Context: an optimization exercise on an open-source flow, tuned for small area. The choices shown serve that exercise and are no tape-out recipe. RTL that was checked went through simulation tests only; none was proved equivalent to the original. Not every run is shown, and edits may drop behaviour that the tests do not exercise. For runs 2 and 7, only the layout was checked, not whether the RTL still works. In runs 5 to 12 the design's own scripts or RTL, not TritonCTS, make the clock network. The flow treats the clock pin as an ideal source. Dropping or thinning the clock tree relies on that and would not hold on a real chip.

Fig. 1: run 1, the metal 1 layer
The bar under the picture is 100 um long. Supply wires on this layer in gray.
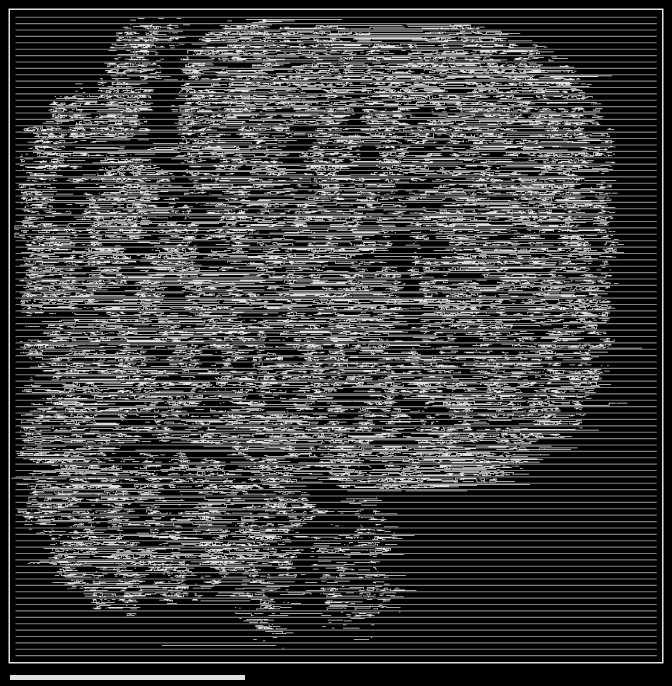
Fig. 2: run 1, signal wires on met2
The bar under the picture is 100 um long. Cells faint in the background.
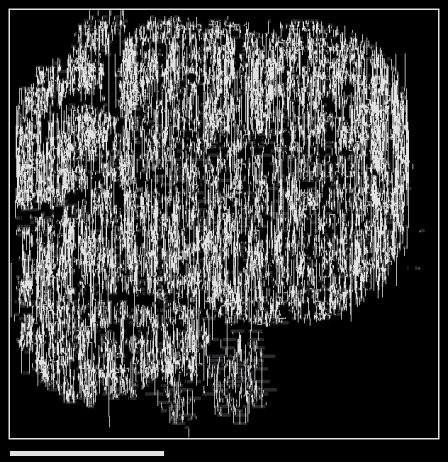
Fig. 3: run 1, signal wires on met3
The bar under the picture is 100 um long. Cells faint in the background.
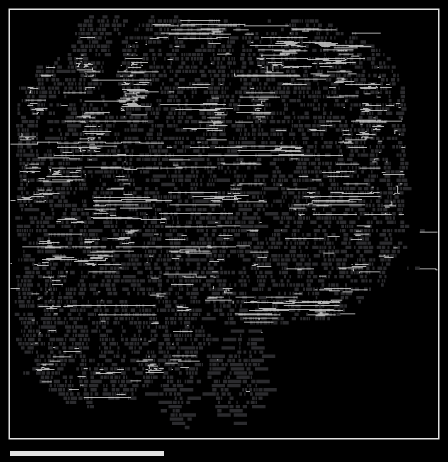
Fig. 4: run 1, met4 routing
The bar under the picture is 100 um long. Supply wires on this layer in gray. Cells faint in the background.
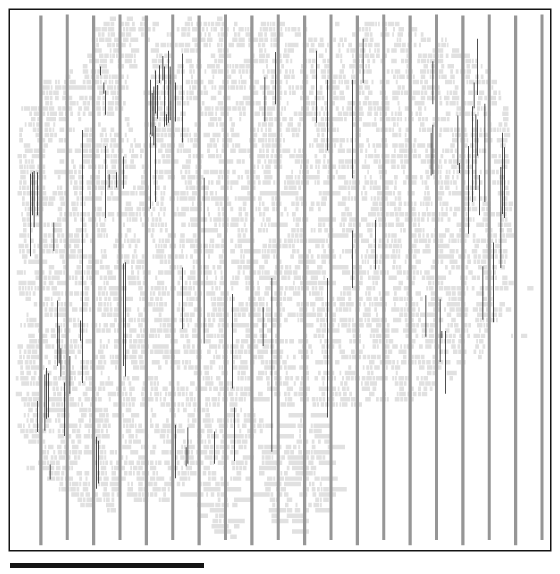
<file path="flow/run.sh">
#!/bin/bash
# synth_recipe.tcl (not shown) runs the flow's synth.tcl, then flattens the netlist and writes it again
# the make line also repeats each setting of config.mk as NAME=value (left out here)
make -C /OpenROAD-flow-scripts/flow DESIGN_CONFIG=/design/flow/config.mk WORK_HOME=/design/flow/orfs CLKGATE_MAP_FILE= SYNTH_SCRIPT=/design/flow/synth_recipe.tcl finish
</file>
<file path="flow/config.mk">
export PLATFORM = sky130hd
export DESIGN_NAME = top_bcd
export DESIGN_NICKNAME = top_bcd
export VERILOG_FILES = /design/flow/design.v
export SDC_FILE = /design/flow/constraint.sdc
export NUM_CORES = 4
export LEC_CHECK = 0
export CAP_MARGIN = 20
export CORE_MARGIN = 2
export CORE_UTILIZATION = 40
export SLEW_MARGIN = 20
</file>
<file path="flow/constraint.sdc">
create_clock -name core_clock -period 100.0 [get_ports {clk}]
set_input_delay 20.0000 -clock core_clock [delete_from_list [all_inputs] [get_ports {clk}]]
set_output_delay 20.0000 -clock core_clock [all_outputs]
set_load 0.01 [all_outputs]
</file>
<file path="flow/design.v">
module counter(
    input clk,rst,
    output reg tick_1
);
    reg [26:0]count;
    parameter count_max=27'd99; 
     always@(posedge clk or posedge rst)
     begin
        if(rst)
        begin
            count<=27'd0000_0000;
            tick_1<=1'b0;
        end
        else if(count==count_max) 
        begin
            count<=27'd0000000;
            tick_1<=1'b1;
        end
        else begin
            count<=count+1;
            tick_1<=1'b0;
        end
     end
endmodule
module bcd(
    input wire clk,
    input wire reset,
    input wire button,
    output wire [3:0] tens,
    output wire [3:0] units,
    output wire [3:0] hund,
    output wire [3:0] thous
);
wire tick_1;
counter tick_gen (
        .clk(clk),
        .rst(reset),
        .tick_1(tick_1)
    );
    reg [15:0]count1;
    reg counting_down;
    reg reaction_done;
  always@(posedge clk or posedge reset)
    begin
        if(reset)
        begin   
            count1<=16'd3000;
            counting_down<=1'b1;
            reaction_done<=1'b1;
        end
        else if(tick_1==1'b1)
            begin
                 if(counting_down)
                 begin
                        if(count1==16'd0000)begin
                            counting_down<=1'b0;
                            count1<=16'd0000;
                        end
                        else 
                            count1<=count1-1;
                 end
                 else if(reaction_done)
                 begin
                            if(button==1'b1)
                            begin
                                reaction_done<=1'b0;
                            end
                            else if (count1<16'd9999)
                            begin
                                  count1<=count1+1;
                            end
                 end
        end
    end
   assign thous = (count1 / 1000) % 10;   
assign hund  = (count1 / 100) % 10;    
assign tens  = (count1 / 10) % 10;     
assign units = count1 % 10;            
endmodule
module top_bcd(
input clk,rst,button,
output reg[6:0]seg,
output reg[3:0] an
);
    wire [3:0] tens,units,hund,thous;
    bcd BC1(.clk(clk),.reset(rst),.button(button),.tens(tens),.units(units),.hund(hund),.thous(thous));
    reg [3:0]current_digits;
    reg [9:0] refresh;
    wire [1:0]scan;
    always@(posedge clk or posedge rst)
        if(rst)begin
            refresh<=10'd0;
        end
        else begin
            refresh<=refresh+1'b1;  
        end
     assign scan=refresh[9:8]; 
  always @(*) begin
        case(scan)
            2'b00: begin
                an = 4'b1110;
                current_digits = units;
            end
            2'b01: begin
                an = 4'b1101;
                current_digits = tens;
            end
            2'b10: begin
                an = 4'b1011;
                current_digits = hund;
            end
            2'b11: begin
                an = 4'b0111;
                current_digits = thous;
            end
        endcase
        seg=digit_seg(current_digits);
       end
    function [6:0] digit_seg;
        input [3:0] digit;
        reg  [6:0] seg;
         begin   
            case (digit)
            4'b0001 : seg = 7'b1111001;    
            4'b0010 : seg = 7'b0100100;    
            4'b0011 : seg = 7'b0110000;    
            4'b0100 : seg = 7'b0011001;    
            4'b0101 : seg = 7'b0010010;    
            4'b0110 : seg = 7'b0000010;    
            4'b0111 : seg = 7'b1111000;    
            4'b1000 : seg = 7'b0000000;    
            4'b1001 : seg = 7'b0010000;    
            default : seg = 7'b1000000;    
            endcase
            digit_seg=seg;
        end
   endfunction
endmodule
</file>
==> flow_metrics.tcl, run 1 <==
set metrics [dict create \
    port_buffers 13 \
    syn-cell-area_um2 30000 \
    slew_viol_final 0 \
    postRouteAntennaNets 0 \
    synth_top_family_by_area "compound AO/OA/AOI/OAI gates" \
    synthMuxAreaShare_pct 4.16 \
    clk_pin_slew_ns 0.09 \
    gp_congestion 0.956 \
    maxCapViolations 0 \
    arrival_ns 74.44 \
    skew_ns 0.0171 \
    first_pass_iters 6 \
    path_class "reg -> out" \
    multi_input_area_um2 27600 \
    fin_crit_sh_pct 94.4 \
    cts.htree.levels 2 \
    synth_warnings 3 \
    synth_async_sr_flop_share_pct 100 \
    crit_family "compound AO/OA/AOI/OAI gates" \
    wl_met1_um 48800 \
    clkbuf_count 5 \
    hold_ws_ns 0.460 \
    clock_area_share_pct 0.467 \
    design.seq.count 56 \
    layout_setup_ws_ns 5.56 \
    ys_seq_area_share_pct 4.71 \
    avgSynthCellArea_um2 6.89 \
    final_area_um2 31600 \
    outcome "complete, no violations" \
    routedWlPerCell_um 19.7 \
    gr-total-overflow 0 \
    largest_register "BC1.tick_gen.count" \
    layout_commonest_cell "nor2_1" \
    drc 0 \
    synth-simple-area-share_pct 32.0 \
    placed_area_um2 30800 \
    critPathMaxFanout 29 \
    crit_path_start "refresh[9]" \
    preCtsSetupSlack_ns -1.36 \
    viasPerCell 6.54 \
    clk_latency_ns 0.31 \
    layout.nets 4515 \
    crit_end "seg[3]" \
    fmax_mhz 10.6 \
    ff2ff_path_depth 8 \
    grt_usage_pct 25.4 \
    ys_ff_latch 56 \
    inv_count 131 \
    tightest_slew_ns 1.05 \
    cp_common_cell "ha_1" \
    final_cells 5257 \
    cts_buffers 5 \
    yosys_most_used_dff "dfrtp_1" \
    synth_area_leader_cell "ha_1" \
    r2r_end "BC1.count1[5]" \
    synth-edff-count 0 \
    antenna_found_initial 0 \
    synth_xor_area_share_pct 7.82 \
    num_antenna_cells 0 \
    grt_first_pass_wirelength_um 166000 \
    post-cts-setup-buffers 4 \
    hold_start "BC1.reaction_done" \
    cts_tree "built" \
    placed_cells 5209 \
    synth_common_cells "nor2_1, nand2_1, a21oi_1" \
    cts_num_sinks 56 \
    die_y_um 278 \
    start_util_pct 40.4 \
    synth.top_cell.area_share_pct 9.39 \
    yosys.cell_types.count 169 \
    signal_buffers 100 \
]
## Picture notes: Fig. 1
The layer holds 47% of the routed length. The longest straight run is 52.4 um.
routed wire length: 103,000 um
met1 GRT Util: 36.5%
Vias: 34,402

## Picture notes: Fig. 2
3,899 nets have wire on it. The layer carries 45.4 mm of wire. The layer holds 44% of the routed length.
GR Layer Usage met2: 40.6%

## Picture notes: Fig. 3
The layer carries 6,650 um of wire. The wires run mostly horizontal. The layer holds 6.4% of the routed length.
met3 Usage GRT: 1.84%

## Picture notes: Fig. 4
The wires run mostly vertical. 80 nets have wire on it. The layer carries 2,450 um of wire. The layer holds 2.4% of the routed length. The longest straight run is 130 um.

==> run 2, diff against run 1 <==
==> flow/design.v (replaced) <==
module counter(
    input clk, rst,
    output tick_1
);
    reg [6:0] s;
    assign tick_1 = s[6] & s[4] & s[3] & ~s[2] & ~s[1] & s[0];
    wire fb = ~(s[6] ^ s[3]) ^ tick_1;
    always @(posedge clk or posedge rst)
        if (rst) s <= 7'b0011001;
        else     s <= {s[5:0], fb};
endmodule
module bcd(
    input wire clk,
    input wire reset,
    input wire button,
    output wire [15:0] d,
    output wire down
);
    wire tick_1;
    counter tick_gen(.clk(clk), .rst(reset), .tick_1(tick_1));
    reg [3:0] d0, d1, d2, d3;
    reg counting_down, armed;
    assign d = {d3, d2, d1, d0};
    assign down = counting_down;
    wire n0 = d0 == 4'd9;
    wire n1 = d1 == 4'd9;
    wire n2 = d2 == 4'd9;
    wire n3 = d3 == 4'd9;
    wire all9 = n0 & n1 & n2 & n3;
    wire inc = tick_1 & (counting_down | (armed & ~button & ~all9));
    wire e1 = inc & n0;
    wire e2 = e1 & n1;
    wire e3 = e2 & n2;
    always @(posedge clk or posedge reset)
        if (reset) begin
            d0 <= 4'd9; d1 <= 4'd9; d2 <= 4'd9; d3 <= 4'd6;
            counting_down <= 1'b1;
            armed <= 1'b1;
        end else begin
            if (inc) d0 <= n0 ? 4'd0 : d0 + 4'd1;
            if (e1)  d1 <= n1 ? 4'd0 : d1 + 4'd1;
            if (e2)  d2 <= n2 ? 4'd0 : d2 + 4'd1;
            if (e3)  d3 <= n3 ? 4'd0 : d3 + 4'd1;
            if (tick_1 & counting_down & all9) counting_down <= 1'b0;
            if (tick_1 & ~counting_down & button) armed <= 1'b0;
        end
endmodule
module top_bcd(
    input clk, rst, button,
    output reg [6:0] seg,
    output reg [3:0] an
);
    wire [15:0] d;
    wire down;
    bcd BC1(.clk(clk), .reset(rst), .button(button), .d(d), .down(down));
    reg [9:0] refresh;
    always @(posedge clk or posedge rst)
        if (rst) refresh <= 10'd0;
        else     refresh <= refresh + 1'b1;
    wire [1:0] scan = refresh[9:8];
    reg [3:0] digit;
    always @(*) begin
        case (scan)
            2'b00: begin an = 4'b1110; digit = d[3:0];   end
            2'b01: begin an = 4'b1101; digit = d[7:4];   end
            2'b10: begin an = 4'b1011; digit = d[11:8];  end
            default: begin an = 4'b0111; digit = d[15:12]; end
        endcase
        case ({down, digit})
            5'h01, 5'h18: seg = 7'b1111001;
            5'h02, 5'h17: seg = 7'b0100100;
            5'h03, 5'h16: seg = 7'b0110000;
            5'h04, 5'h15: seg = 7'b0011001;
            5'h05, 5'h14: seg = 7'b0010010;
            5'h06, 5'h13: seg = 7'b0000010;
            5'h07, 5'h12: seg = 7'b1111000;
            5'h08, 5'h11: seg = 7'b0000000;
            5'h09, 5'h10: seg = 7'b0010000;
            default:      seg = 7'b1000000;
        endcase
    end
endmodule
==> run 2 against run 1 <==
Compared with the run above: still clean; worst setup slack better by 72 ns; global-route usage is 10 points lower; first-iteration DRC count is 97% lower; utilization is 3.1 points higher; count of clock-buffer cells in the layout is 1 higher; clock skew is 0.014 ns lower; sequential share of layout area is 34 points higher; routed wire length is 96% lower; worst hold slack worse by 0.11 ns; maximum frequency grew to 4.1 times the previous value; final cell count is 94% lower; critical path type unchanged.
==> flow_metrics.tcl, run 2 <==
set metrics [dict create \
    largest_register "refresh" \
    drive_above_1_share_pct 15.5 \
    slew_viol_final 0 \
    wl_met1_um 1880 \
    gr-total-overflow 0 \
    viasPerCell 5.32 \
    num_antenna_cells 0 \
    slowest_delay_ns 0.69 \
    die_y_um 76.1 \
    layout_setup_ws_ns 77.21 \
    synth_compound_area_share_pct 14.9 \
    grt_busiest_layer "met2" \
    multi_input_area_share_pct 46.5 \
    synth_xor_area_share_pct 8.00 \
    grt_usage_pct 14.9 \
    avgSynthCellArea_um2 10.1 \
    die_x_um 76.1 \
    r2r_end "BC1.d3[1]" \
    slew-limit-headroom_pct 67.0 \
    synth-simple-area-share_pct 21.9 \
    yosys-top-cells-area "dfrtp_1, dfstp_2, xnor2_1, mux4_2, nand2_1" \
    crit_required_ns 80.00 \
    synth.top_cell.area_share_pct 26.5 \
    synth-edff-count 0 \
    rr_startpoint "BC1.d0[3]" \
    sh_seq_area_pct 38.5 \
    yosys.cell_types.count 53 \
    setup_viol 0 \
    min_to "BC1.tick_gen.s[6]" \
    clkbuf_count 6 \
    gp_congestion 0.814 \
    met2_usage_pct 22.7 \
    tightest_slew_ns 0.491 \
    clk_pin_slew_ns 0.07 \
    maxCapViolations 0 \
    hold_ws_ns 0.353 \
    cp_num_buf_inv 1 \
    layout_commonest_cell "dfrtp_1" \
    ff2ff_path_depth 5 \
    fmax_mhz 43.9 \
    postRouteAntennaNets 0 \
    cts.htree.levels 2 \
    wl_met3_um 184 \
    final_cells 290 \
    setup_tns_ns 0 \
    syn2layout_area_growth_pct 11.4 \
    first_pass_iters 4 \
    mostFrequentLayoutCells "dfrtp_1, nand2_1, nor2_1" \
    ys_ff_latch 35 \
    crit_slowest_cell "mux4_2" \
    cp.depth 6 \
    crit_end "seg[3]" \
    preCtsSetupSlack_ns 77.50 \
    dr.first_iter.drc_count 102 \
    fin_crit_sh_pct 22.8 \
    syn-cell-area_um2 2080 \
    placed_cells 282 \
    cts_buffers 5 \
    drc 0 \
    grt_pass1_vias 1419 \
    multi_input_area_um2 1080 \
    synth_common_cells "dfrtp_1, nand2_1, nor2_1" \
    coreArea_um2 5070 \
    largest_register_ffs 10 \
    clk_latency_ns 0.28 \
    outcome "complete, no violations" \
    routedWlPerCell_um 13.3 \
    start_util_pct 41.0 \
    placed_area_um2 2230 \
    synth_top_family_by_area "simple AND/OR/NAND/NOR gates" \
    hold_class "reg -> reg" \
    ys_seq_area_share_pct 42.9 \
    hold_start "BC1.tick_gen.s[5]" \
    ff_latch_area_um2 892 \
    layout.nets 223 \
    crit_path_start "refresh[8]" \
    grt_first_pass_wirelength_um 6930 \
    synthAdderAreaFrac_pct 0.601 \
    antenna_found_initial 0 \
    hold_viol 0 \
    cts_num_sinks 35 \
    crit_family "multiplexers" \
    multi_input_gates 153 \
    synth_area_leader_cell "dfrtp_1" \
    clock_area_share_pct 3.67 \
    crit_chain "mux4_2, nand2b_1, a21oi_2, nor3_1, o31ai_1, clkdlybuf4s50_1" \
    hpwlAfterDp_um 2780 \
    port_buffers 13 \
    min_period_ns 22.79 \
    critPathMaxFanout 11 \
    hold_path_depth 0 \
    grt_max_degree 36 \
    dominant_cells "multi-input gates" \
    worst_setup_path_end_kind "primary output" \
    synth_async_sr_flop_share_pct 100 \
    path_class "reg -> out" \
    top_layer_used "met4" \
    cts_tree "built" \
    yosys_most_used_dff "dfrtp_1" \
    post-cts-setup-buffers 0 \
    rsz0062_at_grt "false" \
    skew_ns 0.00321 \
    yosysMostFrequentCell "dfrtp_1" \
    buffer_area_share_pct 5.94 \
    synthMuxAreaShare_pct 6.43 \
    inv_count 10 \
    final_area_um2 2320 \
    arrival_ns 2.79 \
    wl_met2_um 1740 \
    start_kind "register" \
    synth_cells 207 \
    r2r_slack_ns 97.92 \
    signal_buffers 14 \
    synth_warnings 3 \
]
Fig. 5: run 2, the metal 1 layer
The bar under the picture is 20 um long. Supply wires on this layer in gray.
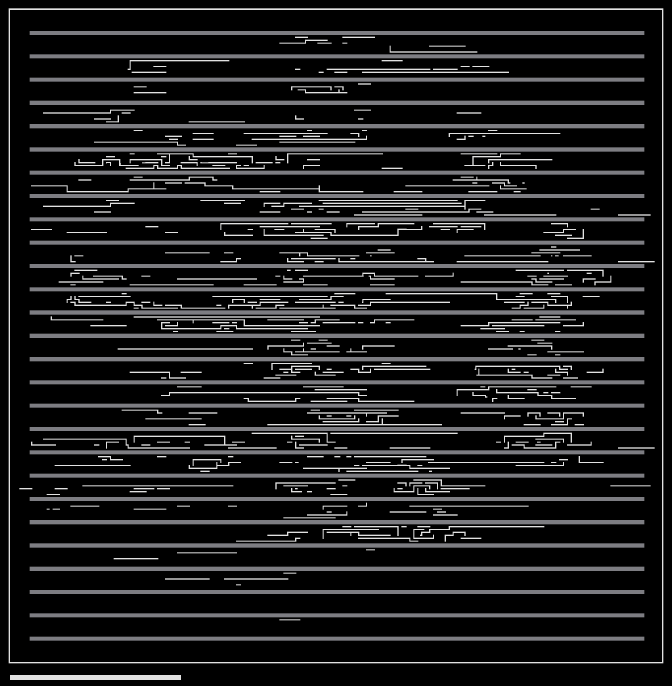
The wires run mostly horizontal. The layer holds 49% of the routed length.
Vias: 1,543
met1 GRT Util: 21.0%
routed wire length: 3860 um

Fig. 6: run 2, cell outlines without signal wires
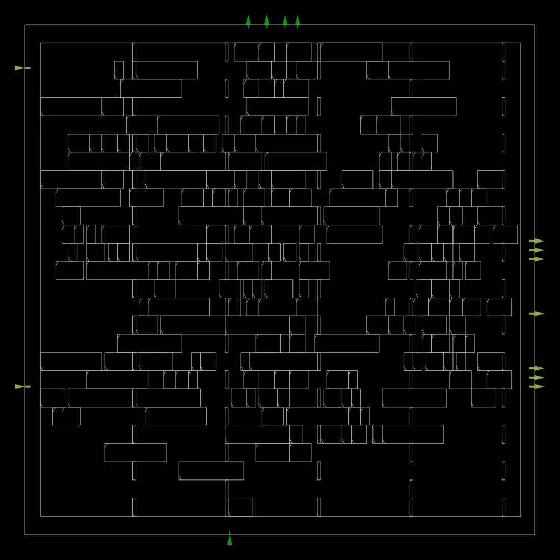
Fillers: 504
row cnt: 26
final core occ: 45.7%
FFs & Latches: 35
tapcell count: 70

Fig. 7: run 2, signal wires on met3
The bar under the picture is 20 um long. Cells faint in the background.
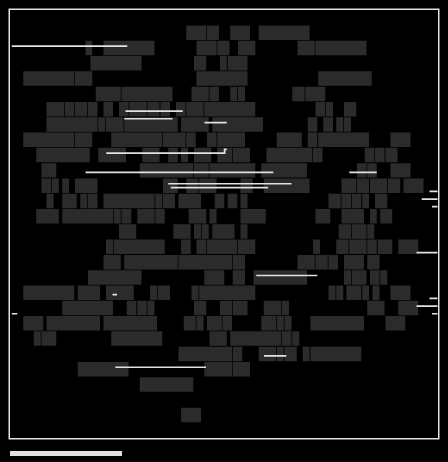
The layer carries 184 um of wire. The longest straight run is 33.1 um. The layer holds 4.8% of the routed length. The wires run mostly horizontal.
met3 Usage GRT: 3.55%

==> run 3, diff against run 2 <==
==> flow/design.v (replaced) <==
module counter(
    input clk, rst,
    output tick_1
);
    reg [6:0] s;
    assign tick_1 = s[6] & s[4] & s[3] & ~s[2] & ~s[1] & s[0];
    wire fb = ~(s[6] ^ s[3]) ^ tick_1;
    always @(posedge clk or posedge rst)
        if (rst) s <= 7'b0011001;
        else     s <= {s[5:0], fb};
endmodule
module bcd_digit(
    input clk, reset,
    input e,                 
    output reg [3:0] d,
    output nine
);
    parameter [3:0] INIT = 4'd9;
    wire a = e & d[0];
    assign nine = d[3] & d[0];    
    always @(posedge clk or posedge reset)
        if (reset) d <= INIT;
        else begin
            d[0] <= d[0] ^ e;
            d[1] <= d[1] ^ (a & ~d[3]);
            d[2] <= d[2] ^ (a & d[1]);
            d[3] <= a ? (~d[3] & d[1] & d[2]) : d[3];
        end
endmodule
module bcd(
    input wire clk,
    input wire reset,
    input wire button,
    output wire [15:0] d,
    output wire down
);
    wire tick_1;
    counter tick_gen(.clk(clk), .rst(reset), .tick_1(tick_1));
    reg counting_down, armed;
    assign down = counting_down;
    wire n0, n1, n2, n3;
    wire all9 = n0 & n1 & n2 & n3;
    wire inc = tick_1 & (counting_down | (armed & ~button & ~all9));
    wire e1 = inc & n0;
    wire e2 = e1 & n1;
    wire e3 = e2 & n2;
    bcd_digit #(4'd9) u0(.clk(clk), .reset(reset), .e(inc), .d(d[3:0]),   .nine(n0));
    bcd_digit #(4'd9) u1(.clk(clk), .reset(reset), .e(e1),  .d(d[7:4]),   .nine(n1));
    bcd_digit #(4'd9) u2(.clk(clk), .reset(reset), .e(e2),  .d(d[11:8]),  .nine(n2));
    bcd_digit #(4'd6) u3(.clk(clk), .reset(reset), .e(e3),  .d(d[15:12]), .nine(n3));
    always @(posedge clk or posedge reset)
        if (reset) begin
            counting_down <= 1'b1;
            armed <= 1'b1;
        end else begin
            if (tick_1 & counting_down & all9) counting_down <= 1'b0;
            if (tick_1 & ~counting_down & button) armed <= 1'b0;
        end
endmodule
module top_bcd(
    input clk, rst, button,
    output [6:0] seg,
    output [3:0] an
);
    wire [15:0] d;
    wire down;
    bcd BC1(.clk(clk), .reset(rst), .button(button), .d(d), .down(down));
    reg [7:0] r;
    reg [1:0] scan;
    wire z = ~|r[6:0];
    wire fb = r[7] ^ r[5] ^ r[4] ^ r[3] ^ z;
    wire wrap = r[7] & z;        
    always @(posedge clk or posedge rst)
        if (rst) begin
            r <= 8'd0;
            scan <= 2'd0;
        end else begin
            r <= {r[6:0], fb};
            scan[0] <= scan[0] ^ wrap;
            scan[1] <= scan[1] ^ (wrap & scan[0]);
        end
    assign an[0] = ~(~scan[1] & ~scan[0]);
    assign an[1] = ~(~scan[1] &  scan[0]);
    assign an[2] = ~( scan[1] & ~scan[0]);
    assign an[3] = ~( scan[1] &  scan[0]);
    wire [3:0] v = (d[3:0] | {4{an[0]}}) & (d[7:4] | {4{an[1]}})
                 & (d[11:8] | {4{an[2]}}) & (d[15:12] | {4{an[3]}});
    wire [3:0] x;
    assign x[0] = v[0] ^ down;
    assign x[1] = v[1];
    assign x[2] = v[2] ^ (down & v[1]);
    assign x[3] = down ? ~(v[3] | v[2] | v[1]) : v[3];
    reg [6:0] s;
    always @(*)
        case (x)
            4'd1: s = 7'b1111001;
            4'd2: s = 7'b0100100;
            4'd3: s = 7'b0110000;
            4'd4: s = 7'b0011001;
            4'd5: s = 7'b0010010;
            4'd6: s = 7'b0000010;
            4'd7: s = 7'b1111000;
            4'd8: s = 7'b0000000;
            4'd9: s = 7'b0010000;
            4'd0: s = 7'b1000000;
            default: s = 7'bx;
        endcase
    assign seg = s;
endmodule
==> flow/flow/run.sh (new file) <==
#!/bin/bash
bash standard.sh > standard.log 2>&1
==> flow/standard.sh (new file) <==
#!/bin/bash
# synth_recipe.tcl (not shown) runs the flow's synth.tcl, then flattens the netlist and writes it again
# the make line also repeats each setting of config.mk as NAME=value (left out here)
make -C /OpenROAD-flow-scripts/flow DESIGN_CONFIG=/design/flow/config.mk WORK_HOME=/design/flow/orfs CLKGATE_MAP_FILE= SYNTH_SCRIPT=/design/flow/synth_recipe.tcl "${@:-finish}"
removed: flow/run.sh
==> run 3 against run 2 <==
Compared with the run above: still clean; via count fell by 26%; synthesized cell count decreased by 29%; clock skew rose by 0.0040 ns; critical path depth is 1 higher; die area is 13% lower; sequential share of layout area grew 4.3 points; maximum frequency decreased by 1.6%; non-clock buffer count unchanged; routed wire length fell by 17%; final area is 10% lower; critical endpoint unchanged.
==> flow_metrics.tcl, run 3 <==
set metrics [dict create \
    crit_family "multiplexers" \
    clock_area_share_pct 5.64 \
    cp_num_buf_inv 2 \
    ff_latch_area_um2 892 \
    yosys-top-cells-area "dfrtp_1, dfstp_2, ha_1, xnor2_1, nand2b_1" \
    layout_setup_ws_ns 76.85 \
    fillers 413 \
    synth_top_family_by_area "simple AND/OR/NAND/NOR gates" \
    signal_buffers 14 \
    ff2ff_path_depth 7 \
    syn2layout_area_growth_pct 16.1 \
    synth_warnings 5 \
    antenna_found_initial 0 \
    hold_path_depth 0 \
    crit_chain "mux4_1, xnor2_1, ha_1, inv_1, mux2i_1, o221ai_1, clkdlybuf4s50_1" \
    ys_ff_latch 35 \
    fmax_mhz 43.2 \
    viasPerCell 5.26 \
    synth.top_cell.area_share_pct 30.7 \
    hold_class "reg -> reg" \
    die_x_um 71.0 \
    setup_viol 0 \
    crit_path_start "scan[0]" \
    synth-simple-area-share_pct 15.1 \
    syn-cell-area_um2 1800 \
    num_rows 24 \
    yosys.cell_types.count 45 \
    min_period_ns 23.15 \
    clk_pin_slew_ns 0.07 \
    avgSynthCellArea_um2 12.1 \
    final_cells 218 \
    hold_viol 0 \
    crit_required_ns 80.00 \
    synth_common_cells "dfrtp_1, dfstp_2, nand2_1" \
    taps 52 \
    arrival_ns 3.15 \
    port_buffers 13 \
    sh_seq_area_pct 42.8 \
    drive_above_1_share_pct 21.7 \
    wl_met2_um 1610 \
    placed_cells 210 \
    wl_met1_um 1430 \
    setup_tns_ns 0 \
    dominant_cells "sequential cells" \
    gr-total-overflow 0 \
    placed_area_um2 1970 \
    buffer_area_share_pct 6.60 \
    gr-usage-met1_pct 17.6 \
    preCtsSetupSlack_ns 77.16 \
    rsz0062_at_grt "false" \
    hold_start "BC1.tick_gen.s[5]" \
    design.seq.count 35 \
    dr.first_iter.drc_count 37 \
    r2r_slack_ns 97.94 \
    yosys_most_used_dff "dfrtp_1" \
    wl_met3_um 100 \
    routedWlPerCell_um 14.7 \
    yosysMostFrequentCell "dfrtp_1" \
    top_layer_used "met4" \
    hpwlAfterDp_um 2430 \
    worst_setup_path_end_kind "primary output" \
    synth-edff-count 0 \
    grt_pass1_vias 1213 \
    maxCapViolations 0 \
    largest_register_ffs 8 \
    grt_busiest_layer "met2" \
    num_antenna_cells 0 \
    hold_ws_ns 0.364 \
    grt_max_degree 35 \
    grt_first_pass_wirelength_um 5620 \
    mostFrequentLayoutCells "dfrtp_1, dfstp_2, clkdlybuf4s50_1" \
    coreArea_um2 4320 \
    tightest_slew_ns 0.441 \
    rr_startpoint "BC1.tick_gen.s[0]" \
    synthMuxAreaShare_pct 9.13 \
    start_util_pct 41.5 \
    start_kind "register" \
    synth_compound_area_share_pct 8.92 \
    post-cts-setup-buffers 0 \
    cp.depth 7 \
    r2r_end "BC1.u3.d[3]" \
    die_y_um 71.0 \
    synth_xor_area_share_pct 6.27 \
    gp_congestion 0.845 \
    min_to "BC1.tick_gen.s[6]" \
    utilization_pct 48.2 \
    ys_seq_area_share_pct 49.7 \
    drc 0 \
    crit_slowest_cell "mux4_1" \
    slew_viol_final 0 \
    cts_num_sinks 35 \
    cts.htree.levels 2 \
    synthAdderAreaFrac_pct 7.67 \
    first_pass_iters 4 \
    outcome "complete, no violations" \
    synth_cells 148 \
    crit_end "seg[3]" \
    largest_register "r" \
    inv_count 7 \
    fin_crit_sh_pct 23.2 \
    critPathMaxFanout 9 \
    clock_path_buffers 2 \
    final_area_um2 2080 \
    multi_input_area_um2 846 \
    slew-limit-headroom_pct 70.4 \
    synth_area_leader_cell "dfrtp_1" \
    postRouteAntennaNets 0 \
    slowest_delay_ns 0.67 \
    grt_usage_pct 14.4 \
    multi_input_gates 102 \
    layout_commonest_cell "dfrtp_1" \
    layout.nets 179 \
    cts_tree "built" \
    clkbuf_count 6 \
    cts_buffers 5 \
]
Fig. 8: run 3, clock distribution
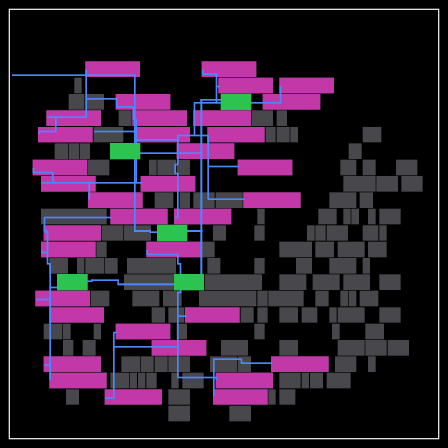
Key: clock wires = blue [length 409 um]; flip-flops = magenta [count 35]; cells driving clock nets = green [count 5]
There are 6 routed clock nets.
clock latency (worst-skew pair): 0.28 ns
clock skew: 0.00722 ns

Fig. 9: run 3, signal wires on met2
The bar under the picture is 20 um long. Cells faint in the background.
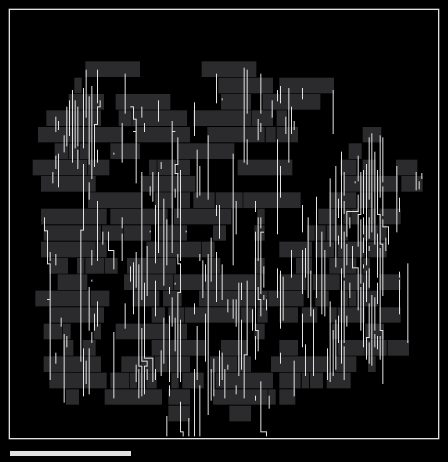
154 nets have wire on it. The layer holds 50% of the routed length. The longest straight run is 26.5 um. The wires run mostly vertical. The layer carries 1,610 um of wire.
Vias: 1,147
routed wire length: 3200 um
GR Layer Usage met2: 23.7%

Fig. 10: run 3, signal wires on met3
The bar under the picture is 20 um long. Cells faint in the background.
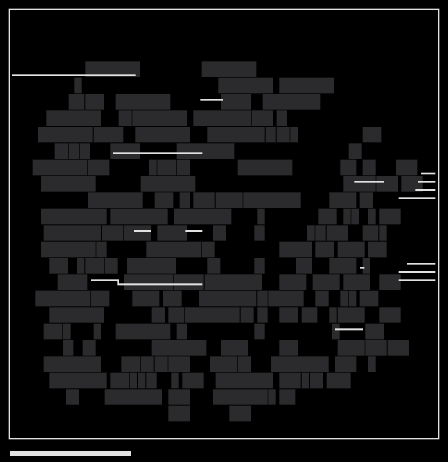
The layer holds 3.1% of the routed length. The layer carries 101 um of wire.
met3 Usage GRT: 3.99%

==> run 4, diff against run 3 <==
==> flow/flow/run.sh (replaced) <==
#!/bin/bash
# Own layout flow: the standard ORFS flow with three changes
#  - ABC maps the logic with an area-oriented script (flow/area.abc); the
#    rest of the synthesis (and so every register) is the standard flow's own
#  - input and output ports are buffered with buf_1
#  - CTS builds the tree from a small buffer list, without dummy loads
# Each tool's output goes to standard.log; ORFS's own logs are under orfs/.
set -uo pipefail
W=$PWD
F=$W/flow
{
  echo 'proc abc {args} {'
  echo '  set i [lsearch -exact $args -script]'
  echo "  if {\$i >= 0} { lset args [expr {\$i + 1}] $F/area.abc }"
  echo '  yosys abc {*}$args'
  echo '}'
  cat $W/synth_recipe.tcl
} > $W/my_synth.tcl
CTS="-sink_clustering_enable -repair_clock_nets -dont_use_dummy_load"
[ -f $F/cts_args ] && CTS=$(cat $F/cts_args)
bash $W/standard.sh SYNTH_SCRIPT=$W/my_synth.tcl \
  "BUFFER_PORTS_ARGS=-buffer_cell sky130_fd_sc_hd__buf_1" \
  "CTS_ARGS=$CTS" finish > $W/standard.log 2>&1
==> flow/flow/area.abc (new file) <==
&get -n; &st; &dch -f; &nf -R 1000; &put; topo
==> flow/flow/cts_args (new file) <==
-sink_clustering_enable -repair_clock_nets -dont_use_dummy_load -buf_list sky130_fd_sc_hd__clkbuf_8 -sink_clustering_size 50 -sink_clustering_max_diameter 500
==> run 4 against run 3 <==
Compared with the run above: via count down 12%; worst hold slack lost 0.015 ns; utilization decreased by 1.5 points; critical path type unchanged; final area decreased by 17%; still clean on timing, DRC and antenna; synthesized cell count shrank 10%; final cell count decreased by 8.7%; die area fell by 13%; highest routed layer unchanged; global-route usage grew 1.1 points.
==> flow_metrics.tcl, run 4 <==
set metrics [dict create \
    ys_ff_latch 35 \
    path_class "reg -> out" \
    slew-limit-headroom_pct 61.3 \
    dominant_cells "sequential cells" \
    maxCapViolations 0 \
    ys_seq_area_share_pct 57.8 \
    setup_viol 0 \
    synth_common_cells "dfrtp_1, dfstp_2, xnor2_1" \
    yosysMostFrequentCell "dfrtp_1" \
    cts_root_buffer "clkbuf_8" \
    grt_first_pass_wirelength_um 4940 \
    postRouteAntennaNets 0 \
    slew_viol_final 0 \
    largest_register_ffs 8 \
    r2r_slack_ns 97.77 \
    cts_buffers 5 \
    hold_ws_ns 0.348 \
    postCtsHoldBufs 0 \
    taps 48 \
    synth_cells 133 \
    hold_viol 0 \
    buffer_area_share_pct 2.83 \
    fin_crit_sh_pct 22.8 \
    avgSynthCellArea_um2 11.6 \
    num_rows 22 \
    tightest_slew_ns 0.581 \
    cts_resized 0 \
    mostFrequentLayoutCells "dfrtp_1, dfstp_2, xnor2_1, buf_1, ha_1" \
    synth_top_family_by_area "simple AND/OR/NAND/NOR gates" \
    grt_busiest_layer "met2" \
    syn2layout_area_growth_pct 11.6 \
    grt_util_met3_pct 5.79 \
    multi_input_area_share_pct 36.5 \
    fmax_mhz 43.9 \
    largest_register "r" \
    placed_area_um2 1650 \
    ff_latch_area_um2 892 \
    start_util_pct 41.9 \
    yosys.cell_types.count 20 \
    layout.nets 167 \
    gp_congestion 0.761 \
    synthAdderAreaFrac_pct 8.91 \
    final_cells 199 \
    rsz0062_at_grt "false" \
    crit_required_ns 80.00 \
    grt_max_degree 36 \
    clk_pin_slew_ns 0.06 \
    synthMuxAreaShare_pct 0 \
    cts_num_sinks 35 \
    min_to "BC1.tick_gen.s[6]" \
    grt_pass1_vias 1042 \
    layout_commonest_cell "dfrtp_1" \
    hold_start "BC1.tick_gen.s[5]" \
    multi_input_gates 92 \
    crit_path_start "scan[1]" \
    synth-simple-area-share_pct 12.8 \
    synth_xor_area_share_pct 9.64 \
    arrival_ns 2.79 \
    hold_path_depth 0 \
    crit_end "seg[5]" \
    slowest_delay_ns 0.42 \
    clock_path_buffers 2 \
    cts_tree "built" \
    die_x_um 66.1 \
    gr-usage-met1_pct 18.4 \
    hold_class "reg -> reg" \
    synth-edff-count 0 \
    drive_above_1_share_pct 12.6 \
    setup_tns_ns 0 \
    synth_warnings 5 \
    die_y_um 66.1 \
    top_regs "r x8, BC1.tick_gen.s x7" \
    r2r_end "BC1.u3.d[3]" \
    crit_family "compound AO/OA/AOI/OAI gates" \
    grt_usage_pct 15.5 \
    post-cts-setup-buffers 0 \
    synth.top_cell.area_share_pct 35.7 \
    drc 0 \
    yosys_most_used_dff "dfrtp_1" \
    signal_buffers 13 \
    final_area_um2 1720 \
    layout_setup_ws_ns 77.21 \
    viasPerCell 5.10 \
    die-area_um2 4370 \
    synth_async_sr_flop_share_pct 100 \
    synth_compound_area_share_pct 9.40 \
    ff2ff_path_depth 8 \
    cts.htree.levels 2 \
    routedWlPerCell_um 14.2 \
    wl_met1_um 1300 \
    gr-total-overflow 0 \
    antenna_found_initial 0 \
    yosys-top-cells-area "dfrtp_1, dfstp_2, ha_1, xnor2_1, nand2b_1" \
    clkbuf_count 5 \
    num_antenna_cells 0 \
    port_buffers 13 \
    wl_met2_um 1360 \
    hpwlAfterDp_um 2030 \
    cp_num_buf_inv 2 \
    critPathMaxFanout 6 \
    ioPinCount 14 \
    min_period_ns 22.79 \
    top_layer_used "met4" \
    cp.depth 9 \
    dr.first_iter.drc_count 39 \
    syn-cell-area_um2 1540 \
    design.seq.count 35 \
    outcome "complete, no violations" \
    first_pass_iters 4 \
    crit_slowest_cell "dfrtp_1" \
    crit_chain "or2_0, o22a_1, o221ai_1, clkinv_1, nand2_1, xor2_1, o21ai_0, a21oi_1, buf_1" \
    clock_area_share_pct 3.99 \
    utilization_pct 46.7 \
    wl_met3_um 106 \
    rr_startpoint "BC1.tick_gen.s[3]" \
    placed_cells 194 \
    inv_count 6 \
    worst_setup_path_end_kind "primary output" \
    synth_area_leader_cell "dfrtp_1" \
    start_kind "register" \
    multi_input_area_um2 629 \
    preCtsSetupSlack_ns 77.57 \
]
Fig. 11: run 4, signal wires on met2
The bar under the picture is 20 um long. Cells faint in the background.
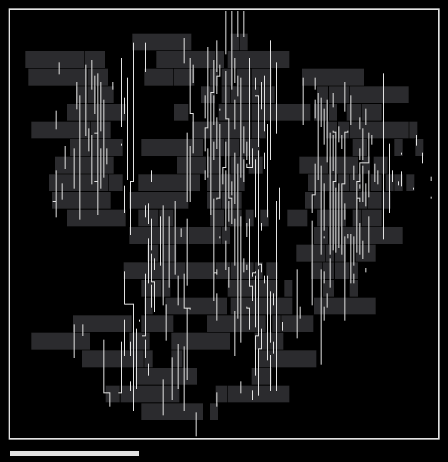
The layer carries 1,360 um of wire. The longest straight run is 29.2 um. The wires run mostly vertical. 139 nets have wire on it. The layer holds 48% of the routed length.
routed wire length: 2830 um
Vias: 1,015
GR Layer Usage met2: 24.9%

Fig. 12: run 4, clock distribution
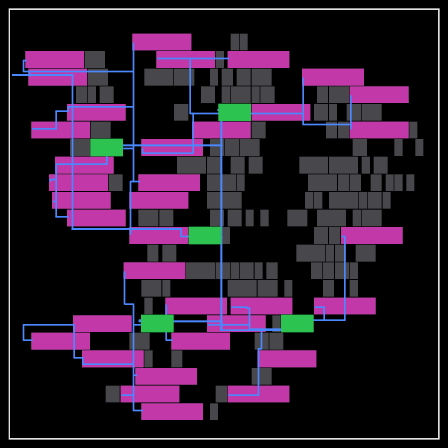
Key: flip-flops = magenta [count 35]; cells driving clock nets = green [count 5]; clock wires = blue [length 425 um]
There are 6 routed clock nets.
clock latency (worst-skew pair): 0.29 ns
clock skew: 0.0198 ns

Fig. 13: run 4, cell outlines without signal wires
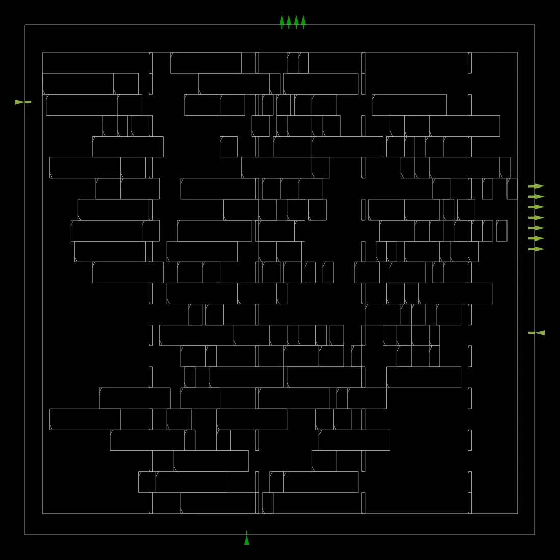
Seq/total area: 51.8%
core box area: 3690 um2
Fillers: 361

==> run 5, diff against run 4 <==
==> flow/flow/run.sh (replaced) <==
#!/bin/bash
# Own layout flow: the standard ORFS flow (standard.sh) with these changes
#  - ABC maps the logic with an area-oriented script (flow/area.abc); the
#    rest of the synthesis, and so every register, is the standard flow's own
#  - input and output ports are buffered with buf_1
#  - the clock tree is a few clock buffers fed straight from the clock port,
#    each driving a cluster of registers (flow/kbuf.tcl, flow/pre_cts.tcl)
# settings come from flow/settings.sh. Each tool's output goes to standard.log
# in this folder; ORFS's own per-step logs are under orfs/logs.
set -uo pipefail
W=$PWD
F=$W/flow
export MY_FLOW_DIR=$F
MY_CLKBUF=sky130_fd_sc_hd__clkbuf_8
MY_NCLKBUF=3
EXTRA=()
[ -f $F/settings.sh ] && source $F/settings.sh
export MY_CLKBUF MY_NCLKBUF
{
  echo 'proc abc {args} {'
  echo '  set i [lsearch -exact $args -script]'
  echo "  if {\$i >= 0} { lset args [expr {\$i + 1}] $F/area.abc }"
  echo '  yosys abc {*}$args'
  echo '}'
  cat $W/synth_recipe.tcl
} > $W/my_synth.tcl
bash $W/standard.sh SYNTH_SCRIPT=$W/my_synth.tcl \
  "BUFFER_PORTS_ARGS=-buffer_cell sky130_fd_sc_hd__buf_1" \
  PRE_CTS_TCL=$F/pre_cts.tcl "${EXTRA[@]}" finish > $W/standard.log 2>&1
==> flow/flow/kbuf.tcl (new file) <==
proc kbuf_clock_tree {cell k} {
  set block [ord::get_db_block]
  set clk_net [$block findNet clk]
  set master [[ord::get_db] findMaster $cell]
  set pts {}
  foreach it [$clk_net getITerms] {
    set bb [[$it getInst] getBBox]
    lappend pts [list $it [expr {([$bb xMin] + [$bb xMax]) / 2}] [expr {([$bb yMin] + [$bb yMax]) / 2}]]
  }
  set pts [lsort -integer -index 1 $pts]
  set n [llength $pts]
  # initial centres: spread along x
  set cs {}
  for {set j 0} {$j < $k} {incr j} {
    set p [lindex $pts [expr {int(($j + 0.5) * $n / $k)}]]
    lappend cs [list [lindex $p 1] [lindex $p 2]]
  }
  for {set iter 0} {$iter < 20} {incr iter} {
    set groups {}
    for {set j 0} {$j < $k} {incr j} { lappend groups {} }
    foreach p $pts {
      set best 0; set bd 1e30
      for {set j 0} {$j < $k} {incr j} {
        set c [lindex $cs $j]
        set d [expr {abs([lindex $p 1] - [lindex $c 0]) + abs([lindex $p 2] - [lindex $c 1])}]
        if {$d < $bd} { set bd $d; set best $j }
      }
      lset groups $best [concat [lindex $groups $best] [list $p]]
    }
    set cs {}
    foreach g $groups {
      set sx 0; set sy 0
      foreach p $g { set sx [expr {$sx + [lindex $p 1]}]; set sy [expr {$sy + [lindex $p 2]}] }
      set m [llength $g]
      if {$m == 0} { set m 1 }
      lappend cs [list [expr {$sx / $m}] [expr {$sy / $m}]]
    }
  }
  for {set j 0} {$j < $k} {incr j} {
    set g [lindex $groups $j]
    if {[llength $g] == 0} { continue }
    set inst [odb::dbInst_create $block $master clkbuf_leaf_$j]
    set net [odb::dbNet_create $block clknet_leaf_$j]
    $net setSigType CLOCK
    foreach p $g {
      set it [lindex $p 0]
      $it disconnect
      $it connect $net
    }
    [$inst findITerm A] connect $clk_net
    [$inst findITerm X] connect $net
    set c [lindex $cs $j]
    $inst setLocation [lindex $c 0] [lindex $c 1]
    $inst setPlacementStatus PLACED
    puts "kbuf_clock_tree: $cell $j drives [llength $g] clock pins"
  }
}
==> flow/flow/pre_cts.tcl (new file) <==
# Replaces TritonCTS for this small design: see kbuf.tcl.
source $::env(MY_FLOW_DIR)/kbuf.tcl
rename clock_tree_synthesis _tritoncts_unused
proc clock_tree_synthesis {args} {
  kbuf_clock_tree $::env(MY_CLKBUF) $::env(MY_NCLKBUF)
  set_propagated_clock [all_clocks]
}
==> flow/flow/settings.sh (new file) <==
MY_CLKBUF=sky130_fd_sc_hd__clkbuf_8
MY_NCLKBUF=3
EXTRA=(ADDER_MAP_FILE=)
--- a/flow/config.mk
+++ b/flow/config.mk
@@ -7,5 +7,6 @@
 export LEC_CHECK = 0
 export CAP_MARGIN = 20
 export CORE_MARGIN = 2
-export CORE_UTILIZATION = 40
+export CORE_UTILIZATION = 70
+export PLACE_DENSITY = 0.8
 export SLEW_MARGIN = 20
removed: flow/flow/cts_args
==> run 5 against run 4 <==
Compared with the run above: area after synthesis fell by 4.5%; flip-flop and latch count did not move.
==> flow_metrics.tcl, run 5 <==
set metrics [dict create \
    outcome "complete, no violations" \
    synth-edff-count 0 \
    fin_crit_sh_pct 22.3 \
    synth_top_family_by_area "simple AND/OR/NAND/NOR gates" \
    gr-usage-met1_pct 36.7 \
    grt_first_pass_wirelength_um 5160 \
    viasPerCell 6.01 \
    synth_cells 140 \
    inv_count 3 \
    largest_register_ffs 8 \
    grt_pass1_vias 1119 \
    taps 27 \
    multi_input_area_share_pct 35.2 \
    yosysMostFrequentCell "nor2_1" \
    fillers 123 \
    wl_met2_um 1440 \
    hold_path_depth 0 \
    synth_compound_area_share_pct 6.28 \
    yosys_most_used_dff "dfrtp_1" \
    multi_input_gates 102 \
    drive_above_1_share_pct 10.8 \
    setup_tns_ns 0 \
    grt_max_degree 20 \
    crit_path_start "scan[0]" \
    tightest_slew_ns 0.626 \
    hold_ws_ns 0.367 \
    ys_seq_area_share_pct 60.5 \
    placed_cells 181 \
    synthMuxAreaShare_pct 0 \
    synth.top_cell.area_share_pct 37.3 \
    post-cts-setup-buffers 0 \
    setup_viol 0 \
    postCtsHoldBufs 0 \
    syn2layout_area_growth_pct 10.3 \
    synth_xor_area_share_pct 11.3 \
    mostFrequentLayoutCells "nor2_1, dfrtp_1, nand2_1" \
    rr_startpoint "BC1.tick_gen.s[3]" \
    start_kind "register" \
    placed_area_um2 1590 \
    ys_ff_latch 35 \
    synth_common_cells "nor2_1, dfrtp_1, nand2_1" \
    maxCapViolations 0 \
    slew_viol_final 0 \
    preCtsSetupSlack_ns 77.86 \
    critPathMaxFanout 6 \
    r2r_slack_ns 97.45 \
    hold_start "BC1.tick_gen.s[5]" \
    port_buffers 13 \
    top_layer_used "met4" \
    antenna_found_initial 0 \
    routedWlPerCell_um 15.5 \
    hpwlAfterDp_um 2150 \
    multi_input_area_um2 572 \
    num_antenna_cells 0 \
    gr-total-overflow 0 \
    arrival_ns 2.35 \
    syn-cell-area_um2 1480 \
    coreArea_um2 1980 \
    top_regs "r x8, BC1.tick_gen.s x7" \
    hold_class "reg -> reg" \
    layout_commonest_cell "nor2_1" \
    wl_met3_um 164 \
    synth_async_sr_flop_share_pct 100 \
    crit_slowest_cell "dfrtp_1" \
    gp_congestion 0.835 \
    fmax_mhz 44.8 \
    cts_resized 0 \
    worst_setup_path_end_kind "primary output" \
    drc 0 \
    synth-simple-area-share_pct 21.2 \
    yosys-top-cells-area "dfrtp_1, dfstp_2, xnor2_1, nor2_1, xor2_1" \
    die-area_um2 2490 \
    ioPinCount 14 \
    start_util_pct 74.4 \
    crit_chain "or2_0, o22ai_1, or3_1, nor2_1, xnor2_1, o21bai_1, nand2_1, a21oi_1, buf_1" \
    postRouteAntennaNets 0 \
    synth_area_leader_cell "dfrtp_1" \
    clk_pin_slew_ns 0.09 \
    final_area_um2 1630 \
    min_to "BC1.tick_gen.s[6]" \
    die_y_um 49.9 \
    r2r_end "BC1.u3.d[3]" \
    avgSynthCellArea_um2 10.5 \
    grt_usage_pct 26.7 \
    crit_end "seg[6]" \
    wl_met1_um 1210 \
    synth_warnings 5 \
    synthAdderAreaFrac_pct 0 \
    slew-limit-headroom_pct 58.0 \
    cp.depth 9 \
    dr.first_iter.drc_count 22 \
    num_rows 16 \
    slowest_delay_ns 0.44 \
    hold_viol 0 \
    layout_setup_ws_ns 77.65 \
    ff_latch_area_um2 892 \
    first_pass_iters 4 \
    layout.nets 162 \
    ff2ff_path_depth 9 \
    dominant_cells "sequential cells" \
    rsz0062_at_grt "false" \
    min_period_ns 22.35 \
    cp_num_buf_inv 1 \
    sh_seq_area_pct 54.8 \
    design.seq.count 35 \
    crit_required_ns 80.00 \
]
Fig. 14: run 5, cell outlines without signal wires
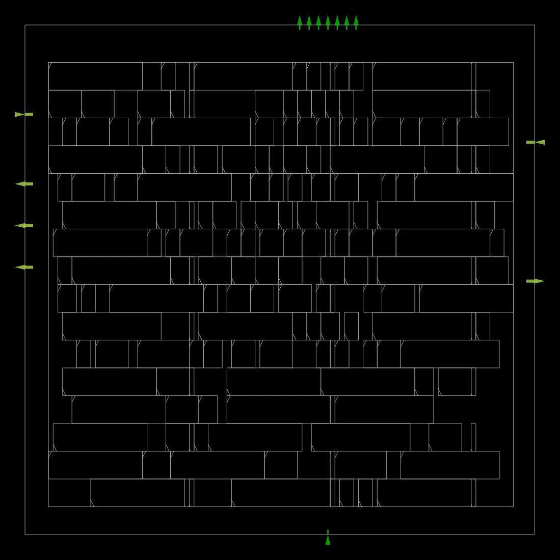
final std cells w/o fill: 184
final core occ: 82.1%

Fig. 15: run 5, signal wires on met2
The bar under the picture is 10 um long. Cells faint in the background.
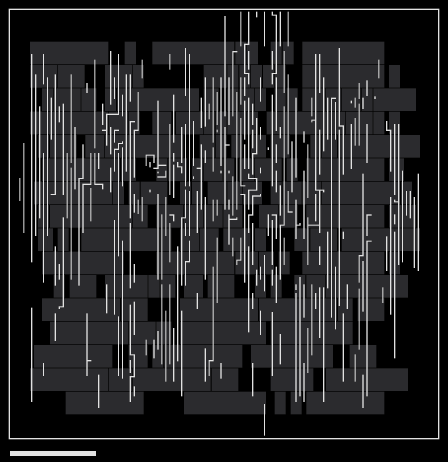
147 nets have wire on it. The wires run mostly vertical. The longest straight run is 25.5 um. The layer holds 50% of the routed length. The layer carries 1,440 um of wire.
routed wire length: 2860 um
GR Layer Usage met2: 46.7%
Vias: 1,106

Fig. 16: run 5, clock distribution
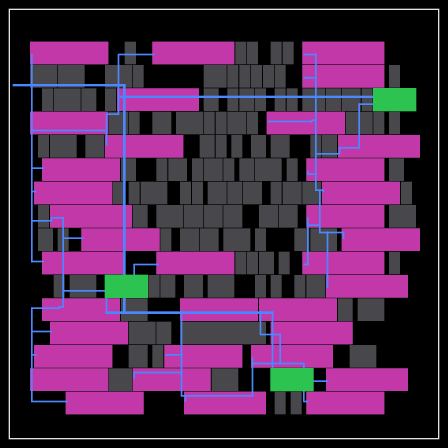
Key: cells driving clock nets = green [count 3]; clock wires = blue [length 322 um]; flip-flops = magenta [count 35]
Position of the flops: widely spread. There are 4 routed clock nets.
clock latency (worst-skew pair): 0.15 ns
clock skew: 0.0259 ns

==> run 6, diff against run 5 <==
--- a/flow/config.mk
+++ b/flow/config.mk
@@ -7,6 +7,5 @@
 export LEC_CHECK = 0
 export CAP_MARGIN = 20
 export CORE_MARGIN = 2
-export CORE_UTILIZATION = 70
-export PLACE_DENSITY = 0.8
+export CORE_UTILIZATION = 40
 export SLEW_MARGIN = 20
==> run 6 against run 5 <==
Compared with the run above: still clean; die area up 68%; worst setup slack improved by 0.0012 ns; critical path depth did not move; routed wire length fell by 8.3%; via count shrank 6.1%; final area is the same; final cell count is 11% higher; critical path type unchanged; largest cell class unchanged.
==> flow_metrics.tcl, run 6 <==
set metrics [dict create \
    outcome "complete, no violations" \
    viasPerCell 5.09 \
    largest_register_ffs 8 \
    wl_met3_um 94 \
    hold_class "reg -> reg" \
    largest_register "r" \
    skew_ns 0.0268 \
    r2r_slack_ns 97.66 \
    synthMuxAreaShare_pct 0 \
    postCtsHoldBufs 0 \
    path_class "reg -> out" \
    multi_input_area_share_pct 35.2 \
    ioPinCount 14 \
    start_kind "register" \
    taps 48 \
    syn2layout_area_growth_pct 10.3 \
    layout_setup_ws_ns 77.66 \
    min_period_ns 22.35 \
    hold_start "BC1.tick_gen.s[5]" \
    placed_area_um2 1590 \
    drc 0 \
    synth_async_sr_flop_share_pct 100 \
    ff2ff_path_depth 9 \
    postRouteAntennaNets 0 \
    dr.first_iter.drc_count 48 \
    top_layer_used "met4" \
    synth_warnings 5 \
    grt_max_degree 36 \
    placed_cells 201 \
    synth_cells 140 \
    crit_path_start "scan[0]" \
    layout.nets 161 \
    slowest_delay_ns 0.43 \
    yosys-top-cells-area "dfrtp_1, dfstp_2, xnor2_1, nor2_1, xor2_1" \
    mostFrequentLayoutCells "nor2_1, dfrtp_1, nand2_1" \
    synth.top_cell.area_share_pct 37.3 \
    die_y_um 64.7 \
    crit_required_ns 80.00 \
    gp_congestion 0.837 \
    synth-edff-count 0 \
    drive_above_1_share_pct 10.9 \
    cp.depth 9 \
    routedWlPerCell_um 12.8 \
    r2r_end "BC1.u3.d[3]" \
    cp_num_buf_inv 1 \
    top_regs "r x8, BC1.tick_gen.s x7" \
    num_antenna_cells 0 \
    coreArea_um2 3610 \
    yosys_most_used_dff "dfrtp_1" \
    antenna_found_initial 0 \
    crit_chain "or2_0, o22ai_1, or3_1, nor2_1, xnor2_1, o21bai_1, nand2_1, a21oi_1, buf_1" \
    gr-usage-met1_pct 19.1 \
    rsz0062_at_grt "false" \
    avgSynthCellArea_um2 10.5 \
    multi_input_area_um2 572 \
    arrival_ns 2.35 \
    first_pass_iters 4 \
    wl_met1_um 1260 \
    grt_usage_pct 13.6 \
    rr_startpoint "BC1.tick_gen.s[3]" \
    multi_input_gates 102 \
    clk_latency_ns 0.15 \
    grt_busiest_layer "met2" \
    preCtsSetupSlack_ns 77.83 \
    syn-cell-area_um2 1480 \
    tightest_slew_ns 0.610 \
    synthAdderAreaFrac_pct 0 \
    synth_top_family_by_area "simple AND/OR/NAND/NOR gates" \
    hold_viol 0 \
    post-cts-setup-buffers 0 \
    crit_family "simple AND/OR/NAND/NOR gates" \
    port_buffers 13 \
    crit_end "seg[6]" \
    layout_commonest_cell "nor2_1" \
    die_x_um 64.7 \
    hold_path_depth 0 \
    final_cells 204 \
    worst_setup_path_end_kind "primary output" \
    yosys.cell_types.count 25 \
    fin_crit_sh_pct 22.3 \
    min_to "BC1.tick_gen.s[6]" \
    yosysMostFrequentCell "nor2_1" \
    fmax_mhz 44.8 \
    crit_slowest_cell "dfrtp_1" \
    critPathMaxFanout 6 \
    synth_area_leader_cell "dfrtp_1" \
    grt_first_pass_wirelength_um 4740 \
    hpwlAfterDp_um 1970 \
    slew_viol_final 0 \
    synth_common_cells "nor2_1, dfrtp_1, nand2_1" \
    start_util_pct 40.9 \
    ys_seq_area_share_pct 60.5 \
    synth_xor_area_share_pct 11.3 \
    dominant_cells "sequential cells" \
    die-area_um2 4190 \
    hold_ws_ns 0.362 \
    gr-total-overflow 0 \
    maxCapViolations 0 \
    setup_tns_ns 0 \
    slew-limit-headroom_pct 58.9 \
    design.seq.count 35 \
    final_area_um2 1630 \
    inv_count 3 \
    grt_pass1_vias 1064 \
    setup_viol 0 \
    ys_ff_latch 35 \
    ff_latch_area_um2 892 \
    synth-simple-area-share_pct 21.2 \
    cts_resized 0 \
    clk_pin_slew_ns 0.09 \
    synth_compound_area_share_pct 6.28 \
    wl_met2_um 1230 \
]
Fig. 17: run 6, signal wires on met3
The bar under the picture is 20 um long. Cells faint in the background.
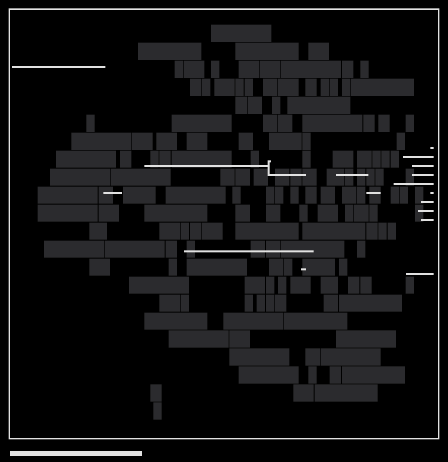
The layer holds 3.6% of the routed length. The longest straight run is 19.3 um. The wires run mostly horizontal. The layer carries 94.5 um of wire.
routed wire length: 2620 um
met3 Usage GRT: 1.04%

Fig. 18: run 6, signal wires on met2
The bar under the picture is 20 um long. Cells faint in the background.
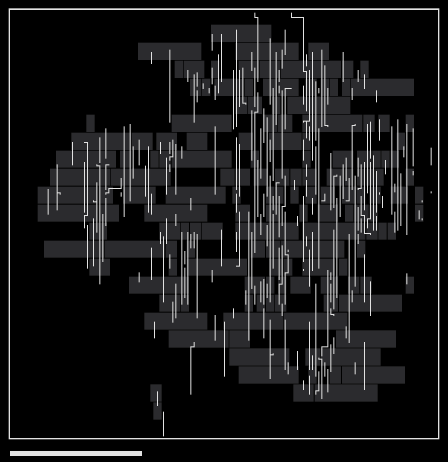
The wires run mostly vertical. 142 nets have wire on it. The layer carries 1,230 um of wire. The layer holds 47% of the routed length. The longest straight run is 21.2 um.
GR Layer Usage met2: 23.8%
Vias: 1,039

Fig. 19: run 6, cell outlines without signal wires
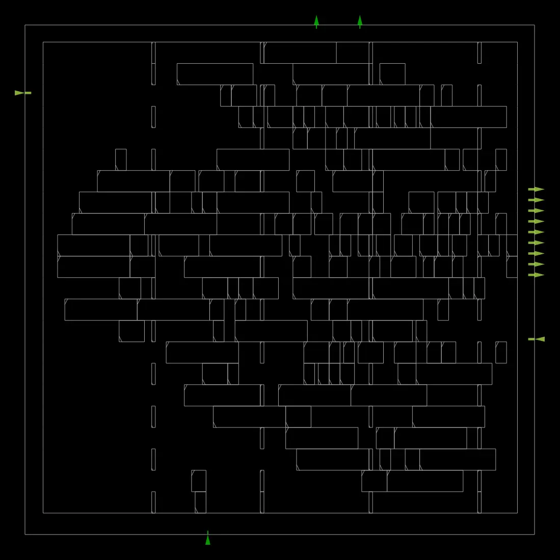
Seq/total area: 54.8%
row cnt: 22
final core occ: 45.1%
Fillers: 362

==> run 7, diff against run 6 <==
--- a/flow/design.v
+++ b/flow/design.v
@@ -15,11 +15,10 @@
     output reg [3:0] d,
     output nine
 );
-    parameter [3:0] INIT = 4'd9;
     wire a = e & d[0];
     assign nine = d[3] & d[0];    
     always @(posedge clk or posedge reset)
-        if (reset) d <= INIT;
+        if (reset) d <= 4'd9;
         else begin
             d[0] <= d[0] ^ e;
             d[1] <= d[1] ^ (a & ~d[3]);
@@ -36,25 +35,27 @@
 );
     wire tick_1;
     counter tick_gen(.clk(clk), .rst(reset), .tick_1(tick_1));
-    reg counting_down, armed;
-    assign down = counting_down;
-    wire n0, n1, n2, n3;
-    wire all9 = n0 & n1 & n2 & n3;
-    wire inc = tick_1 & (counting_down | (armed & ~button & ~all9));
+    reg [3:0] t;
+    reg armed;
+    assign down = t[3] & (t[2] | t[1]);
+    wire n0, n1, n2;
+    wire all9 = n0 & n1 & n2 & t[3] & t[0];
+    wire inc = tick_1 & (down | (armed & ~button & ~all9));
     wire e1 = inc & n0;
     wire e2 = e1 & n1;
     wire e3 = e2 & n2;
-    bcd_digit #(4'd9) u0(.clk(clk), .reset(reset), .e(inc), .d(d[3:0]),   .nine(n0));
-    bcd_digit #(4'd9) u1(.clk(clk), .reset(reset), .e(e1),  .d(d[7:4]),   .nine(n1));
-    bcd_digit #(4'd9) u2(.clk(clk), .reset(reset), .e(e2),  .d(d[11:8]),  .nine(n2));
-    bcd_digit #(4'd6) u3(.clk(clk), .reset(reset), .e(e3),  .d(d[15:12]), .nine(n3));
+    bcd_digit u0(.clk(clk), .reset(reset), .e(inc), .d(d[3:0]),  .nine(n0));
+    bcd_digit u1(.clk(clk), .reset(reset), .e(e1),  .d(d[7:4]),  .nine(n1));
+    bcd_digit u2(.clk(clk), .reset(reset), .e(e2),  .d(d[11:8]), .nine(n2));
+    assign d[15:12] = t;
+    wire k9 = t[3] & t[2] & t[0];
     always @(posedge clk or posedge reset)
         if (reset) begin
-            counting_down <= 1'b1;
+            t <= 4'b1010;
             armed <= 1'b1;
         end else begin
-            if (tick_1 & counting_down & all9) counting_down <= 1'b0;
-            if (tick_1 & ~counting_down & button) armed <= 1'b0;
+            if (e3) t <= k9 ? 4'd0 : t + 4'd1;
+            if (tick_1 & ~down & button) armed <= 1'b0;
         end
 endmodule
 module top_bcd(
@@ -67,9 +68,9 @@
     bcd BC1(.clk(clk), .reset(rst), .button(button), .d(d), .down(down));
     reg [7:0] r;
     reg [1:0] scan;
-    wire z = ~|r[6:0];
-    wire fb = r[7] ^ r[5] ^ r[4] ^ r[3] ^ z;
-    wire wrap = r[7] & z;        
+    wire z = ~(r[1] | r[2] | r[3] | r[5] | r[6]);
+    wire fb = r[7] ^ (r[0] | r[4] | z);
+    wire wrap = r[7] & ~r[0] & ~r[4] & z;    
     always @(posedge clk or posedge rst)
         if (rst) begin
             r <= 8'd0;
@@ -88,7 +89,7 @@
     wire [3:0] x;
     assign x[0] = v[0] ^ down;
     assign x[1] = v[1];
-    assign x[2] = v[2] ^ (down & v[1]);
+    assign x[2] = down ? (v[2] ^ v[1]) & ~v[3] : v[2];
     assign x[3] = down ? ~(v[3] | v[2] | v[1]) : v[3];
     reg [6:0] s;
     always @(*)
--- a/flow/flow/run.sh
+++ b/flow/flow/run.sh
@@ -1,6 +1,7 @@
 #!/bin/bash
 # Own layout flow: the standard ORFS flow (standard.sh) with these changes
-#  - ABC maps the logic with an area-oriented script (flow/area.abc); the
+#  - ABC maps the logic with each of a few area-oriented scripts
+#    (flow/abc*.abc) and the smallest result is kept (flow/abc_pick.tcl); the
 #    rest of the synthesis, and so every register, is the standard flow's own
 #  - input and output ports are buffered with buf_1
 #  - the clock tree is a few clock buffers fed straight from the clock port,
@@ -17,11 +18,7 @@
 [ -f $F/settings.sh ] && source $F/settings.sh
 export MY_CLKBUF MY_NCLKBUF
 {
-  echo 'proc abc {args} {'
-  echo '  set i [lsearch -exact $args -script]'
-  echo "  if {\$i >= 0} { lset args [expr {\$i + 1}] $F/area.abc }"
-  echo '  yosys abc {*}$args'
-  echo '}'
+  echo "source $F/abc_pick.tcl"
   cat $W/synth_recipe.tcl
 } > $W/my_synth.tcl
 bash $W/standard.sh SYNTH_SCRIPT=$W/my_synth.tcl \
==> flow/flow/abc1.abc (new file) <==
&get -n; &st; &dch -f; &nf -R 1000; &put; topo
==> flow/flow/abc2.abc (new file) <==
&get -n; &st; &dch -f; &nf -R 1000; &put; strash; &get -n; &st; &dch -f; &nf -R 1000; &put; topo
==> flow/flow/abc3.abc (new file) <==
&get -n; &st; &dc2; &dc2; &dch -f; &nf -R 1000 -a; &put; topo
==> flow/flow/abc4.abc (new file) <==
strash; dch; map -a; topo
==> flow/flow/abc5.abc (new file) <==
&get -n; &st; &dc2; &dch -f; &nf -R 1000; &put; topo
==> flow/flow/abc_pick.tcl (new file) <==
# Replaces yosys's abc command in the standard flow's synthesis script: the logic is
# mapped with each ABC script in $::env(MY_FLOW_DIR)/abc*.abc and the
# smallest result (by liberty cell area) is kept. Only the combinational
# logic changes; registers are mapped before abc runs and are left alone.
proc abc {args} {
  set i [lsearch -exact $args -script]
  set libargs {}
  foreach {k v} $args { if {$k eq "-liberty"} { lappend libargs -liberty $v } }
  set scripts [lsort [glob $::env(MY_FLOW_DIR)/abc*.abc]]
  yosys design -save pre_abc
  set best ""
  set best_area 1e30
  foreach s $scripts {
    yosys design -load pre_abc
    set a $args
    lset a [expr {$i + 1}] $s
    yosys abc {*}$a
    set txt [yosys tee -q -s result.string stat {*}$libargs]
    set area 1e30
    foreach {m v} [regexp -all -inline {Chip area for [^:]*: ([0-9.]+)} $txt] { set area $v }
    puts "abc_pick: $s area $area"
    if {$area < $best_area} { set best_area $area; set best $s }
  }
  yosys design -load pre_abc
  set a $args
  lset a [expr {$i + 1}] $best
  puts "abc_pick: using $best ($best_area)"
  yosys abc {*}$a
}
removed: flow/flow/area.abc
==> run 7 against run 6 <==
Compared with the run above: critical path depth grew 2; clock skew fell by 0.0044 ns; synthesized cell count shrank 2.1%; final cell count fell by 2.5%; worst setup slack got worse by 0.32 ns; utilization grew 1.8 points; die area down 1.4%; maximum frequency is 1.4% lower; register-to-register slack worse by 0.38 ns.
==> flow_metrics.tcl, run 7 <==
set metrics [dict create \
    maxCapViolations 0 \
    slowest_delay_ns 0.43 \
    path_class "reg -> out" \
    taps 46 \
    inv_count 3 \
    final_area_um2 1600 \
    rsz0062_at_grt "false" \
    synth_async_sr_flop_share_pct 100 \
    slew_viol_final 0 \
    hold_class "reg -> reg" \
    die_x_um 64.3 \
    ys_seq_area_share_pct 59.6 \
    grt_usage_pct 13.5 \
    preCtsSetupSlack_ns 77.53 \
    utilization_pct 46.9 \
    drc 0 \
    multi_input_area_um2 577 \
    num_rows 21 \
    crit_chain "or2_0, o22ai_1, nor2_1, clkinv_1, nor2_1, xor2_1, o21ai_0, a21oi_1, nor2b_1, nor2b_1, buf_1" \
    first_pass_iters 4 \
    grt_first_pass_wirelength_um 4710 \
    design.seq.count 34 \
    ys_ff_latch 34 \
    num_antenna_cells 0 \
    grt_max_degree 35 \
    start_kind "register" \
    rr_startpoint "BC1.tick_gen.s[3]" \
    grt_busiest_layer "met2" \
    synth_cells 137 \
    die-area_um2 4130 \
    grt_util_met3_pct 1.23 \
    top_regs "r x8, BC1.tick_gen.s x7" \
    layout_setup_ws_ns 77.33 \
    synth_warnings 4 \
    synthMuxAreaShare_pct 0 \
    syn-cell-area_um2 1450 \
    mostFrequentLayoutCells "dfrtp_1, nor2_1, buf_1" \
    ioPinCount 14 \
    cts_resized 0 \
    synth_area_leader_cell "dfrtp_1" \
    routedWlPerCell_um 12.7 \
    dr.first_iter.drc_count 76 \
    hold_start "BC1.tick_gen.s[5]" \
    multi_input_area_share_pct 36.0 \
    sh_seq_area_pct 54.0 \
    critPathMaxFanout 6 \
    met2_usage_pct 23.2 \
    min_to "BC1.tick_gen.s[6]" \
    synth_common_cells "dfrtp_1, nor2_1, dfstp_2, nand2_1, xor2_1" \
    grt_pass1_vias 1027 \
    wl_met3_um 110 \
    synth_top_family_by_area "simple AND/OR/NAND/NOR gates" \
    hold_ws_ns 0.354 \
    die_y_um 64.3 \
    post-cts-setup-buffers 0 \
    synth-edff-count 0 \
    cp.depth 11 \
    worst_setup_path_end_kind "primary output" \
    postRouteAntennaNets 0 \
    viasPerCell 5.20 \
    ff_latch_area_um2 866 \
    setup_tns_ns 0 \
    final_cells 199 \
    yosysMostFrequentCell "dfrtp_1" \
    synth_xor_area_share_pct 10.2 \
    largest_register_ffs 8 \
    coreArea_um2 3420 \
    avgSynthCellArea_um2 10.6 \
    crit_required_ns 80.00 \
    r2r_end "BC1.t[1]" \
    yosys_most_used_dff "dfrtp_1" \
    clk_latency_ns 0.15 \
    yosys-top-cells-area "dfrtp_1, dfstp_2, xor2_1, nor2_1, xnor2_1" \
    r2r_slack_ns 97.28 \
    crit_family "simple AND/OR/NAND/NOR gates" \
    crit_path_start "scan[0]" \
    arrival_ns 2.67 \
    placed_area_um2 1560 \
    antenna_found_initial 0 \
    synth-simple-area-share_pct 20.0 \
    ff2ff_path_depth 8 \
    top_layer_used "met4" \
    port_buffers 13 \
    start_util_pct 42.6 \
    synthAdderAreaFrac_pct 0 \
    slew-limit-headroom_pct 53.0 \
    fin_crit_sh_pct 22.7 \
    fmax_mhz 44.1 \
    fillers 333 \
    drive_above_1_share_pct 10.5 \
    wl_met1_um 1230 \
    setup_viol 0 \
    clk_pin_slew_ns 0.09 \
    cp_num_buf_inv 2 \
    layout.nets 158 \
    synth.top_cell.area_share_pct 37.9 \
    largest_register "r" \
    postCtsHoldBufs 0 \
    dominant_cells "sequential cells" \
    layout_commonest_cell "dfrtp_1" \
    hold_viol 0 \
    synth_compound_area_share_pct 9.47 \
    outcome "complete, no violations" \
    hold_path_depth 0 \
    wl_met2_um 1140 \
    multi_input_gates 100 \
    placed_cells 196 \
    crit_slowest_cell "dfrtp_1" \
    tightest_slew_ns 0.698 \
    min_period_ns 22.67 \
    yosys.cell_types.count 26 \
    crit_end "seg[1]" \
    gp_congestion 0.789 \
    gr-total-overflow 0 \
    syn2layout_area_growth_pct 10.2 \
    hpwlAfterDp_um 1870 \
]
Fig. 20: run 7, signal wires on met2
The bar under the picture is 20 um long. Cells faint in the background.
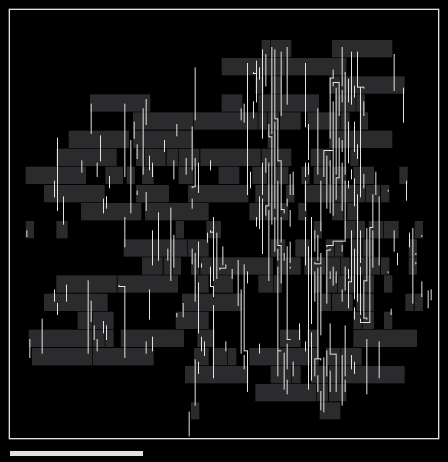
130 nets have wire on it. The layer carries 1,140 um of wire. The longest straight run is 21.4 um. The layer holds 45% of the routed length.
routed wire length: 2520 um
Vias: 1,035

Fig. 21: run 7, the metal 1 layer
The bar under the picture is 20 um long. Supply wires on this layer in gray.
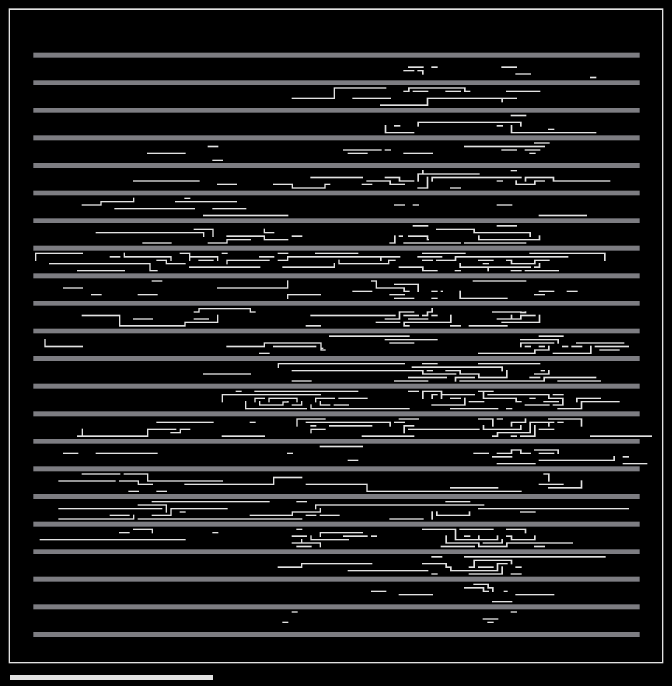
The wires run mostly horizontal. The layer carries 1,230 um of wire. 141 nets have wire on it. The layer holds 49% of the routed length.
met1 GRT Util: 19.2%

Fig. 22: run 7, clock distribution
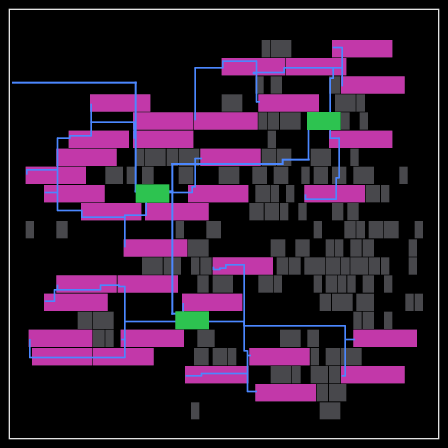
Key: clock wires = blue [length 363 um]; flip-flops = magenta [count 34]; cells driving clock nets = green [count 3]
Position of the flops: widely spread.
clock skew: 0.0224 ns

==> run 8, diff against run 7 <==
--- a/flow/design.v
+++ b/flow/design.v
@@ -1,12 +1,14 @@
 module counter(
     input clk, rst,
+    input freeze,
     output tick_1
 );
     reg [6:0] s;
-    assign tick_1 = s[6] & s[4] & s[3] & ~s[2] & ~s[1] & s[0];
-    wire fb = ~(s[6] ^ s[3]) ^ tick_1;
+    assign tick_1 = ~s[6] & s[5] & s[4] & s[3] & s[2] & s[1] & s[0];
+    wire jump = s[6] & ~s[5] & s[3] & ~s[2] & ~s[1] & s[0];
+    wire fb = (~(s[6] ^ s[3]) ^ jump) | freeze;
     always @(posedge clk or posedge rst)
-        if (rst) s <= 7'b0011001;
+        if (rst) s <= 7'b0010011;
         else     s <= {s[5:0], fb};
 endmodule
 module bcd_digit(
@@ -33,14 +35,14 @@
     output wire [15:0] d,
     output wire down
 );
+    reg [3:0] t;
+    assign down = t[3] & (t[2] | t[1]);
     wire tick_1;
-    counter tick_gen(.clk(clk), .rst(reset), .tick_1(tick_1));
-    reg [3:0] t;
-    reg armed;
-    assign down = t[3] & (t[2] | t[1]);
+    counter tick_gen(.clk(clk), .rst(reset), .freeze(tick_1 & ~down & button),
+                     .tick_1(tick_1));
     wire n0, n1, n2;
     wire all9 = n0 & n1 & n2 & t[3] & t[0];
-    wire inc = tick_1 & (down | (armed & ~button & ~all9));
+    wire inc = tick_1 & (down | (~button & ~all9));
     wire e1 = inc & n0;
     wire e2 = e1 & n1;
     wire e3 = e2 & n2;
@@ -50,13 +52,8 @@
     assign d[15:12] = t;
     wire k9 = t[3] & t[2] & t[0];
     always @(posedge clk or posedge reset)
-        if (reset) begin
-            t <= 4'b1010;
-            armed <= 1'b1;
-        end else begin
-            if (e3) t <= k9 ? 4'd0 : t + 4'd1;
-            if (tick_1 & ~down & button) armed <= 1'b0;
-        end
+        if (reset) t <= 4'b1010;
+        else if (e3) t <= k9 ? 4'd0 : t + 4'd1;
 endmodule
 module top_bcd(
     input clk, rst, button,
==> run 8 against run 7 <==
Compared with the run above: still clean; sequential share of layout area is 0.68 points lower; global-route usage is 0.44 points higher; worst hold slack gained 0.022 ns.
==> flow_metrics.tcl, run 8 <==
set metrics [dict create \
    top_regs "r x8, BC1.tick_gen.s x7" \
    layout_commonest_cell "dfrtp_1" \
    design.seq.count 33 \
    die_y_um 63.7 \
    crit_end "seg[1]" \
    coreArea_um2 3390 \
    mostFrequentLayoutCells "dfrtp_1, nor2_1, buf_1" \
    placed_area_um2 1530 \
    r2r_slack_ns 97.27 \
    crit_path_start "scan[0]" \
    die_x_um 63.7 \
    fin_crit_sh_pct 22.4 \
    largest_register_ffs 8 \
    ys_ff_latch 33 \
    viasPerCell 5.40 \
    ff_latch_area_um2 840 \
    layout_setup_ws_ns 77.64 \
    wl_met1_um 1200 \
    drive_above_1_share_pct 9.74 \
    synth_xor_area_share_pct 8.60 \
    start_util_pct 42.1 \
    critPathMaxFanout 6 \
    path_class "reg -> out" \
    crit_family "simple AND/OR/NAND/NOR gates" \
    gr-total-overflow 0 \
    grt_first_pass_wirelength_um 4700 \
    dominant_cells "sequential cells" \
    sh_seq_area_pct 53.3 \
    top_layer_used "met4" \
    taps 46 \
    gp_congestion 0.839 \
    synth_common_cells "dfrtp_1, nor2_1, nand2_1" \
    maxCapViolations 0 \
    preCtsSetupSlack_ns 77.80 \
    fmax_mhz 44.7 \
    die-area_um2 4060 \
    post-cts-setup-buffers 0 \
    yosys-top-cells-area "dfrtp_1, dfstp_2, nor2_1, xnor2_1, xor2_1" \
    multi_input_area_share_pct 36.8 \
    slew_viol_final 0 \
    synth_warnings 4 \
    outcome "complete, no violations" \
    grt_pass1_vias 1048 \
    wl_met2_um 1290 \
    layout.nets 159 \
    final_area_um2 1570 \
    cts_resized 0 \
    num_antenna_cells 0 \
    tightest_slew_ns 0.732 \
    slew-limit-headroom_pct 50.7 \
    slowest_delay_ns 0.44 \
    largest_register "r" \
    min_to "r[3]" \
    hold_viol 0 \
    routedWlPerCell_um 13.4 \
    hold_path_depth 0 \
    grt_max_degree 34 \
    multi_input_gates 103 \
    synth_cells 138 \
    synth-simple-area-share_pct 21.8 \
]
Fig. 23: run 8, clock distribution
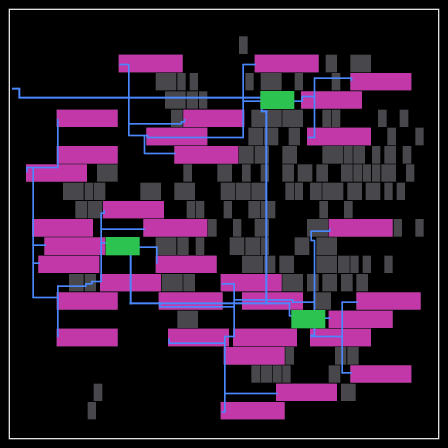
Key: clock wires = blue [length 378 um]; cells driving clock nets = green [count 3]; flip-flops = magenta [count 33]
There are 4 routed clock nets.
clock latency (worst-skew pair): 0.14 ns
clock skew: 0.0168 ns

Fig. 24: run 8, signal wires on met2
The bar under the picture is 20 um long. Cells faint in the background.
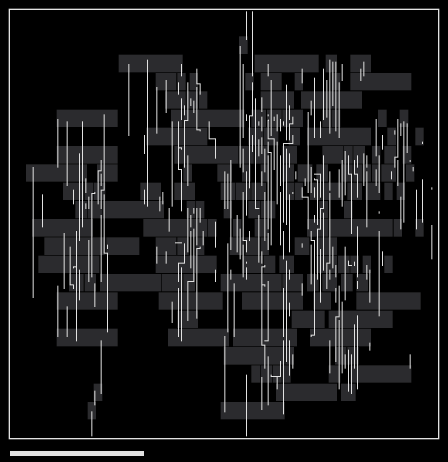
The longest straight run is 21.8 um. 140 nets have wire on it. The layer carries 1,290 um of wire. The layer holds 48% of the routed length. The wires run mostly vertical.
GR Layer Usage met2: 24.5%
Vias: 1,080
routed wire length: 2670 um

Fig. 25: run 8, signal wires on met3
The bar under the picture is 20 um long. Cells faint in the background.
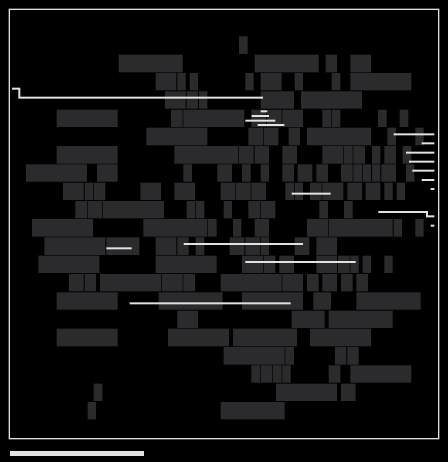
The longest straight run is 36.1 um. The layer holds 5.4% of the routed length. The layer carries 144 um of wire. The wires run mostly horizontal.
met3 Usage GRT: 1.79%

==> run 9, diff against run 8 <==
==> flow/flow/settings.sh (replaced) <==
MY_CLKBUF=sky130_fd_sc_hd__clkbuf_8
MY_NCLKBUF=2
EXTRA=(ADDER_MAP_FILE=)
==> run 9 against run 8 <==
Compared with the run above: worst setup slack worse by 0.040 ns; critical path type unchanged; critical endpoint unchanged; final cell count down 0.50%; synthesized cell count unchanged; sequential share of layout area up 0.47 points; largest cell class unchanged.
==> flow_metrics.tcl, run 9 <==
set metrics [dict create \
    dr.first_iter.drc_count 61 \
    routedWlPerCell_um 13.3 \
    multi_input_area_share_pct 37.1 \
    gr-total-overflow 0 \
    avgSynthCellArea_um2 10.3 \
    maxCapViolations 0 \
    synth_compound_area_share_pct 10.2 \
    hpwlAfterDp_um 2000 \
    crit_end "seg[1]" \
    fillers 327 \
    ff2ff_path_depth 8 \
    cp.depth 9 \
    taps 46 \
    synth-edff-count 0 \
    critPathMaxFanout 6 \
    slew-limit-headroom_pct 51.2 \
    die_x_um 63.7 \
    synth_cells 138 \
    yosys_most_used_dff "dfrtp_1" \
    r2r_end "BC1.t[2]" \
    dominant_cells "sequential cells" \
    grt_usage_pct 13.8 \
    ys_seq_area_share_pct 58.9 \
    cp_num_buf_inv 1 \
    fmax_mhz 44.6 \
    placed_area_um2 1530 \
    hold_ws_ns 0.382 \
    multi_input_area_um2 579 \
    multi_input_gates 103 \
    cts_resized 0 \
    viasPerCell 5.36 \
    final_cells 199 \
    ys_ff_latch 33 \
    top_layer_used "met4" \
    yosysMostFrequentCell "dfrtp_1" \
    mostFrequentLayoutCells "dfrtp_1, nor2_1, buf_1" \
    coreArea_um2 3390 \
    sh_seq_area_pct 53.8 \
    synth_common_cells "dfrtp_1, nor2_1, nand2_1" \
    syn-cell-area_um2 1430 \
    cp_common_cell "nor2_1" \
    crit_slowest_cell "dfrtp_1" \
    postCtsHoldBufs 0 \
    crit_required_ns 80.00 \
    hold_class "reg -> reg" \
    setup_tns_ns 0 \
    synth_async_sr_flop_share_pct 100 \
    layout_setup_ws_ns 77.60 \
    worst_setup_path_end_kind "primary output" \
    top_regs "r x8, BC1.tick_gen.s x7" \
    syn2layout_area_growth_pct 9.39 \
    path_class "reg -> out" \
    crit_path_start "scan[0]" \
    crit_family "simple AND/OR/NAND/NOR gates" \
    clk_pin_slew_ns 0.10 \
    placed_cells 197 \
    utilization_pct 46.0 \
    grt_pass1_vias 1060 \
    first_pass_iters 4 \
    min_to "BC1.tick_gen.s[1]" \
    synth_area_leader_cell "dfrtp_1" \
    largest_register "r" \
    yosys.cell_types.count 26 \
    final_area_um2 1560 \
    start_util_pct 42.1 \
    met2_usage_pct 24.5 \
    synth.top_cell.area_share_pct 38.6 \
    port_buffers 13 \
    wl_met2_um 1270 \
    postRouteAntennaNets 0 \
    drive_above_1_share_pct 9.15 \
    gp_congestion 0.839 \
    slew_viol_final 0 \
    drc 0 \
    fin_crit_sh_pct 22.4 \
    start_kind "register" \
    slowest_delay_ns 0.46 \
    synth-simple-area-share_pct 21.8 \
    grt_busiest_layer "met2" \
    inv_count 2 \
    r2r_slack_ns 97.27 \
    crit_chain "or2_0, nor2_1, or3_1, nor2_1, o22a_1, o21ai_0, nor2_1, and2_0, buf_1" \
    ff_latch_area_um2 840 \
    setup_viol 0 \
    preCtsSetupSlack_ns 77.80 \
    synthMuxAreaShare_pct 0 \
    grt_util_met3_pct 1.61 \
    arrival_ns 2.40 \
    grt_first_pass_wirelength_um 4680 \
    outcome "complete, no violations" \
    tightest_slew_ns 0.724 \
    die-area_um2 4060 \
    synth_xor_area_share_pct 8.60 \
    ioPinCount 14 \
    die_y_um 63.7 \
    num_antenna_cells 0 \
    hold_start "BC1.tick_gen.s[0]" \
    wl_met1_um 1220 \
    gr-usage-met1_pct 18.8 \
    post-cts-setup-buffers 0 \
    hold_path_depth 0 \
    grt_max_degree 34 \
    antenna_found_initial 0 \
    num_rows 21 \
    rsz0062_at_grt "false" \
    rr_startpoint "BC1.t[2]" \
    yosys-top-cells-area "dfrtp_1, dfstp_2, nor2_1, xnor2_1, xor2_1" \
    synthAdderAreaFrac_pct 0 \
    design.seq.count 33 \
    hold_viol 0 \
]
Fig. 26: run 9, clock distribution
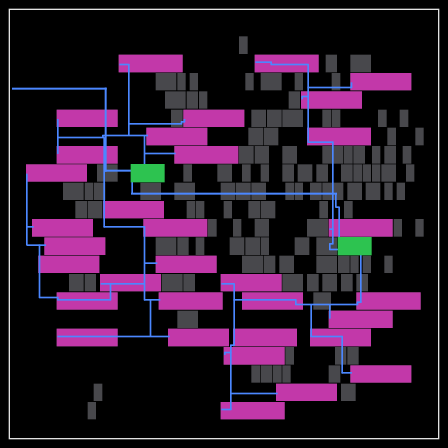
Key: cells driving clock nets = green [count 2]; clock wires = blue [length 352 um]; flip-flops = magenta [count 33]
There are 3 routed clock nets.
clock latency (worst-skew pair): 0.16 ns
clock skew: 0.00809 ns

Fig. 27: run 9, signal wires on met3
The bar under the picture is 20 um long. Cells faint in the background.
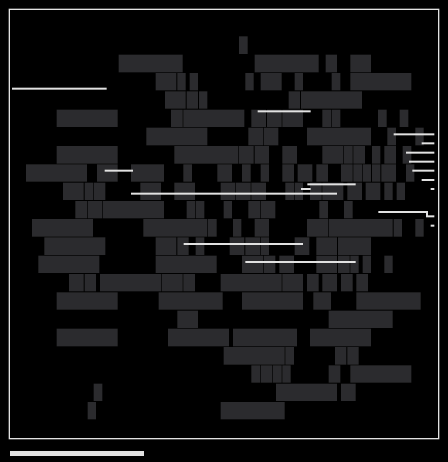
The layer holds 4.8% of the routed length. 14 nets have wire on it. The layer carries 126 um of wire. The longest straight run is 30.4 um. The wires run mostly horizontal.
Vias: 1,066
routed wire length: 2640 um

Fig. 28: run 9, signal wires on met2
The bar under the picture is 20 um long. Cells faint in the background.
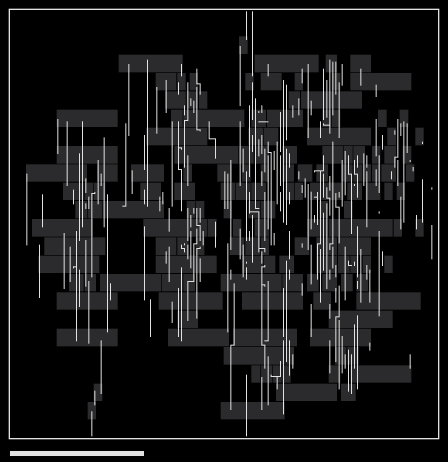
The layer holds 48% of the routed length. The longest straight run is 21.8 um.

==> run 10, diff against run 9 <==
==> flow/flow/settings.sh (replaced) <==
MY_CLKBUF=sky130_fd_sc_hd__clkbuf_16
MY_NCLKBUF=1
EXTRA=(ADDER_MAP_FILE=)
==> run 10 against run 9 <==
Compared with the run above: utilization fell by 0.074 points; routed wire length barely moved; highest routed layer unchanged; area after synthesis did not move; largest cell class unchanged; sequential share of layout area increased by 0.087 points; worst hold slack improved by 0.0040 ns; register-to-register slack is essentially flat; critical path depth is the same; clock skew decreased by 0.0020 ns.
==> flow_metrics.tcl, run 10 <==
set metrics [dict create \
    die_y_um 63.7 \
    slew_viol_final 0 \
    dr.first_iter.drc_count 60 \
    final_cells 198 \
    synth-edff-count 0 \
    multi_input_area_share_pct 37.2 \
    rsz0062_at_grt "false" \
    die-area_um2 4060 \
    hold_path_depth 0 \
    placed_area_um2 1530 \
    synth_async_sr_flop_share_pct 100 \
    ioPinCount 14 \
    design.seq.count 33 \
    crit_end "seg[1]" \
    fillers 328 \
    worst_setup_path_end_kind "primary output" \
    skew_ns 0.00614 \
    largest_register "r" \
    synth_xor_area_share_pct 8.60 \
    hold_class "reg -> reg" \
    routedWlPerCell_um 13.3 \
    clk_latency_ns 0.18 \
    slew-limit-headroom_pct 51.1 \
    sh_seq_area_pct 53.9 \
    syn-cell-area_um2 1430 \
    multi_input_area_um2 579 \
    layout_setup_ws_ns 77.59 \
    multi_input_gates 103 \
    fin_crit_sh_pct 22.4 \
    grt_first_pass_wirelength_um 4640 \
    fmax_mhz 44.6 \
    tightest_slew_ns 0.725 \
    wl_met1_um 1220 \
    yosys-top-cells-area "dfrtp_1, dfstp_2, nor2_1, xnor2_1, xor2_1" \
    r2r_end "BC1.t[2]" \
    syn2layout_area_growth_pct 9.21 \
    rr_startpoint "BC1.t[2]" \
    postCtsHoldBufs 0 \
    postRouteAntennaNets 0 \
    cts_resized 0 \
    drc 0 \
    drive_above_1_share_pct 8.55 \
    synth_area_leader_cell "dfrtp_1" \
    placed_cells 197 \
    outcome "complete, no violations" \
    grt_pass1_vias 1052 \
    start_util_pct 42.1 \
    viasPerCell 5.39 \
    crit_path_start "scan[0]" \
    synth_top_family_by_area "simple AND/OR/NAND/NOR gates" \
    wl_met2_um 1270 \
    grt_busiest_layer "met2" \
    synthMuxAreaShare_pct 0 \
    synth_cells 138 \
    avgSynthCellArea_um2 10.3 \
    synth_warnings 4 \
    start_kind "register" \
    post-cts-setup-buffers 0 \
    coreArea_um2 3390 \
    cp.depth 9 \
    yosysMostFrequentCell "dfrtp_1" \
    inv_count 2 \
    grt_usage_pct 13.7 \
    hold_ws_ns 0.386 \
    antenna_found_initial 0 \
    setup_viol 0 \
    ff_latch_area_um2 840 \
    num_rows 21 \
    crit_family "simple AND/OR/NAND/NOR gates" \
    crit_chain "or2_0, nor2_1, or3_1, nor2_1, o22a_1, o21ai_0, nor2_1, and2_0, buf_1" \
    maxCapViolations 0 \
    min_period_ns 22.41 \
    crit_required_ns 80.00 \
    utilization_pct 46.0 \
    cp_common_cell "nor2_1" \
    wl_met3_um 106 \
    min_to "BC1.tick_gen.s[1]" \
    taps 46 \
    synthAdderAreaFrac_pct 0 \
    hold_start "BC1.tick_gen.s[0]" \
    first_pass_iters 4 \
    setup_tns_ns 0 \
    hold_viol 0 \
    top_layer_used "met4" \
    path_class "reg -> out" \
    synth.top_cell.area_share_pct 38.6 \
    synth_common_cells "dfrtp_1, nor2_1, nand2_1" \
    dominant_cells "sequential cells" \
    largest_register_ffs 8 \
    crit_slowest_cell "dfrtp_1" \
    critPathMaxFanout 6 \
    hpwlAfterDp_um 2000 \
    gr-total-overflow 0 \
    synth_compound_area_share_pct 10.2 \
    arrival_ns 2.41 \
    ff2ff_path_depth 8 \
    gp_congestion 0.839 \
    ys_seq_area_share_pct 58.9 \
    layout.nets 157 \
    ys_ff_latch 33 \
    preCtsSetupSlack_ns 77.80 \
    top_regs "r x8, BC1.tick_gen.s x7" \
    layout_commonest_cell "dfrtp_1" \
    final_area_um2 1560 \
    clk_pin_slew_ns 0.12 \
    num_antenna_cells 0 \
    slowest_delay_ns 0.46 \
    grt_max_degree 34 \
    port_buffers 13 \
    yosys_most_used_dff "dfrtp_1" \
    mostFrequentLayoutCells "dfrtp_1, nor2_1, buf_1" \
    yosys.cell_types.count 26 \
    synth-simple-area-share_pct 21.8 \
    r2r_slack_ns 97.27 \
    cp_num_buf_inv 1 \
    die_x_um 63.7 \
]
Fig. 29: run 10, signal wires on met2
The bar under the picture is 20 um long. Cells faint in the background.
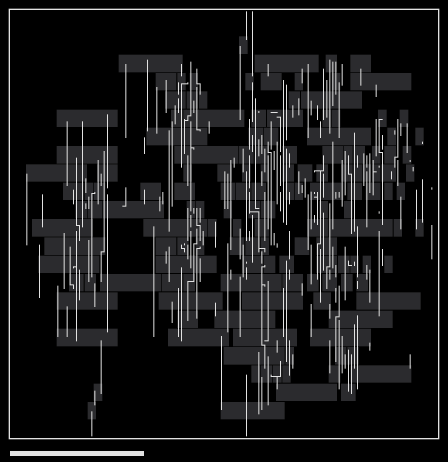
The longest straight run is 21.1 um. 138 nets have wire on it. The layer carries 1,270 um of wire. The wires run mostly vertical.
Vias: 1,067
GR Layer Usage met2: 24.3%

Fig. 30: run 10, signal wires on met3
The bar under the picture is 20 um long. Cells faint in the background.
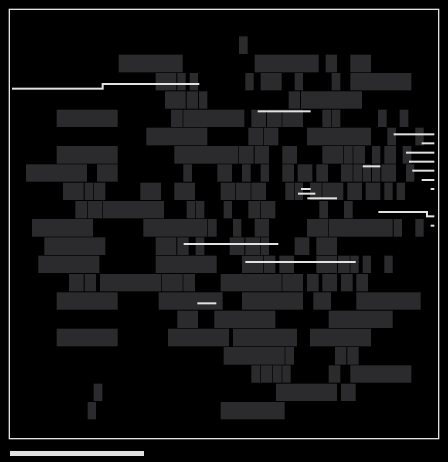
The wires run mostly horizontal. The longest straight run is 16.1 um.
routed wire length: 2640 um
met3 Usage GRT: 1.07%

Fig. 31: run 10, the metal 1 layer
The bar under the picture is 20 um long. Supply wires on this layer in gray.
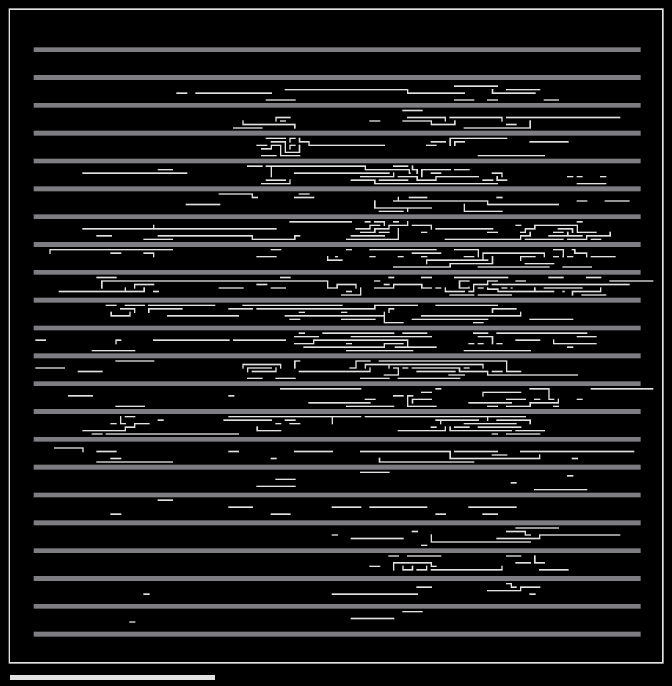
The longest straight run is 22.1 um. The layer holds 46% of the routed length. 139 nets have wire on it. The layer carries 1,220 um of wire. The wires run mostly horizontal.
met1 GRT Util: 18.6%

==> run 11, diff against run 10 <==
--- a/flow/design.v
+++ b/flow/design.v
@@ -36,7 +36,7 @@
     output wire down
 );
     reg [3:0] t;
-    assign down = t[3] & (t[2] | t[1]);
+    assign down = t[3] & t[2];
     wire tick_1;
     counter tick_gen(.clk(clk), .rst(reset), .freeze(tick_1 & ~down & button),
                      .tick_1(tick_1));
@@ -50,10 +50,9 @@
     bcd_digit u1(.clk(clk), .reset(reset), .e(e1),  .d(d[7:4]),  .nine(n1));
     bcd_digit u2(.clk(clk), .reset(reset), .e(e2),  .d(d[11:8]), .nine(n2));
     assign d[15:12] = t;
-    wire k9 = t[3] & t[2] & t[0];
     always @(posedge clk or posedge reset)
-        if (reset) t <= 4'b1010;
-        else if (e3) t <= k9 ? 4'd0 : t + 4'd1;
+        if (reset) t <= 4'b1100;
+        else if (e3) t <= t + 4'd1;
 endmodule
 module top_bcd(
     input clk, rst, button,
@@ -85,7 +84,7 @@
                  & (d[11:8] | {4{an[2]}}) & (d[15:12] | {4{an[3]}});
     wire [3:0] x;
     assign x[0] = v[0] ^ down;
-    assign x[1] = v[1];
+    assign x[1] = v[1] ^ (down & v[3] & v[2]);
     assign x[2] = down ? (v[2] ^ v[1]) & ~v[3] : v[2];
     assign x[3] = down ? ~(v[3] | v[2] | v[1]) : v[3];
     reg [6:0] s;
--- a/flow/flow/run.sh
+++ b/flow/flow/run.sh
@@ -1,7 +1,7 @@
 #!/bin/bash
 # Own layout flow: the standard ORFS flow (standard.sh) with these changes
 #  - ABC maps the logic with each of a few area-oriented scripts
-#    (flow/abc*.abc) and the smallest result is kept (flow/abc_pick.tcl); the
+#    (flow/abc_scripts.txt) and the smallest result is kept (flow/abc_pick.tcl); the
 #    rest of the synthesis, and so every register, is the standard flow's own
 #  - input and output ports are buffered with buf_1
 #  - the clock tree is a few clock buffers fed straight from the clock port,
==> flow/flow/abc_pick.tcl (replaced) <==
# Replaces yosys's abc command in the standard flow's synthesis script: the logic is
# mapped with each ABC script listed in $::env(MY_FLOW_DIR)/abc_scripts.txt
# (one per line) and the smallest result by liberty cell area is kept. Only
# the combinational logic changes: registers are mapped before abc runs.
proc abc {args} {
  set i [lsearch -exact $args -script]
  set libargs {}
  foreach {k v} $args { if {$k eq "-liberty"} { lappend libargs -liberty $v } }
  set fh [open $::env(MY_FLOW_DIR)/abc_scripts.txt]
  set lines [split [string trim [read $fh]] "\n"]
  close $fh
  set scripts {}
  set n 0
  foreach l $lines {
    incr n
    set f [file join $::env(OBJECTS_DIR) "abc_script_$n.abc"]
    set o [open $f w]; puts $o $l; close $o
    lappend scripts $f
  }
  yosys design -save pre_abc
  set best ""
  set best_area 1e30
  foreach s $scripts {
    yosys design -load pre_abc
    set a $args
    lset a [expr {$i + 1}] $s
    if {[catch {yosys abc {*}$a} err]} { puts "abc_pick: $s failed: $err"; continue }
    set txt [yosys tee -q -s result.string stat {*}$libargs]
    set area 1e30
    foreach {m v} [regexp -all -inline {Chip area for [^:]*: ([0-9.]+)} $txt] { set area $v }
    puts "abc_pick: $s area $area"
    if {$area < $best_area} { set best_area $area; set best $s }
  }
  yosys design -load pre_abc
  set a $args
  lset a [expr {$i + 1}] $best
  puts "abc_pick: using $best ($best_area)"
  yosys abc {*}$a
}
==> flow/flow/abc_scripts.txt (new file) <==
&get -n; &st; &dch -f; &nf -R 1000; &put; topo
&get -n; &st; &dch -f; &nf -R 1000; &put; strash; &get -n; &st; &dch -f; &nf -R 1000; &put; topo
&get -n; &st; &dc2; &dc2; &dch -f; &nf -R 1000 -a; &put; topo
&get -n; &st; &dc2; &dch -f; &nf -R 1000; &put; topo
&get -n; &st; &synch2; &dch -f; &nf -R 1000; &put; topo
&get -n; &st; &syn2; &dch -f; &nf -R 1000; &put; topo
&get -n; &st; &syn3; &dch -f; &nf -R 1000; &put; topo
&get -n; &st; &dch; &nf -R 1000; &put; topo
&get -n; &st; &dch -x; &nf -R 1000; &put; topo
&get -n; &st; &if -K 4; &st; &dch -f; &nf -R 1000; &put; topo
&get -n; &st; &if -K 6; &mfs; &st; &dch -f; &nf -R 1000; &put; topo
strash; balance; rewrite; refactor; balance; rewrite; rewrite -z; balance; refactor -z; rewrite -z; balance; &get -n; &st; &dch -f; &nf -R 1000; &put; topo
strash; balance; rewrite; refactor; balance; rewrite; rewrite -z; balance; refactor -z; rewrite -z; balance; balance; rewrite; refactor; balance; rewrite; rewrite -z; balance; refactor -z; rewrite -z; balance; &get -n; &st; &dch -f; &nf -R 1000; &put; topo
strash; dc2; balance; rewrite; refactor; &get -n; &st; &dch -f; &nf -R 1000; &put; topo
&get -n; &st; &dch -f; &nf -R 1000 -E 10; &put; topo
&get -n; &st; &dch -f; &nf -R 1000 -Q 10; &put; topo
&get -n; &st; &dc2; &dch -f; &nf -R 1000; &put; strash; &get -n; &st; &dc2; &dch -f; &nf -R 1000; &put; topo
&get -n; &st; &b; &dch -f; &nf -R 1000; &put; topo
&get -n; &st; &dsdb; &dch -f; &nf -R 1000; &put; topo
&get -n; &st; &dch -f; &nf -R 1000 -p; &put; topo
&get -n; &st; &dc2; &syn2; &dch -f; &nf -R 1000; &put; topo
&get -n; &st; &synch2; &dc2; &dch -f; &nf -R 1000; &put; strash; &get -n; &st; &dch -f; &nf -R 1000; &put; topo
strash; dch -f; map -a; strash; &get -n; &st; &dch -f; &nf -R 1000; &put; topo
strash; balance; rewrite; refactor; balance; rewrite; rewrite -z; balance; refactor -z; rewrite -z; balance; dch -f; map -a; topo
==> flow/flow/settings.sh (replaced) <==
MY_CLKBUF=sky130_fd_sc_hd__clkbuf_8
MY_NCLKBUF=2
EXTRA=(ADDER_MAP_FILE=)
removed: flow/flow/abc1.abc
removed: flow/flow/abc2.abc
removed: flow/flow/abc3.abc
removed: flow/flow/abc4.abc
removed: flow/flow/abc5.abc
==> run 11 against run 10 <==
Compared with the run above: via count down 3.9%; clock skew about the same; area after synthesis fell by 1.2%; critical path type unchanged; largest cell class unchanged.
==> flow_metrics.tcl, run 11 <==
set metrics [dict create \
    yosys_most_used_dff "dfrtp_1" \
    first_pass_iters 4 \
    die_x_um 63.3 \
    dominant_cells "sequential cells" \
    hold_start "BC1.tick_gen.s[0]" \
    utilization_pct 46.7 \
    hpwlAfterDp_um 1980 \
    ff_latch_area_um2 840 \
    ys_ff_latch 33 \
    grt_pass1_vias 1001 \
    multi_input_area_um2 558 \
    grt_util_met3_pct 0.536 \
    wl_met2_um 1190 \
    sh_seq_area_pct 53.5 \
    synth_area_leader_cell "dfrtp_1" \
    largest_register "r" \
    path_class "reg -> out" \
    postRouteAntennaNets 0 \
    drive_above_1_share_pct 9.33 \
    multi_input_area_share_pct 35.5 \
    grt_max_degree 22 \
    placed_cells 194 \
    min_to "BC1.tick_gen.s[1]" \
    hold_class "reg -> reg" \
    top_layer_used "met4" \
    top_regs "r x8, BC1.tick_gen.s x7" \
    routedWlPerCell_um 12.9 \
    yosys.cell_types.count 23 \
    setup_viol 0 \
    ff2ff_path_depth 8 \
    design.seq.count 33 \
    largest_register_ffs 8 \
    crit_path_start "scan[0]" \
    synth_common_cells "dfrtp_1, nor2_1, nand2_1, xnor2_1, dfstp_2" \
    coreArea_um2 3360 \
    post-cts-setup-buffers 0 \
    min_period_ns 22.47 \
    synth_warnings 4 \
    slew_viol_final 0 \
    yosysMostFrequentCell "dfrtp_1" \
    critPathMaxFanout 6 \
    cts_resized 0 \
    viasPerCell 5.23 \
    synth_xor_area_share_pct 9.33 \
    synth_compound_area_share_pct 11.6 \
    fmax_mhz 44.5 \
    setup_tns_ns 0 \
    layout_setup_ws_ns 77.53 \
    grt_first_pass_wirelength_um 4650 \
    postCtsHoldBufs 0 \
    slew-limit-headroom_pct 64.6 \
    hold_viol 0 \
    syn-cell-area_um2 1410 \
    crit_slowest_cell "dfrtp_1" \
    yosys-top-cells-area "dfrtp_1, dfstp_2, xnor2_1, nor2_1, a21oi_1" \
    placed_area_um2 1540 \
    crit_end "seg[0]" \
    synth-simple-area-share_pct 18.7 \
    mostFrequentLayoutCells "dfrtp_1, nor2_1, buf_1" \
    gp_congestion 0.758 \
    slowest_delay_ns 0.44 \
    preCtsSetupSlack_ns 77.74 \
    antenna_found_initial 0 \
    layout.nets 155 \
    inv_count 3 \
    clk_latency_ns 0.16 \
    synthMuxAreaShare_pct 0 \
    maxCapViolations 0 \
    dr.first_iter.drc_count 56 \
    die-area_um2 4010 \
    cp_num_buf_inv 2 \
    fin_crit_sh_pct 22.5 \
    num_rows 21 \
    crit_family "simple AND/OR/NAND/NOR gates" \
    grt_busiest_layer "met2" \
    synth.top_cell.area_share_pct 39.1 \
    final_cells 196 \
    arrival_ns 2.47 \
    tightest_slew_ns 0.526 \
    synth_async_sr_flop_share_pct 100 \
    clk_pin_slew_ns 0.10 \
    fillers 353 \
    multi_input_gates 98 \
    crit_chain "or2_0, o22ai_1, nor3_1, nand2_1, xor2_1, clkinv_1, a21oi_1, nand2_1, a21oi_1, buf_1" \
    ioPinCount 14 \
    drc 0 \
    die_y_um 63.3 \
    wl_met3_um 76 \
    crit_required_ns 80.00 \
    ys_seq_area_share_pct 59.6 \
    cp.depth 10 \
    r2r_slack_ns 97.48 \
    hold_ws_ns 0.382 \
    worst_setup_path_end_kind "primary output" \
    synth_top_family_by_area "simple AND/OR/NAND/NOR gates" \
    syn2layout_area_growth_pct 11.5 \
    outcome "complete, no violations" \
    grt_usage_pct 13.9 \
    taps 46 \
    rr_startpoint "BC1.t[2]" \
    rsz0062_at_grt "false" \
    synthAdderAreaFrac_pct 0 \
    hold_path_depth 0 \
    wl_met1_um 1230 \
    layout_commonest_cell "dfrtp_1" \
    synth-edff-count 0 \
    port_buffers 13 \
    num_antenna_cells 0 \
    synth_cells 134 \
    start_kind "register" \
    start_util_pct 41.9 \
    avgSynthCellArea_um2 10.5 \
    gr-total-overflow 0 \
    r2r_end "BC1.t[3]" \
    final_area_um2 1570 \
]
Fig. 32: run 11, clock distribution
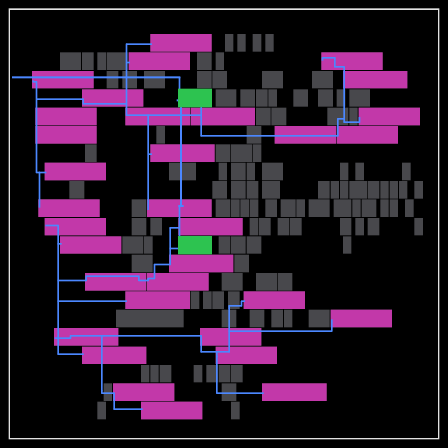
Key: cells driving clock nets = green [count 2]; flip-flops = magenta [count 33]; clock wires = blue [length 323 um]
Position of the flops: widely spread. There are 3 routed clock nets.
clock skew: 0.00606 ns

Fig. 33: run 11, signal wires on met2
The bar under the picture is 20 um long. Cells faint in the background.
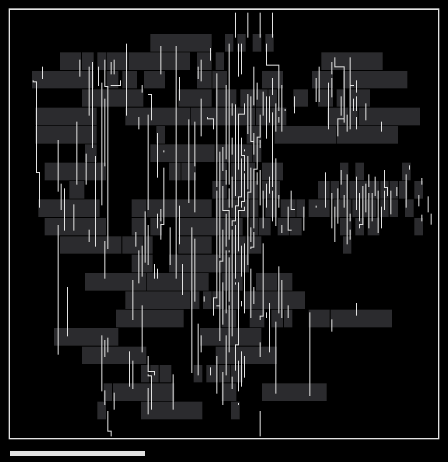
The layer carries 1,190 um of wire. The wires run mostly vertical. The longest straight run is 34.3 um. 130 nets have wire on it. The layer holds 47% of the routed length.
routed wire length: 2530 um
Vias: 1,025
GR Layer Usage met2: 23.2%

Fig. 34: run 11, the metal 1 layer
The bar under the picture is 20 um long. Supply wires on this layer in gray.
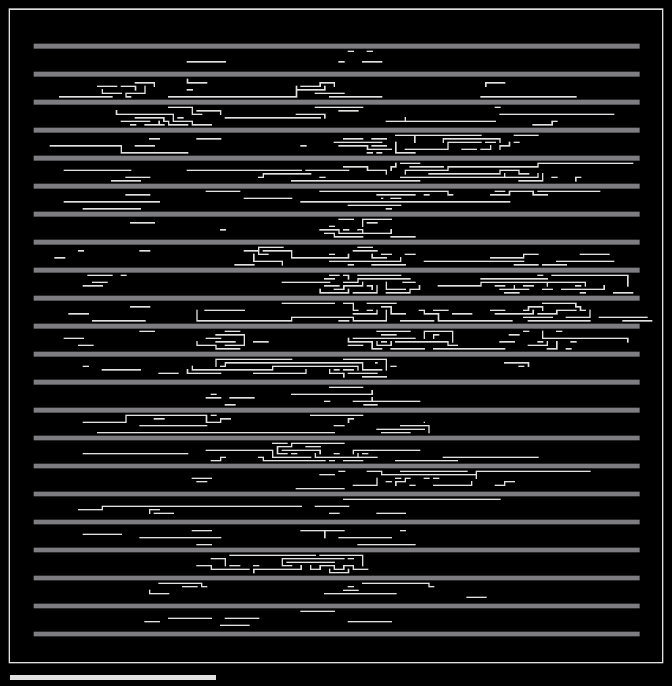
139 nets have wire on it. The layer carries 1,230 um of wire. The layer holds 48% of the routed length. The longest straight run is 23.0 um. The wires run mostly horizontal.
met1 GRT Util: 20.8%

==> run 12, diff against run 11 <==
--- a/flow/design.v
+++ b/flow/design.v
@@ -36,7 +36,7 @@
     output wire down
 );
     reg [3:0] t;
-    assign down = t[3] & t[2];
+    assign down = t[3] & (t[2] | t[1]);
     wire tick_1;
     counter tick_gen(.clk(clk), .rst(reset), .freeze(tick_1 & ~down & button),
                      .tick_1(tick_1));
@@ -50,9 +50,10 @@
     bcd_digit u1(.clk(clk), .reset(reset), .e(e1),  .d(d[7:4]),  .nine(n1));
     bcd_digit u2(.clk(clk), .reset(reset), .e(e2),  .d(d[11:8]), .nine(n2));
     assign d[15:12] = t;
+    wire k9 = t[3] & t[2] & t[0];
     always @(posedge clk or posedge reset)
-        if (reset) t <= 4'b1100;
-        else if (e3) t <= t + 4'd1;
+        if (reset) t <= 4'b1010;
+        else if (e3) t <= k9 ? 4'd0 : t + 4'd1;
 endmodule
 module top_bcd(
     input clk, rst, button,
@@ -84,7 +85,7 @@
                  & (d[11:8] | {4{an[2]}}) & (d[15:12] | {4{an[3]}});
     wire [3:0] x;
     assign x[0] = v[0] ^ down;
-    assign x[1] = v[1] ^ (down & v[3] & v[2]);
+    assign x[1] = v[1];
     assign x[2] = down ? (v[2] ^ v[1]) & ~v[3] : v[2];
     assign x[3] = down ? ~(v[3] | v[2] | v[1]) : v[3];
     reg [6:0] s;
==> run 12 against run 11 <==
Compared with the run above: sequential share of layout area decreased by 0.38 points; maximum frequency decreased by 0.70%; via count increased by 0.39%; still clean on timing, DRC and antenna; worst hold slack improved by 0.0041 ns; first-iteration DRC count increased by 110%; largest cell class unchanged; worst setup slack got worse by 0.16 ns; flip-flop and latch count unchanged; highest routed layer unchanged; area after synthesis increased by 0.80%.
==> flow_metrics.tcl, run 12 <==
set metrics [dict create \
    outcome "complete, no violations" \
    critPathMaxFanout 6 \
    final_area_um2 1580 \
    setup_viol 0 \
    cp.depth 10 \
    grt_busiest_layer "met2" \
    ff2ff_path_depth 11 \
    start_util_pct 42.2 \
    mostFrequentLayoutCells "dfrtp_1, nand2_1, nor2_1" \
    antenna_found_initial 0 \
    ys_ff_latch 33 \
    synth_common_cells "dfrtp_1, nand2_1, nor2_1" \
    synthMuxAreaShare_pct 0 \
    crit_end "seg[3]" \
    layout_setup_ws_ns 77.37 \
    viasPerCell 5.22 \
    path_class "reg -> out" \
    multi_input_area_share_pct 35.8 \
    grt_first_pass_wirelength_um 4870 \
    worst_setup_path_end_kind "primary output" \
    die_x_um 63.6 \
    synthAdderAreaFrac_pct 0 \
    slowest_delay_ns 0.45 \
    fin_crit_sh_pct 22.6 \
    clk_pin_slew_ns 0.11 \
    syn-cell-area_um2 1420 \
    crit_path_start "scan[0]" \
    placed_area_um2 1550 \
    die-area_um2 4040 \
    setup_tns_ns 0 \
    synth-simple-area-share_pct 20.1 \
    preCtsSetupSlack_ns 77.60 \
    hold_ws_ns 0.386 \
    post-cts-setup-buffers 0 \
    syn2layout_area_growth_pct 11.4 \
    die_y_um 63.6 \
    yosysMostFrequentCell "dfrtp_1" \
    first_pass_iters 4 \
    rsz0062_at_grt "false" \
    hold_viol 0 \
    clk_latency_ns 0.16 \
    routedWlPerCell_um 13.4 \
    cts_resized 0 \
    avgSynthCellArea_um2 10.5 \
    final_cells 197 \
    arrival_ns 2.63 \
    rr_startpoint "BC1.u1.d[0]" \
    placed_cells 195 \
    ff_latch_area_um2 840 \
    synth_warnings 4 \
    largest_register "r" \
    min_period_ns 22.63 \
    yosys.cell_types.count 30 \
    postCtsHoldBufs 0 \
    fmax_mhz 44.2 \
    drive_above_1_share_pct 9.27 \
    hold_path_depth 0 \
    synth.top_cell.area_share_pct 38.8 \
    port_buffers 13 \
    layout_commonest_cell "dfrtp_1" \
    num_rows 21 \
    grt_pass1_vias 1020 \
    coreArea_um2 3360 \
    crit_slowest_cell "dfrtp_1" \
    gr-total-overflow 0 \
    drc 0 \
    r2r_end "BC1.u2.d[1]" \
    wl_met3_um 79 \
    grt_usage_pct 14.6 \
    slew-limit-headroom_pct 55.2 \
    gr-usage-met1_pct 20.1 \
    ioPinCount 14 \
    yosys_most_used_dff "dfrtp_1" \
    tightest_slew_ns 0.666 \
    gp_congestion 0.783 \
    largest_register_ffs 8 \
    multi_input_area_um2 566 \
    hold_class "reg -> reg" \
    crit_required_ns 80.00 \
    r2r_slack_ns 97.55 \
    utilization_pct 47.0 \
]
Fig. 35: run 12, signal wires on met2
The bar under the picture is 20 um long. Cells faint in the background.
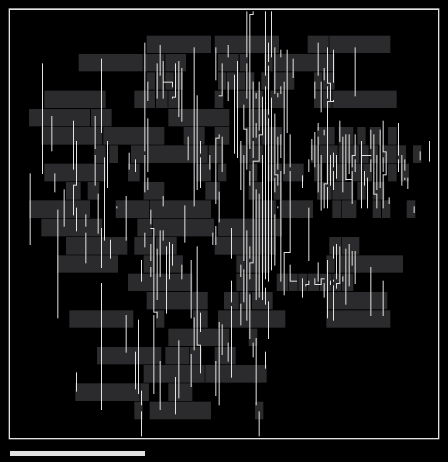
The longest straight run is 28.6 um. The wires run mostly vertical. The layer carries 1,310 um of wire. The layer holds 49% of the routed length.
routed wire length: 2640 um
GR Layer Usage met2: 26.4%
Vias: 1,029

Fig. 36: run 12, signal wires on met3
The bar under the picture is 20 um long. Cells faint in the background.
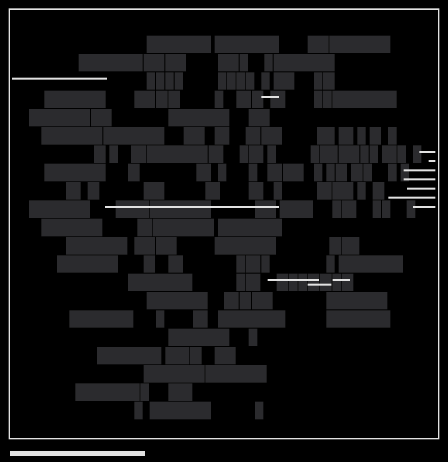
The layer carries 79.6 um of wire. 12 nets have wire on it. The longest straight run is 25.5 um.
met3 Usage GRT: 0.893%

Fig. 37: run 12, clock distribution
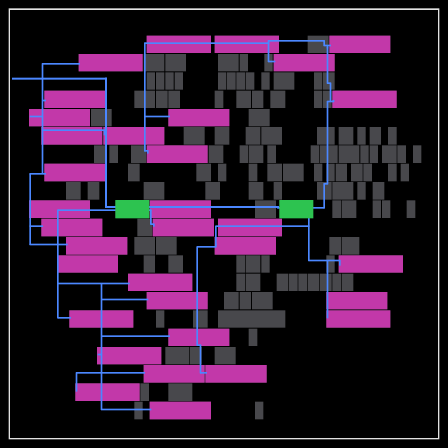
Key: cells driving clock nets = green [count 2]; flip-flops = magenta [count 33]; clock wires = blue [length 357 um]
There are 3 routed clock nets. Position of the flops: widely spread.
clock skew: 0.0155 ns


==> notes/layouts.md <==
Pictures saved along the way, in no particular order.

Cell outlines without signal wires.
image #1
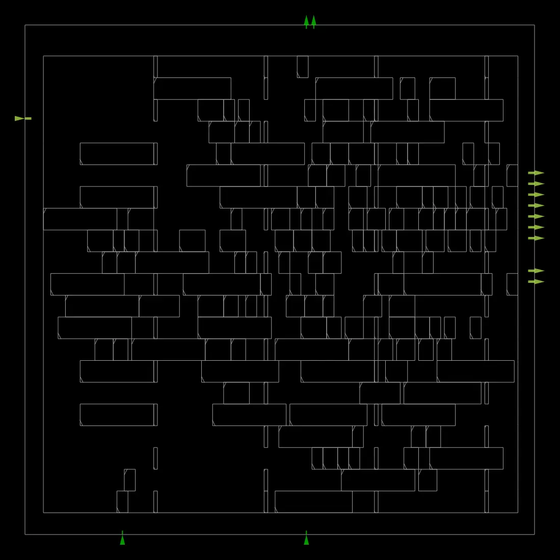
image #2
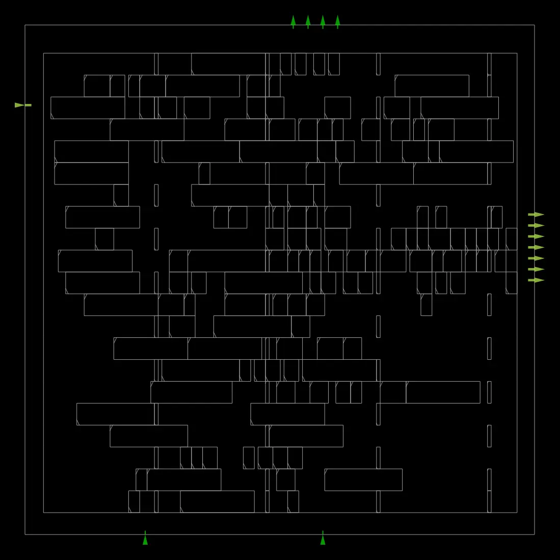
image #3
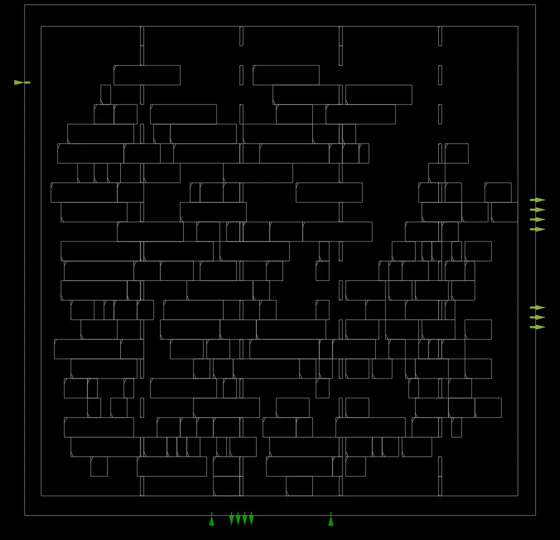
image #4
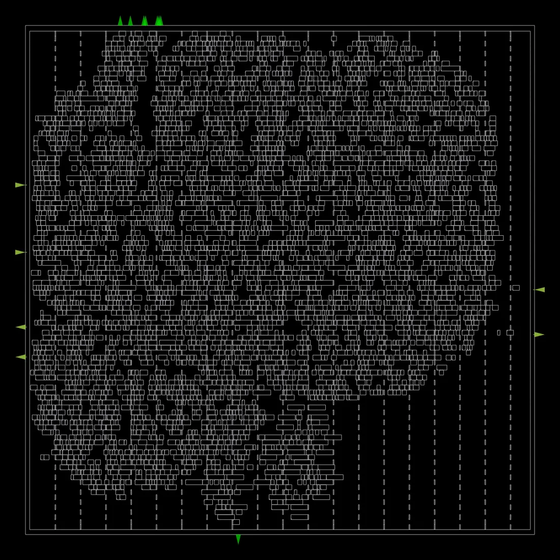
run 3: image #3
run 8: image #1
run 11: image #2
run 1: image #4


==> layout pictures side by side <==
The metal 1 layer.
The bar under the picture is 20 um long. Supply wires on this layer in gray.
picture 1
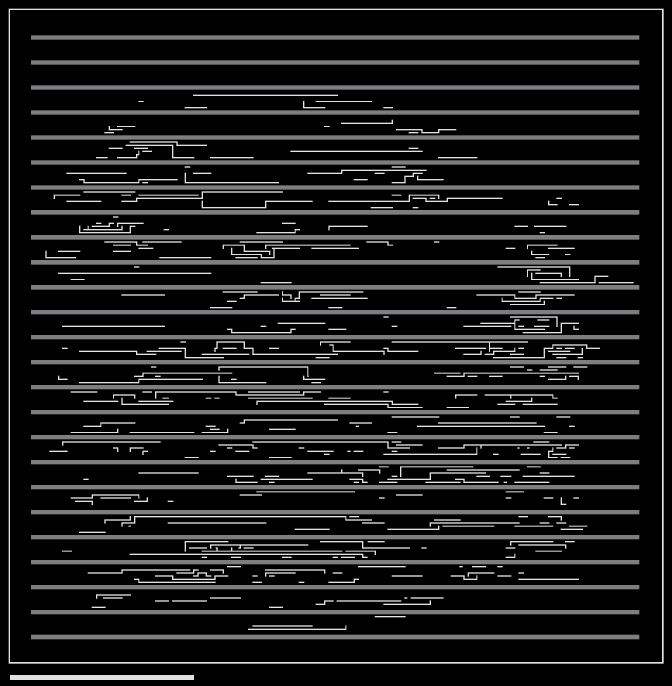
picture 2
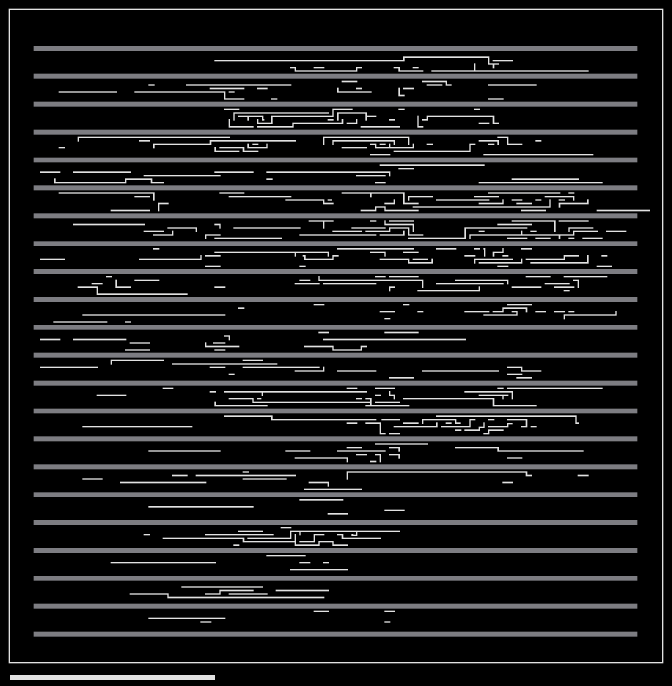
Run 12 is picture 2.
Run 3 is picture 1.
Of these, largest die: picture 1

-- re-timing with driven ports --
The flow's constraints put no driver on any port. The routed layouts listed below were extracted and timed again, unchanged, in two steps. Step 1, drivers: a clkbuf_16 drives clk and a buf_2 each remaining input, both assumed. Step 2 moves the port delays by t, midway between the first and last clock arrival at a register: inputs arrive t later, outputs are due t later. That takes back most of the time a late clock gives input paths. Slacks: ideal ports / drivers / drivers and shift; pairs: ideal ports / drivers.
run | t, ns | setup WS [ns] | worst setup path at the end | latest minus earliest clock arrival (ns) | slew at the worst register clock pin (ns)
run 1 | 0.371 | 5.561 / 5.496 / 5.867 | register to output | 0.018 / 0.018 | 0.09 / 0.09
run 2 | 0.306 | 77.214 / 77.190 / 77.496 | register to output | 0.003 / 0.003 | 0.07 / 0.07
run 3 | 0.303 | 76.850 / 76.825 / 77.128 | register to output | 0.007 / 0.007 | 0.07 / 0.07
run 4 | 0.304 | 77.206 / 77.181 / 77.485 | register to output | 0.020 / 0.020 | 0.07 / 0.07
run 5 | 0.183 | 77.654 / 77.607 / 77.790 | register to output | 0.026 / 0.026 | 0.09 / 0.09
run 6 | 0.180 | 77.655 / 77.610 / 77.791 | register to output | 0.026 / 0.027 | 0.09 / 0.09
run 7 | 0.177 | 77.334 / 77.292 / 77.469 | register to output | 0.022 / 0.022 | 0.09 / 0.09
run 8 | 0.179 | 77.637 / 77.591 / 77.771 | register to output | 0.016 / 0.017 | 0.08 / 0.08
run 9 | 0.188 | 77.597 / 77.563 / 77.751 | register to output | 0.008 / 0.009 | 0.10 / 0.10
run 10 | 0.206 | 77.586 / 77.553 / 77.758 | register to output | 0.006 / 0.007 | 0.12 / 0.12
run 11 | 0.183 | 77.532 / 77.502 / 77.685 | register to output | 0.006 / 0.006 | 0.10 / 0.10
run 12 | 0.184 | 77.373 / 77.342 / 77.526 | register to output | 0.016 / 0.015 | 0.11 / 0.11
After both steps setup and hold are still met in every run listed.
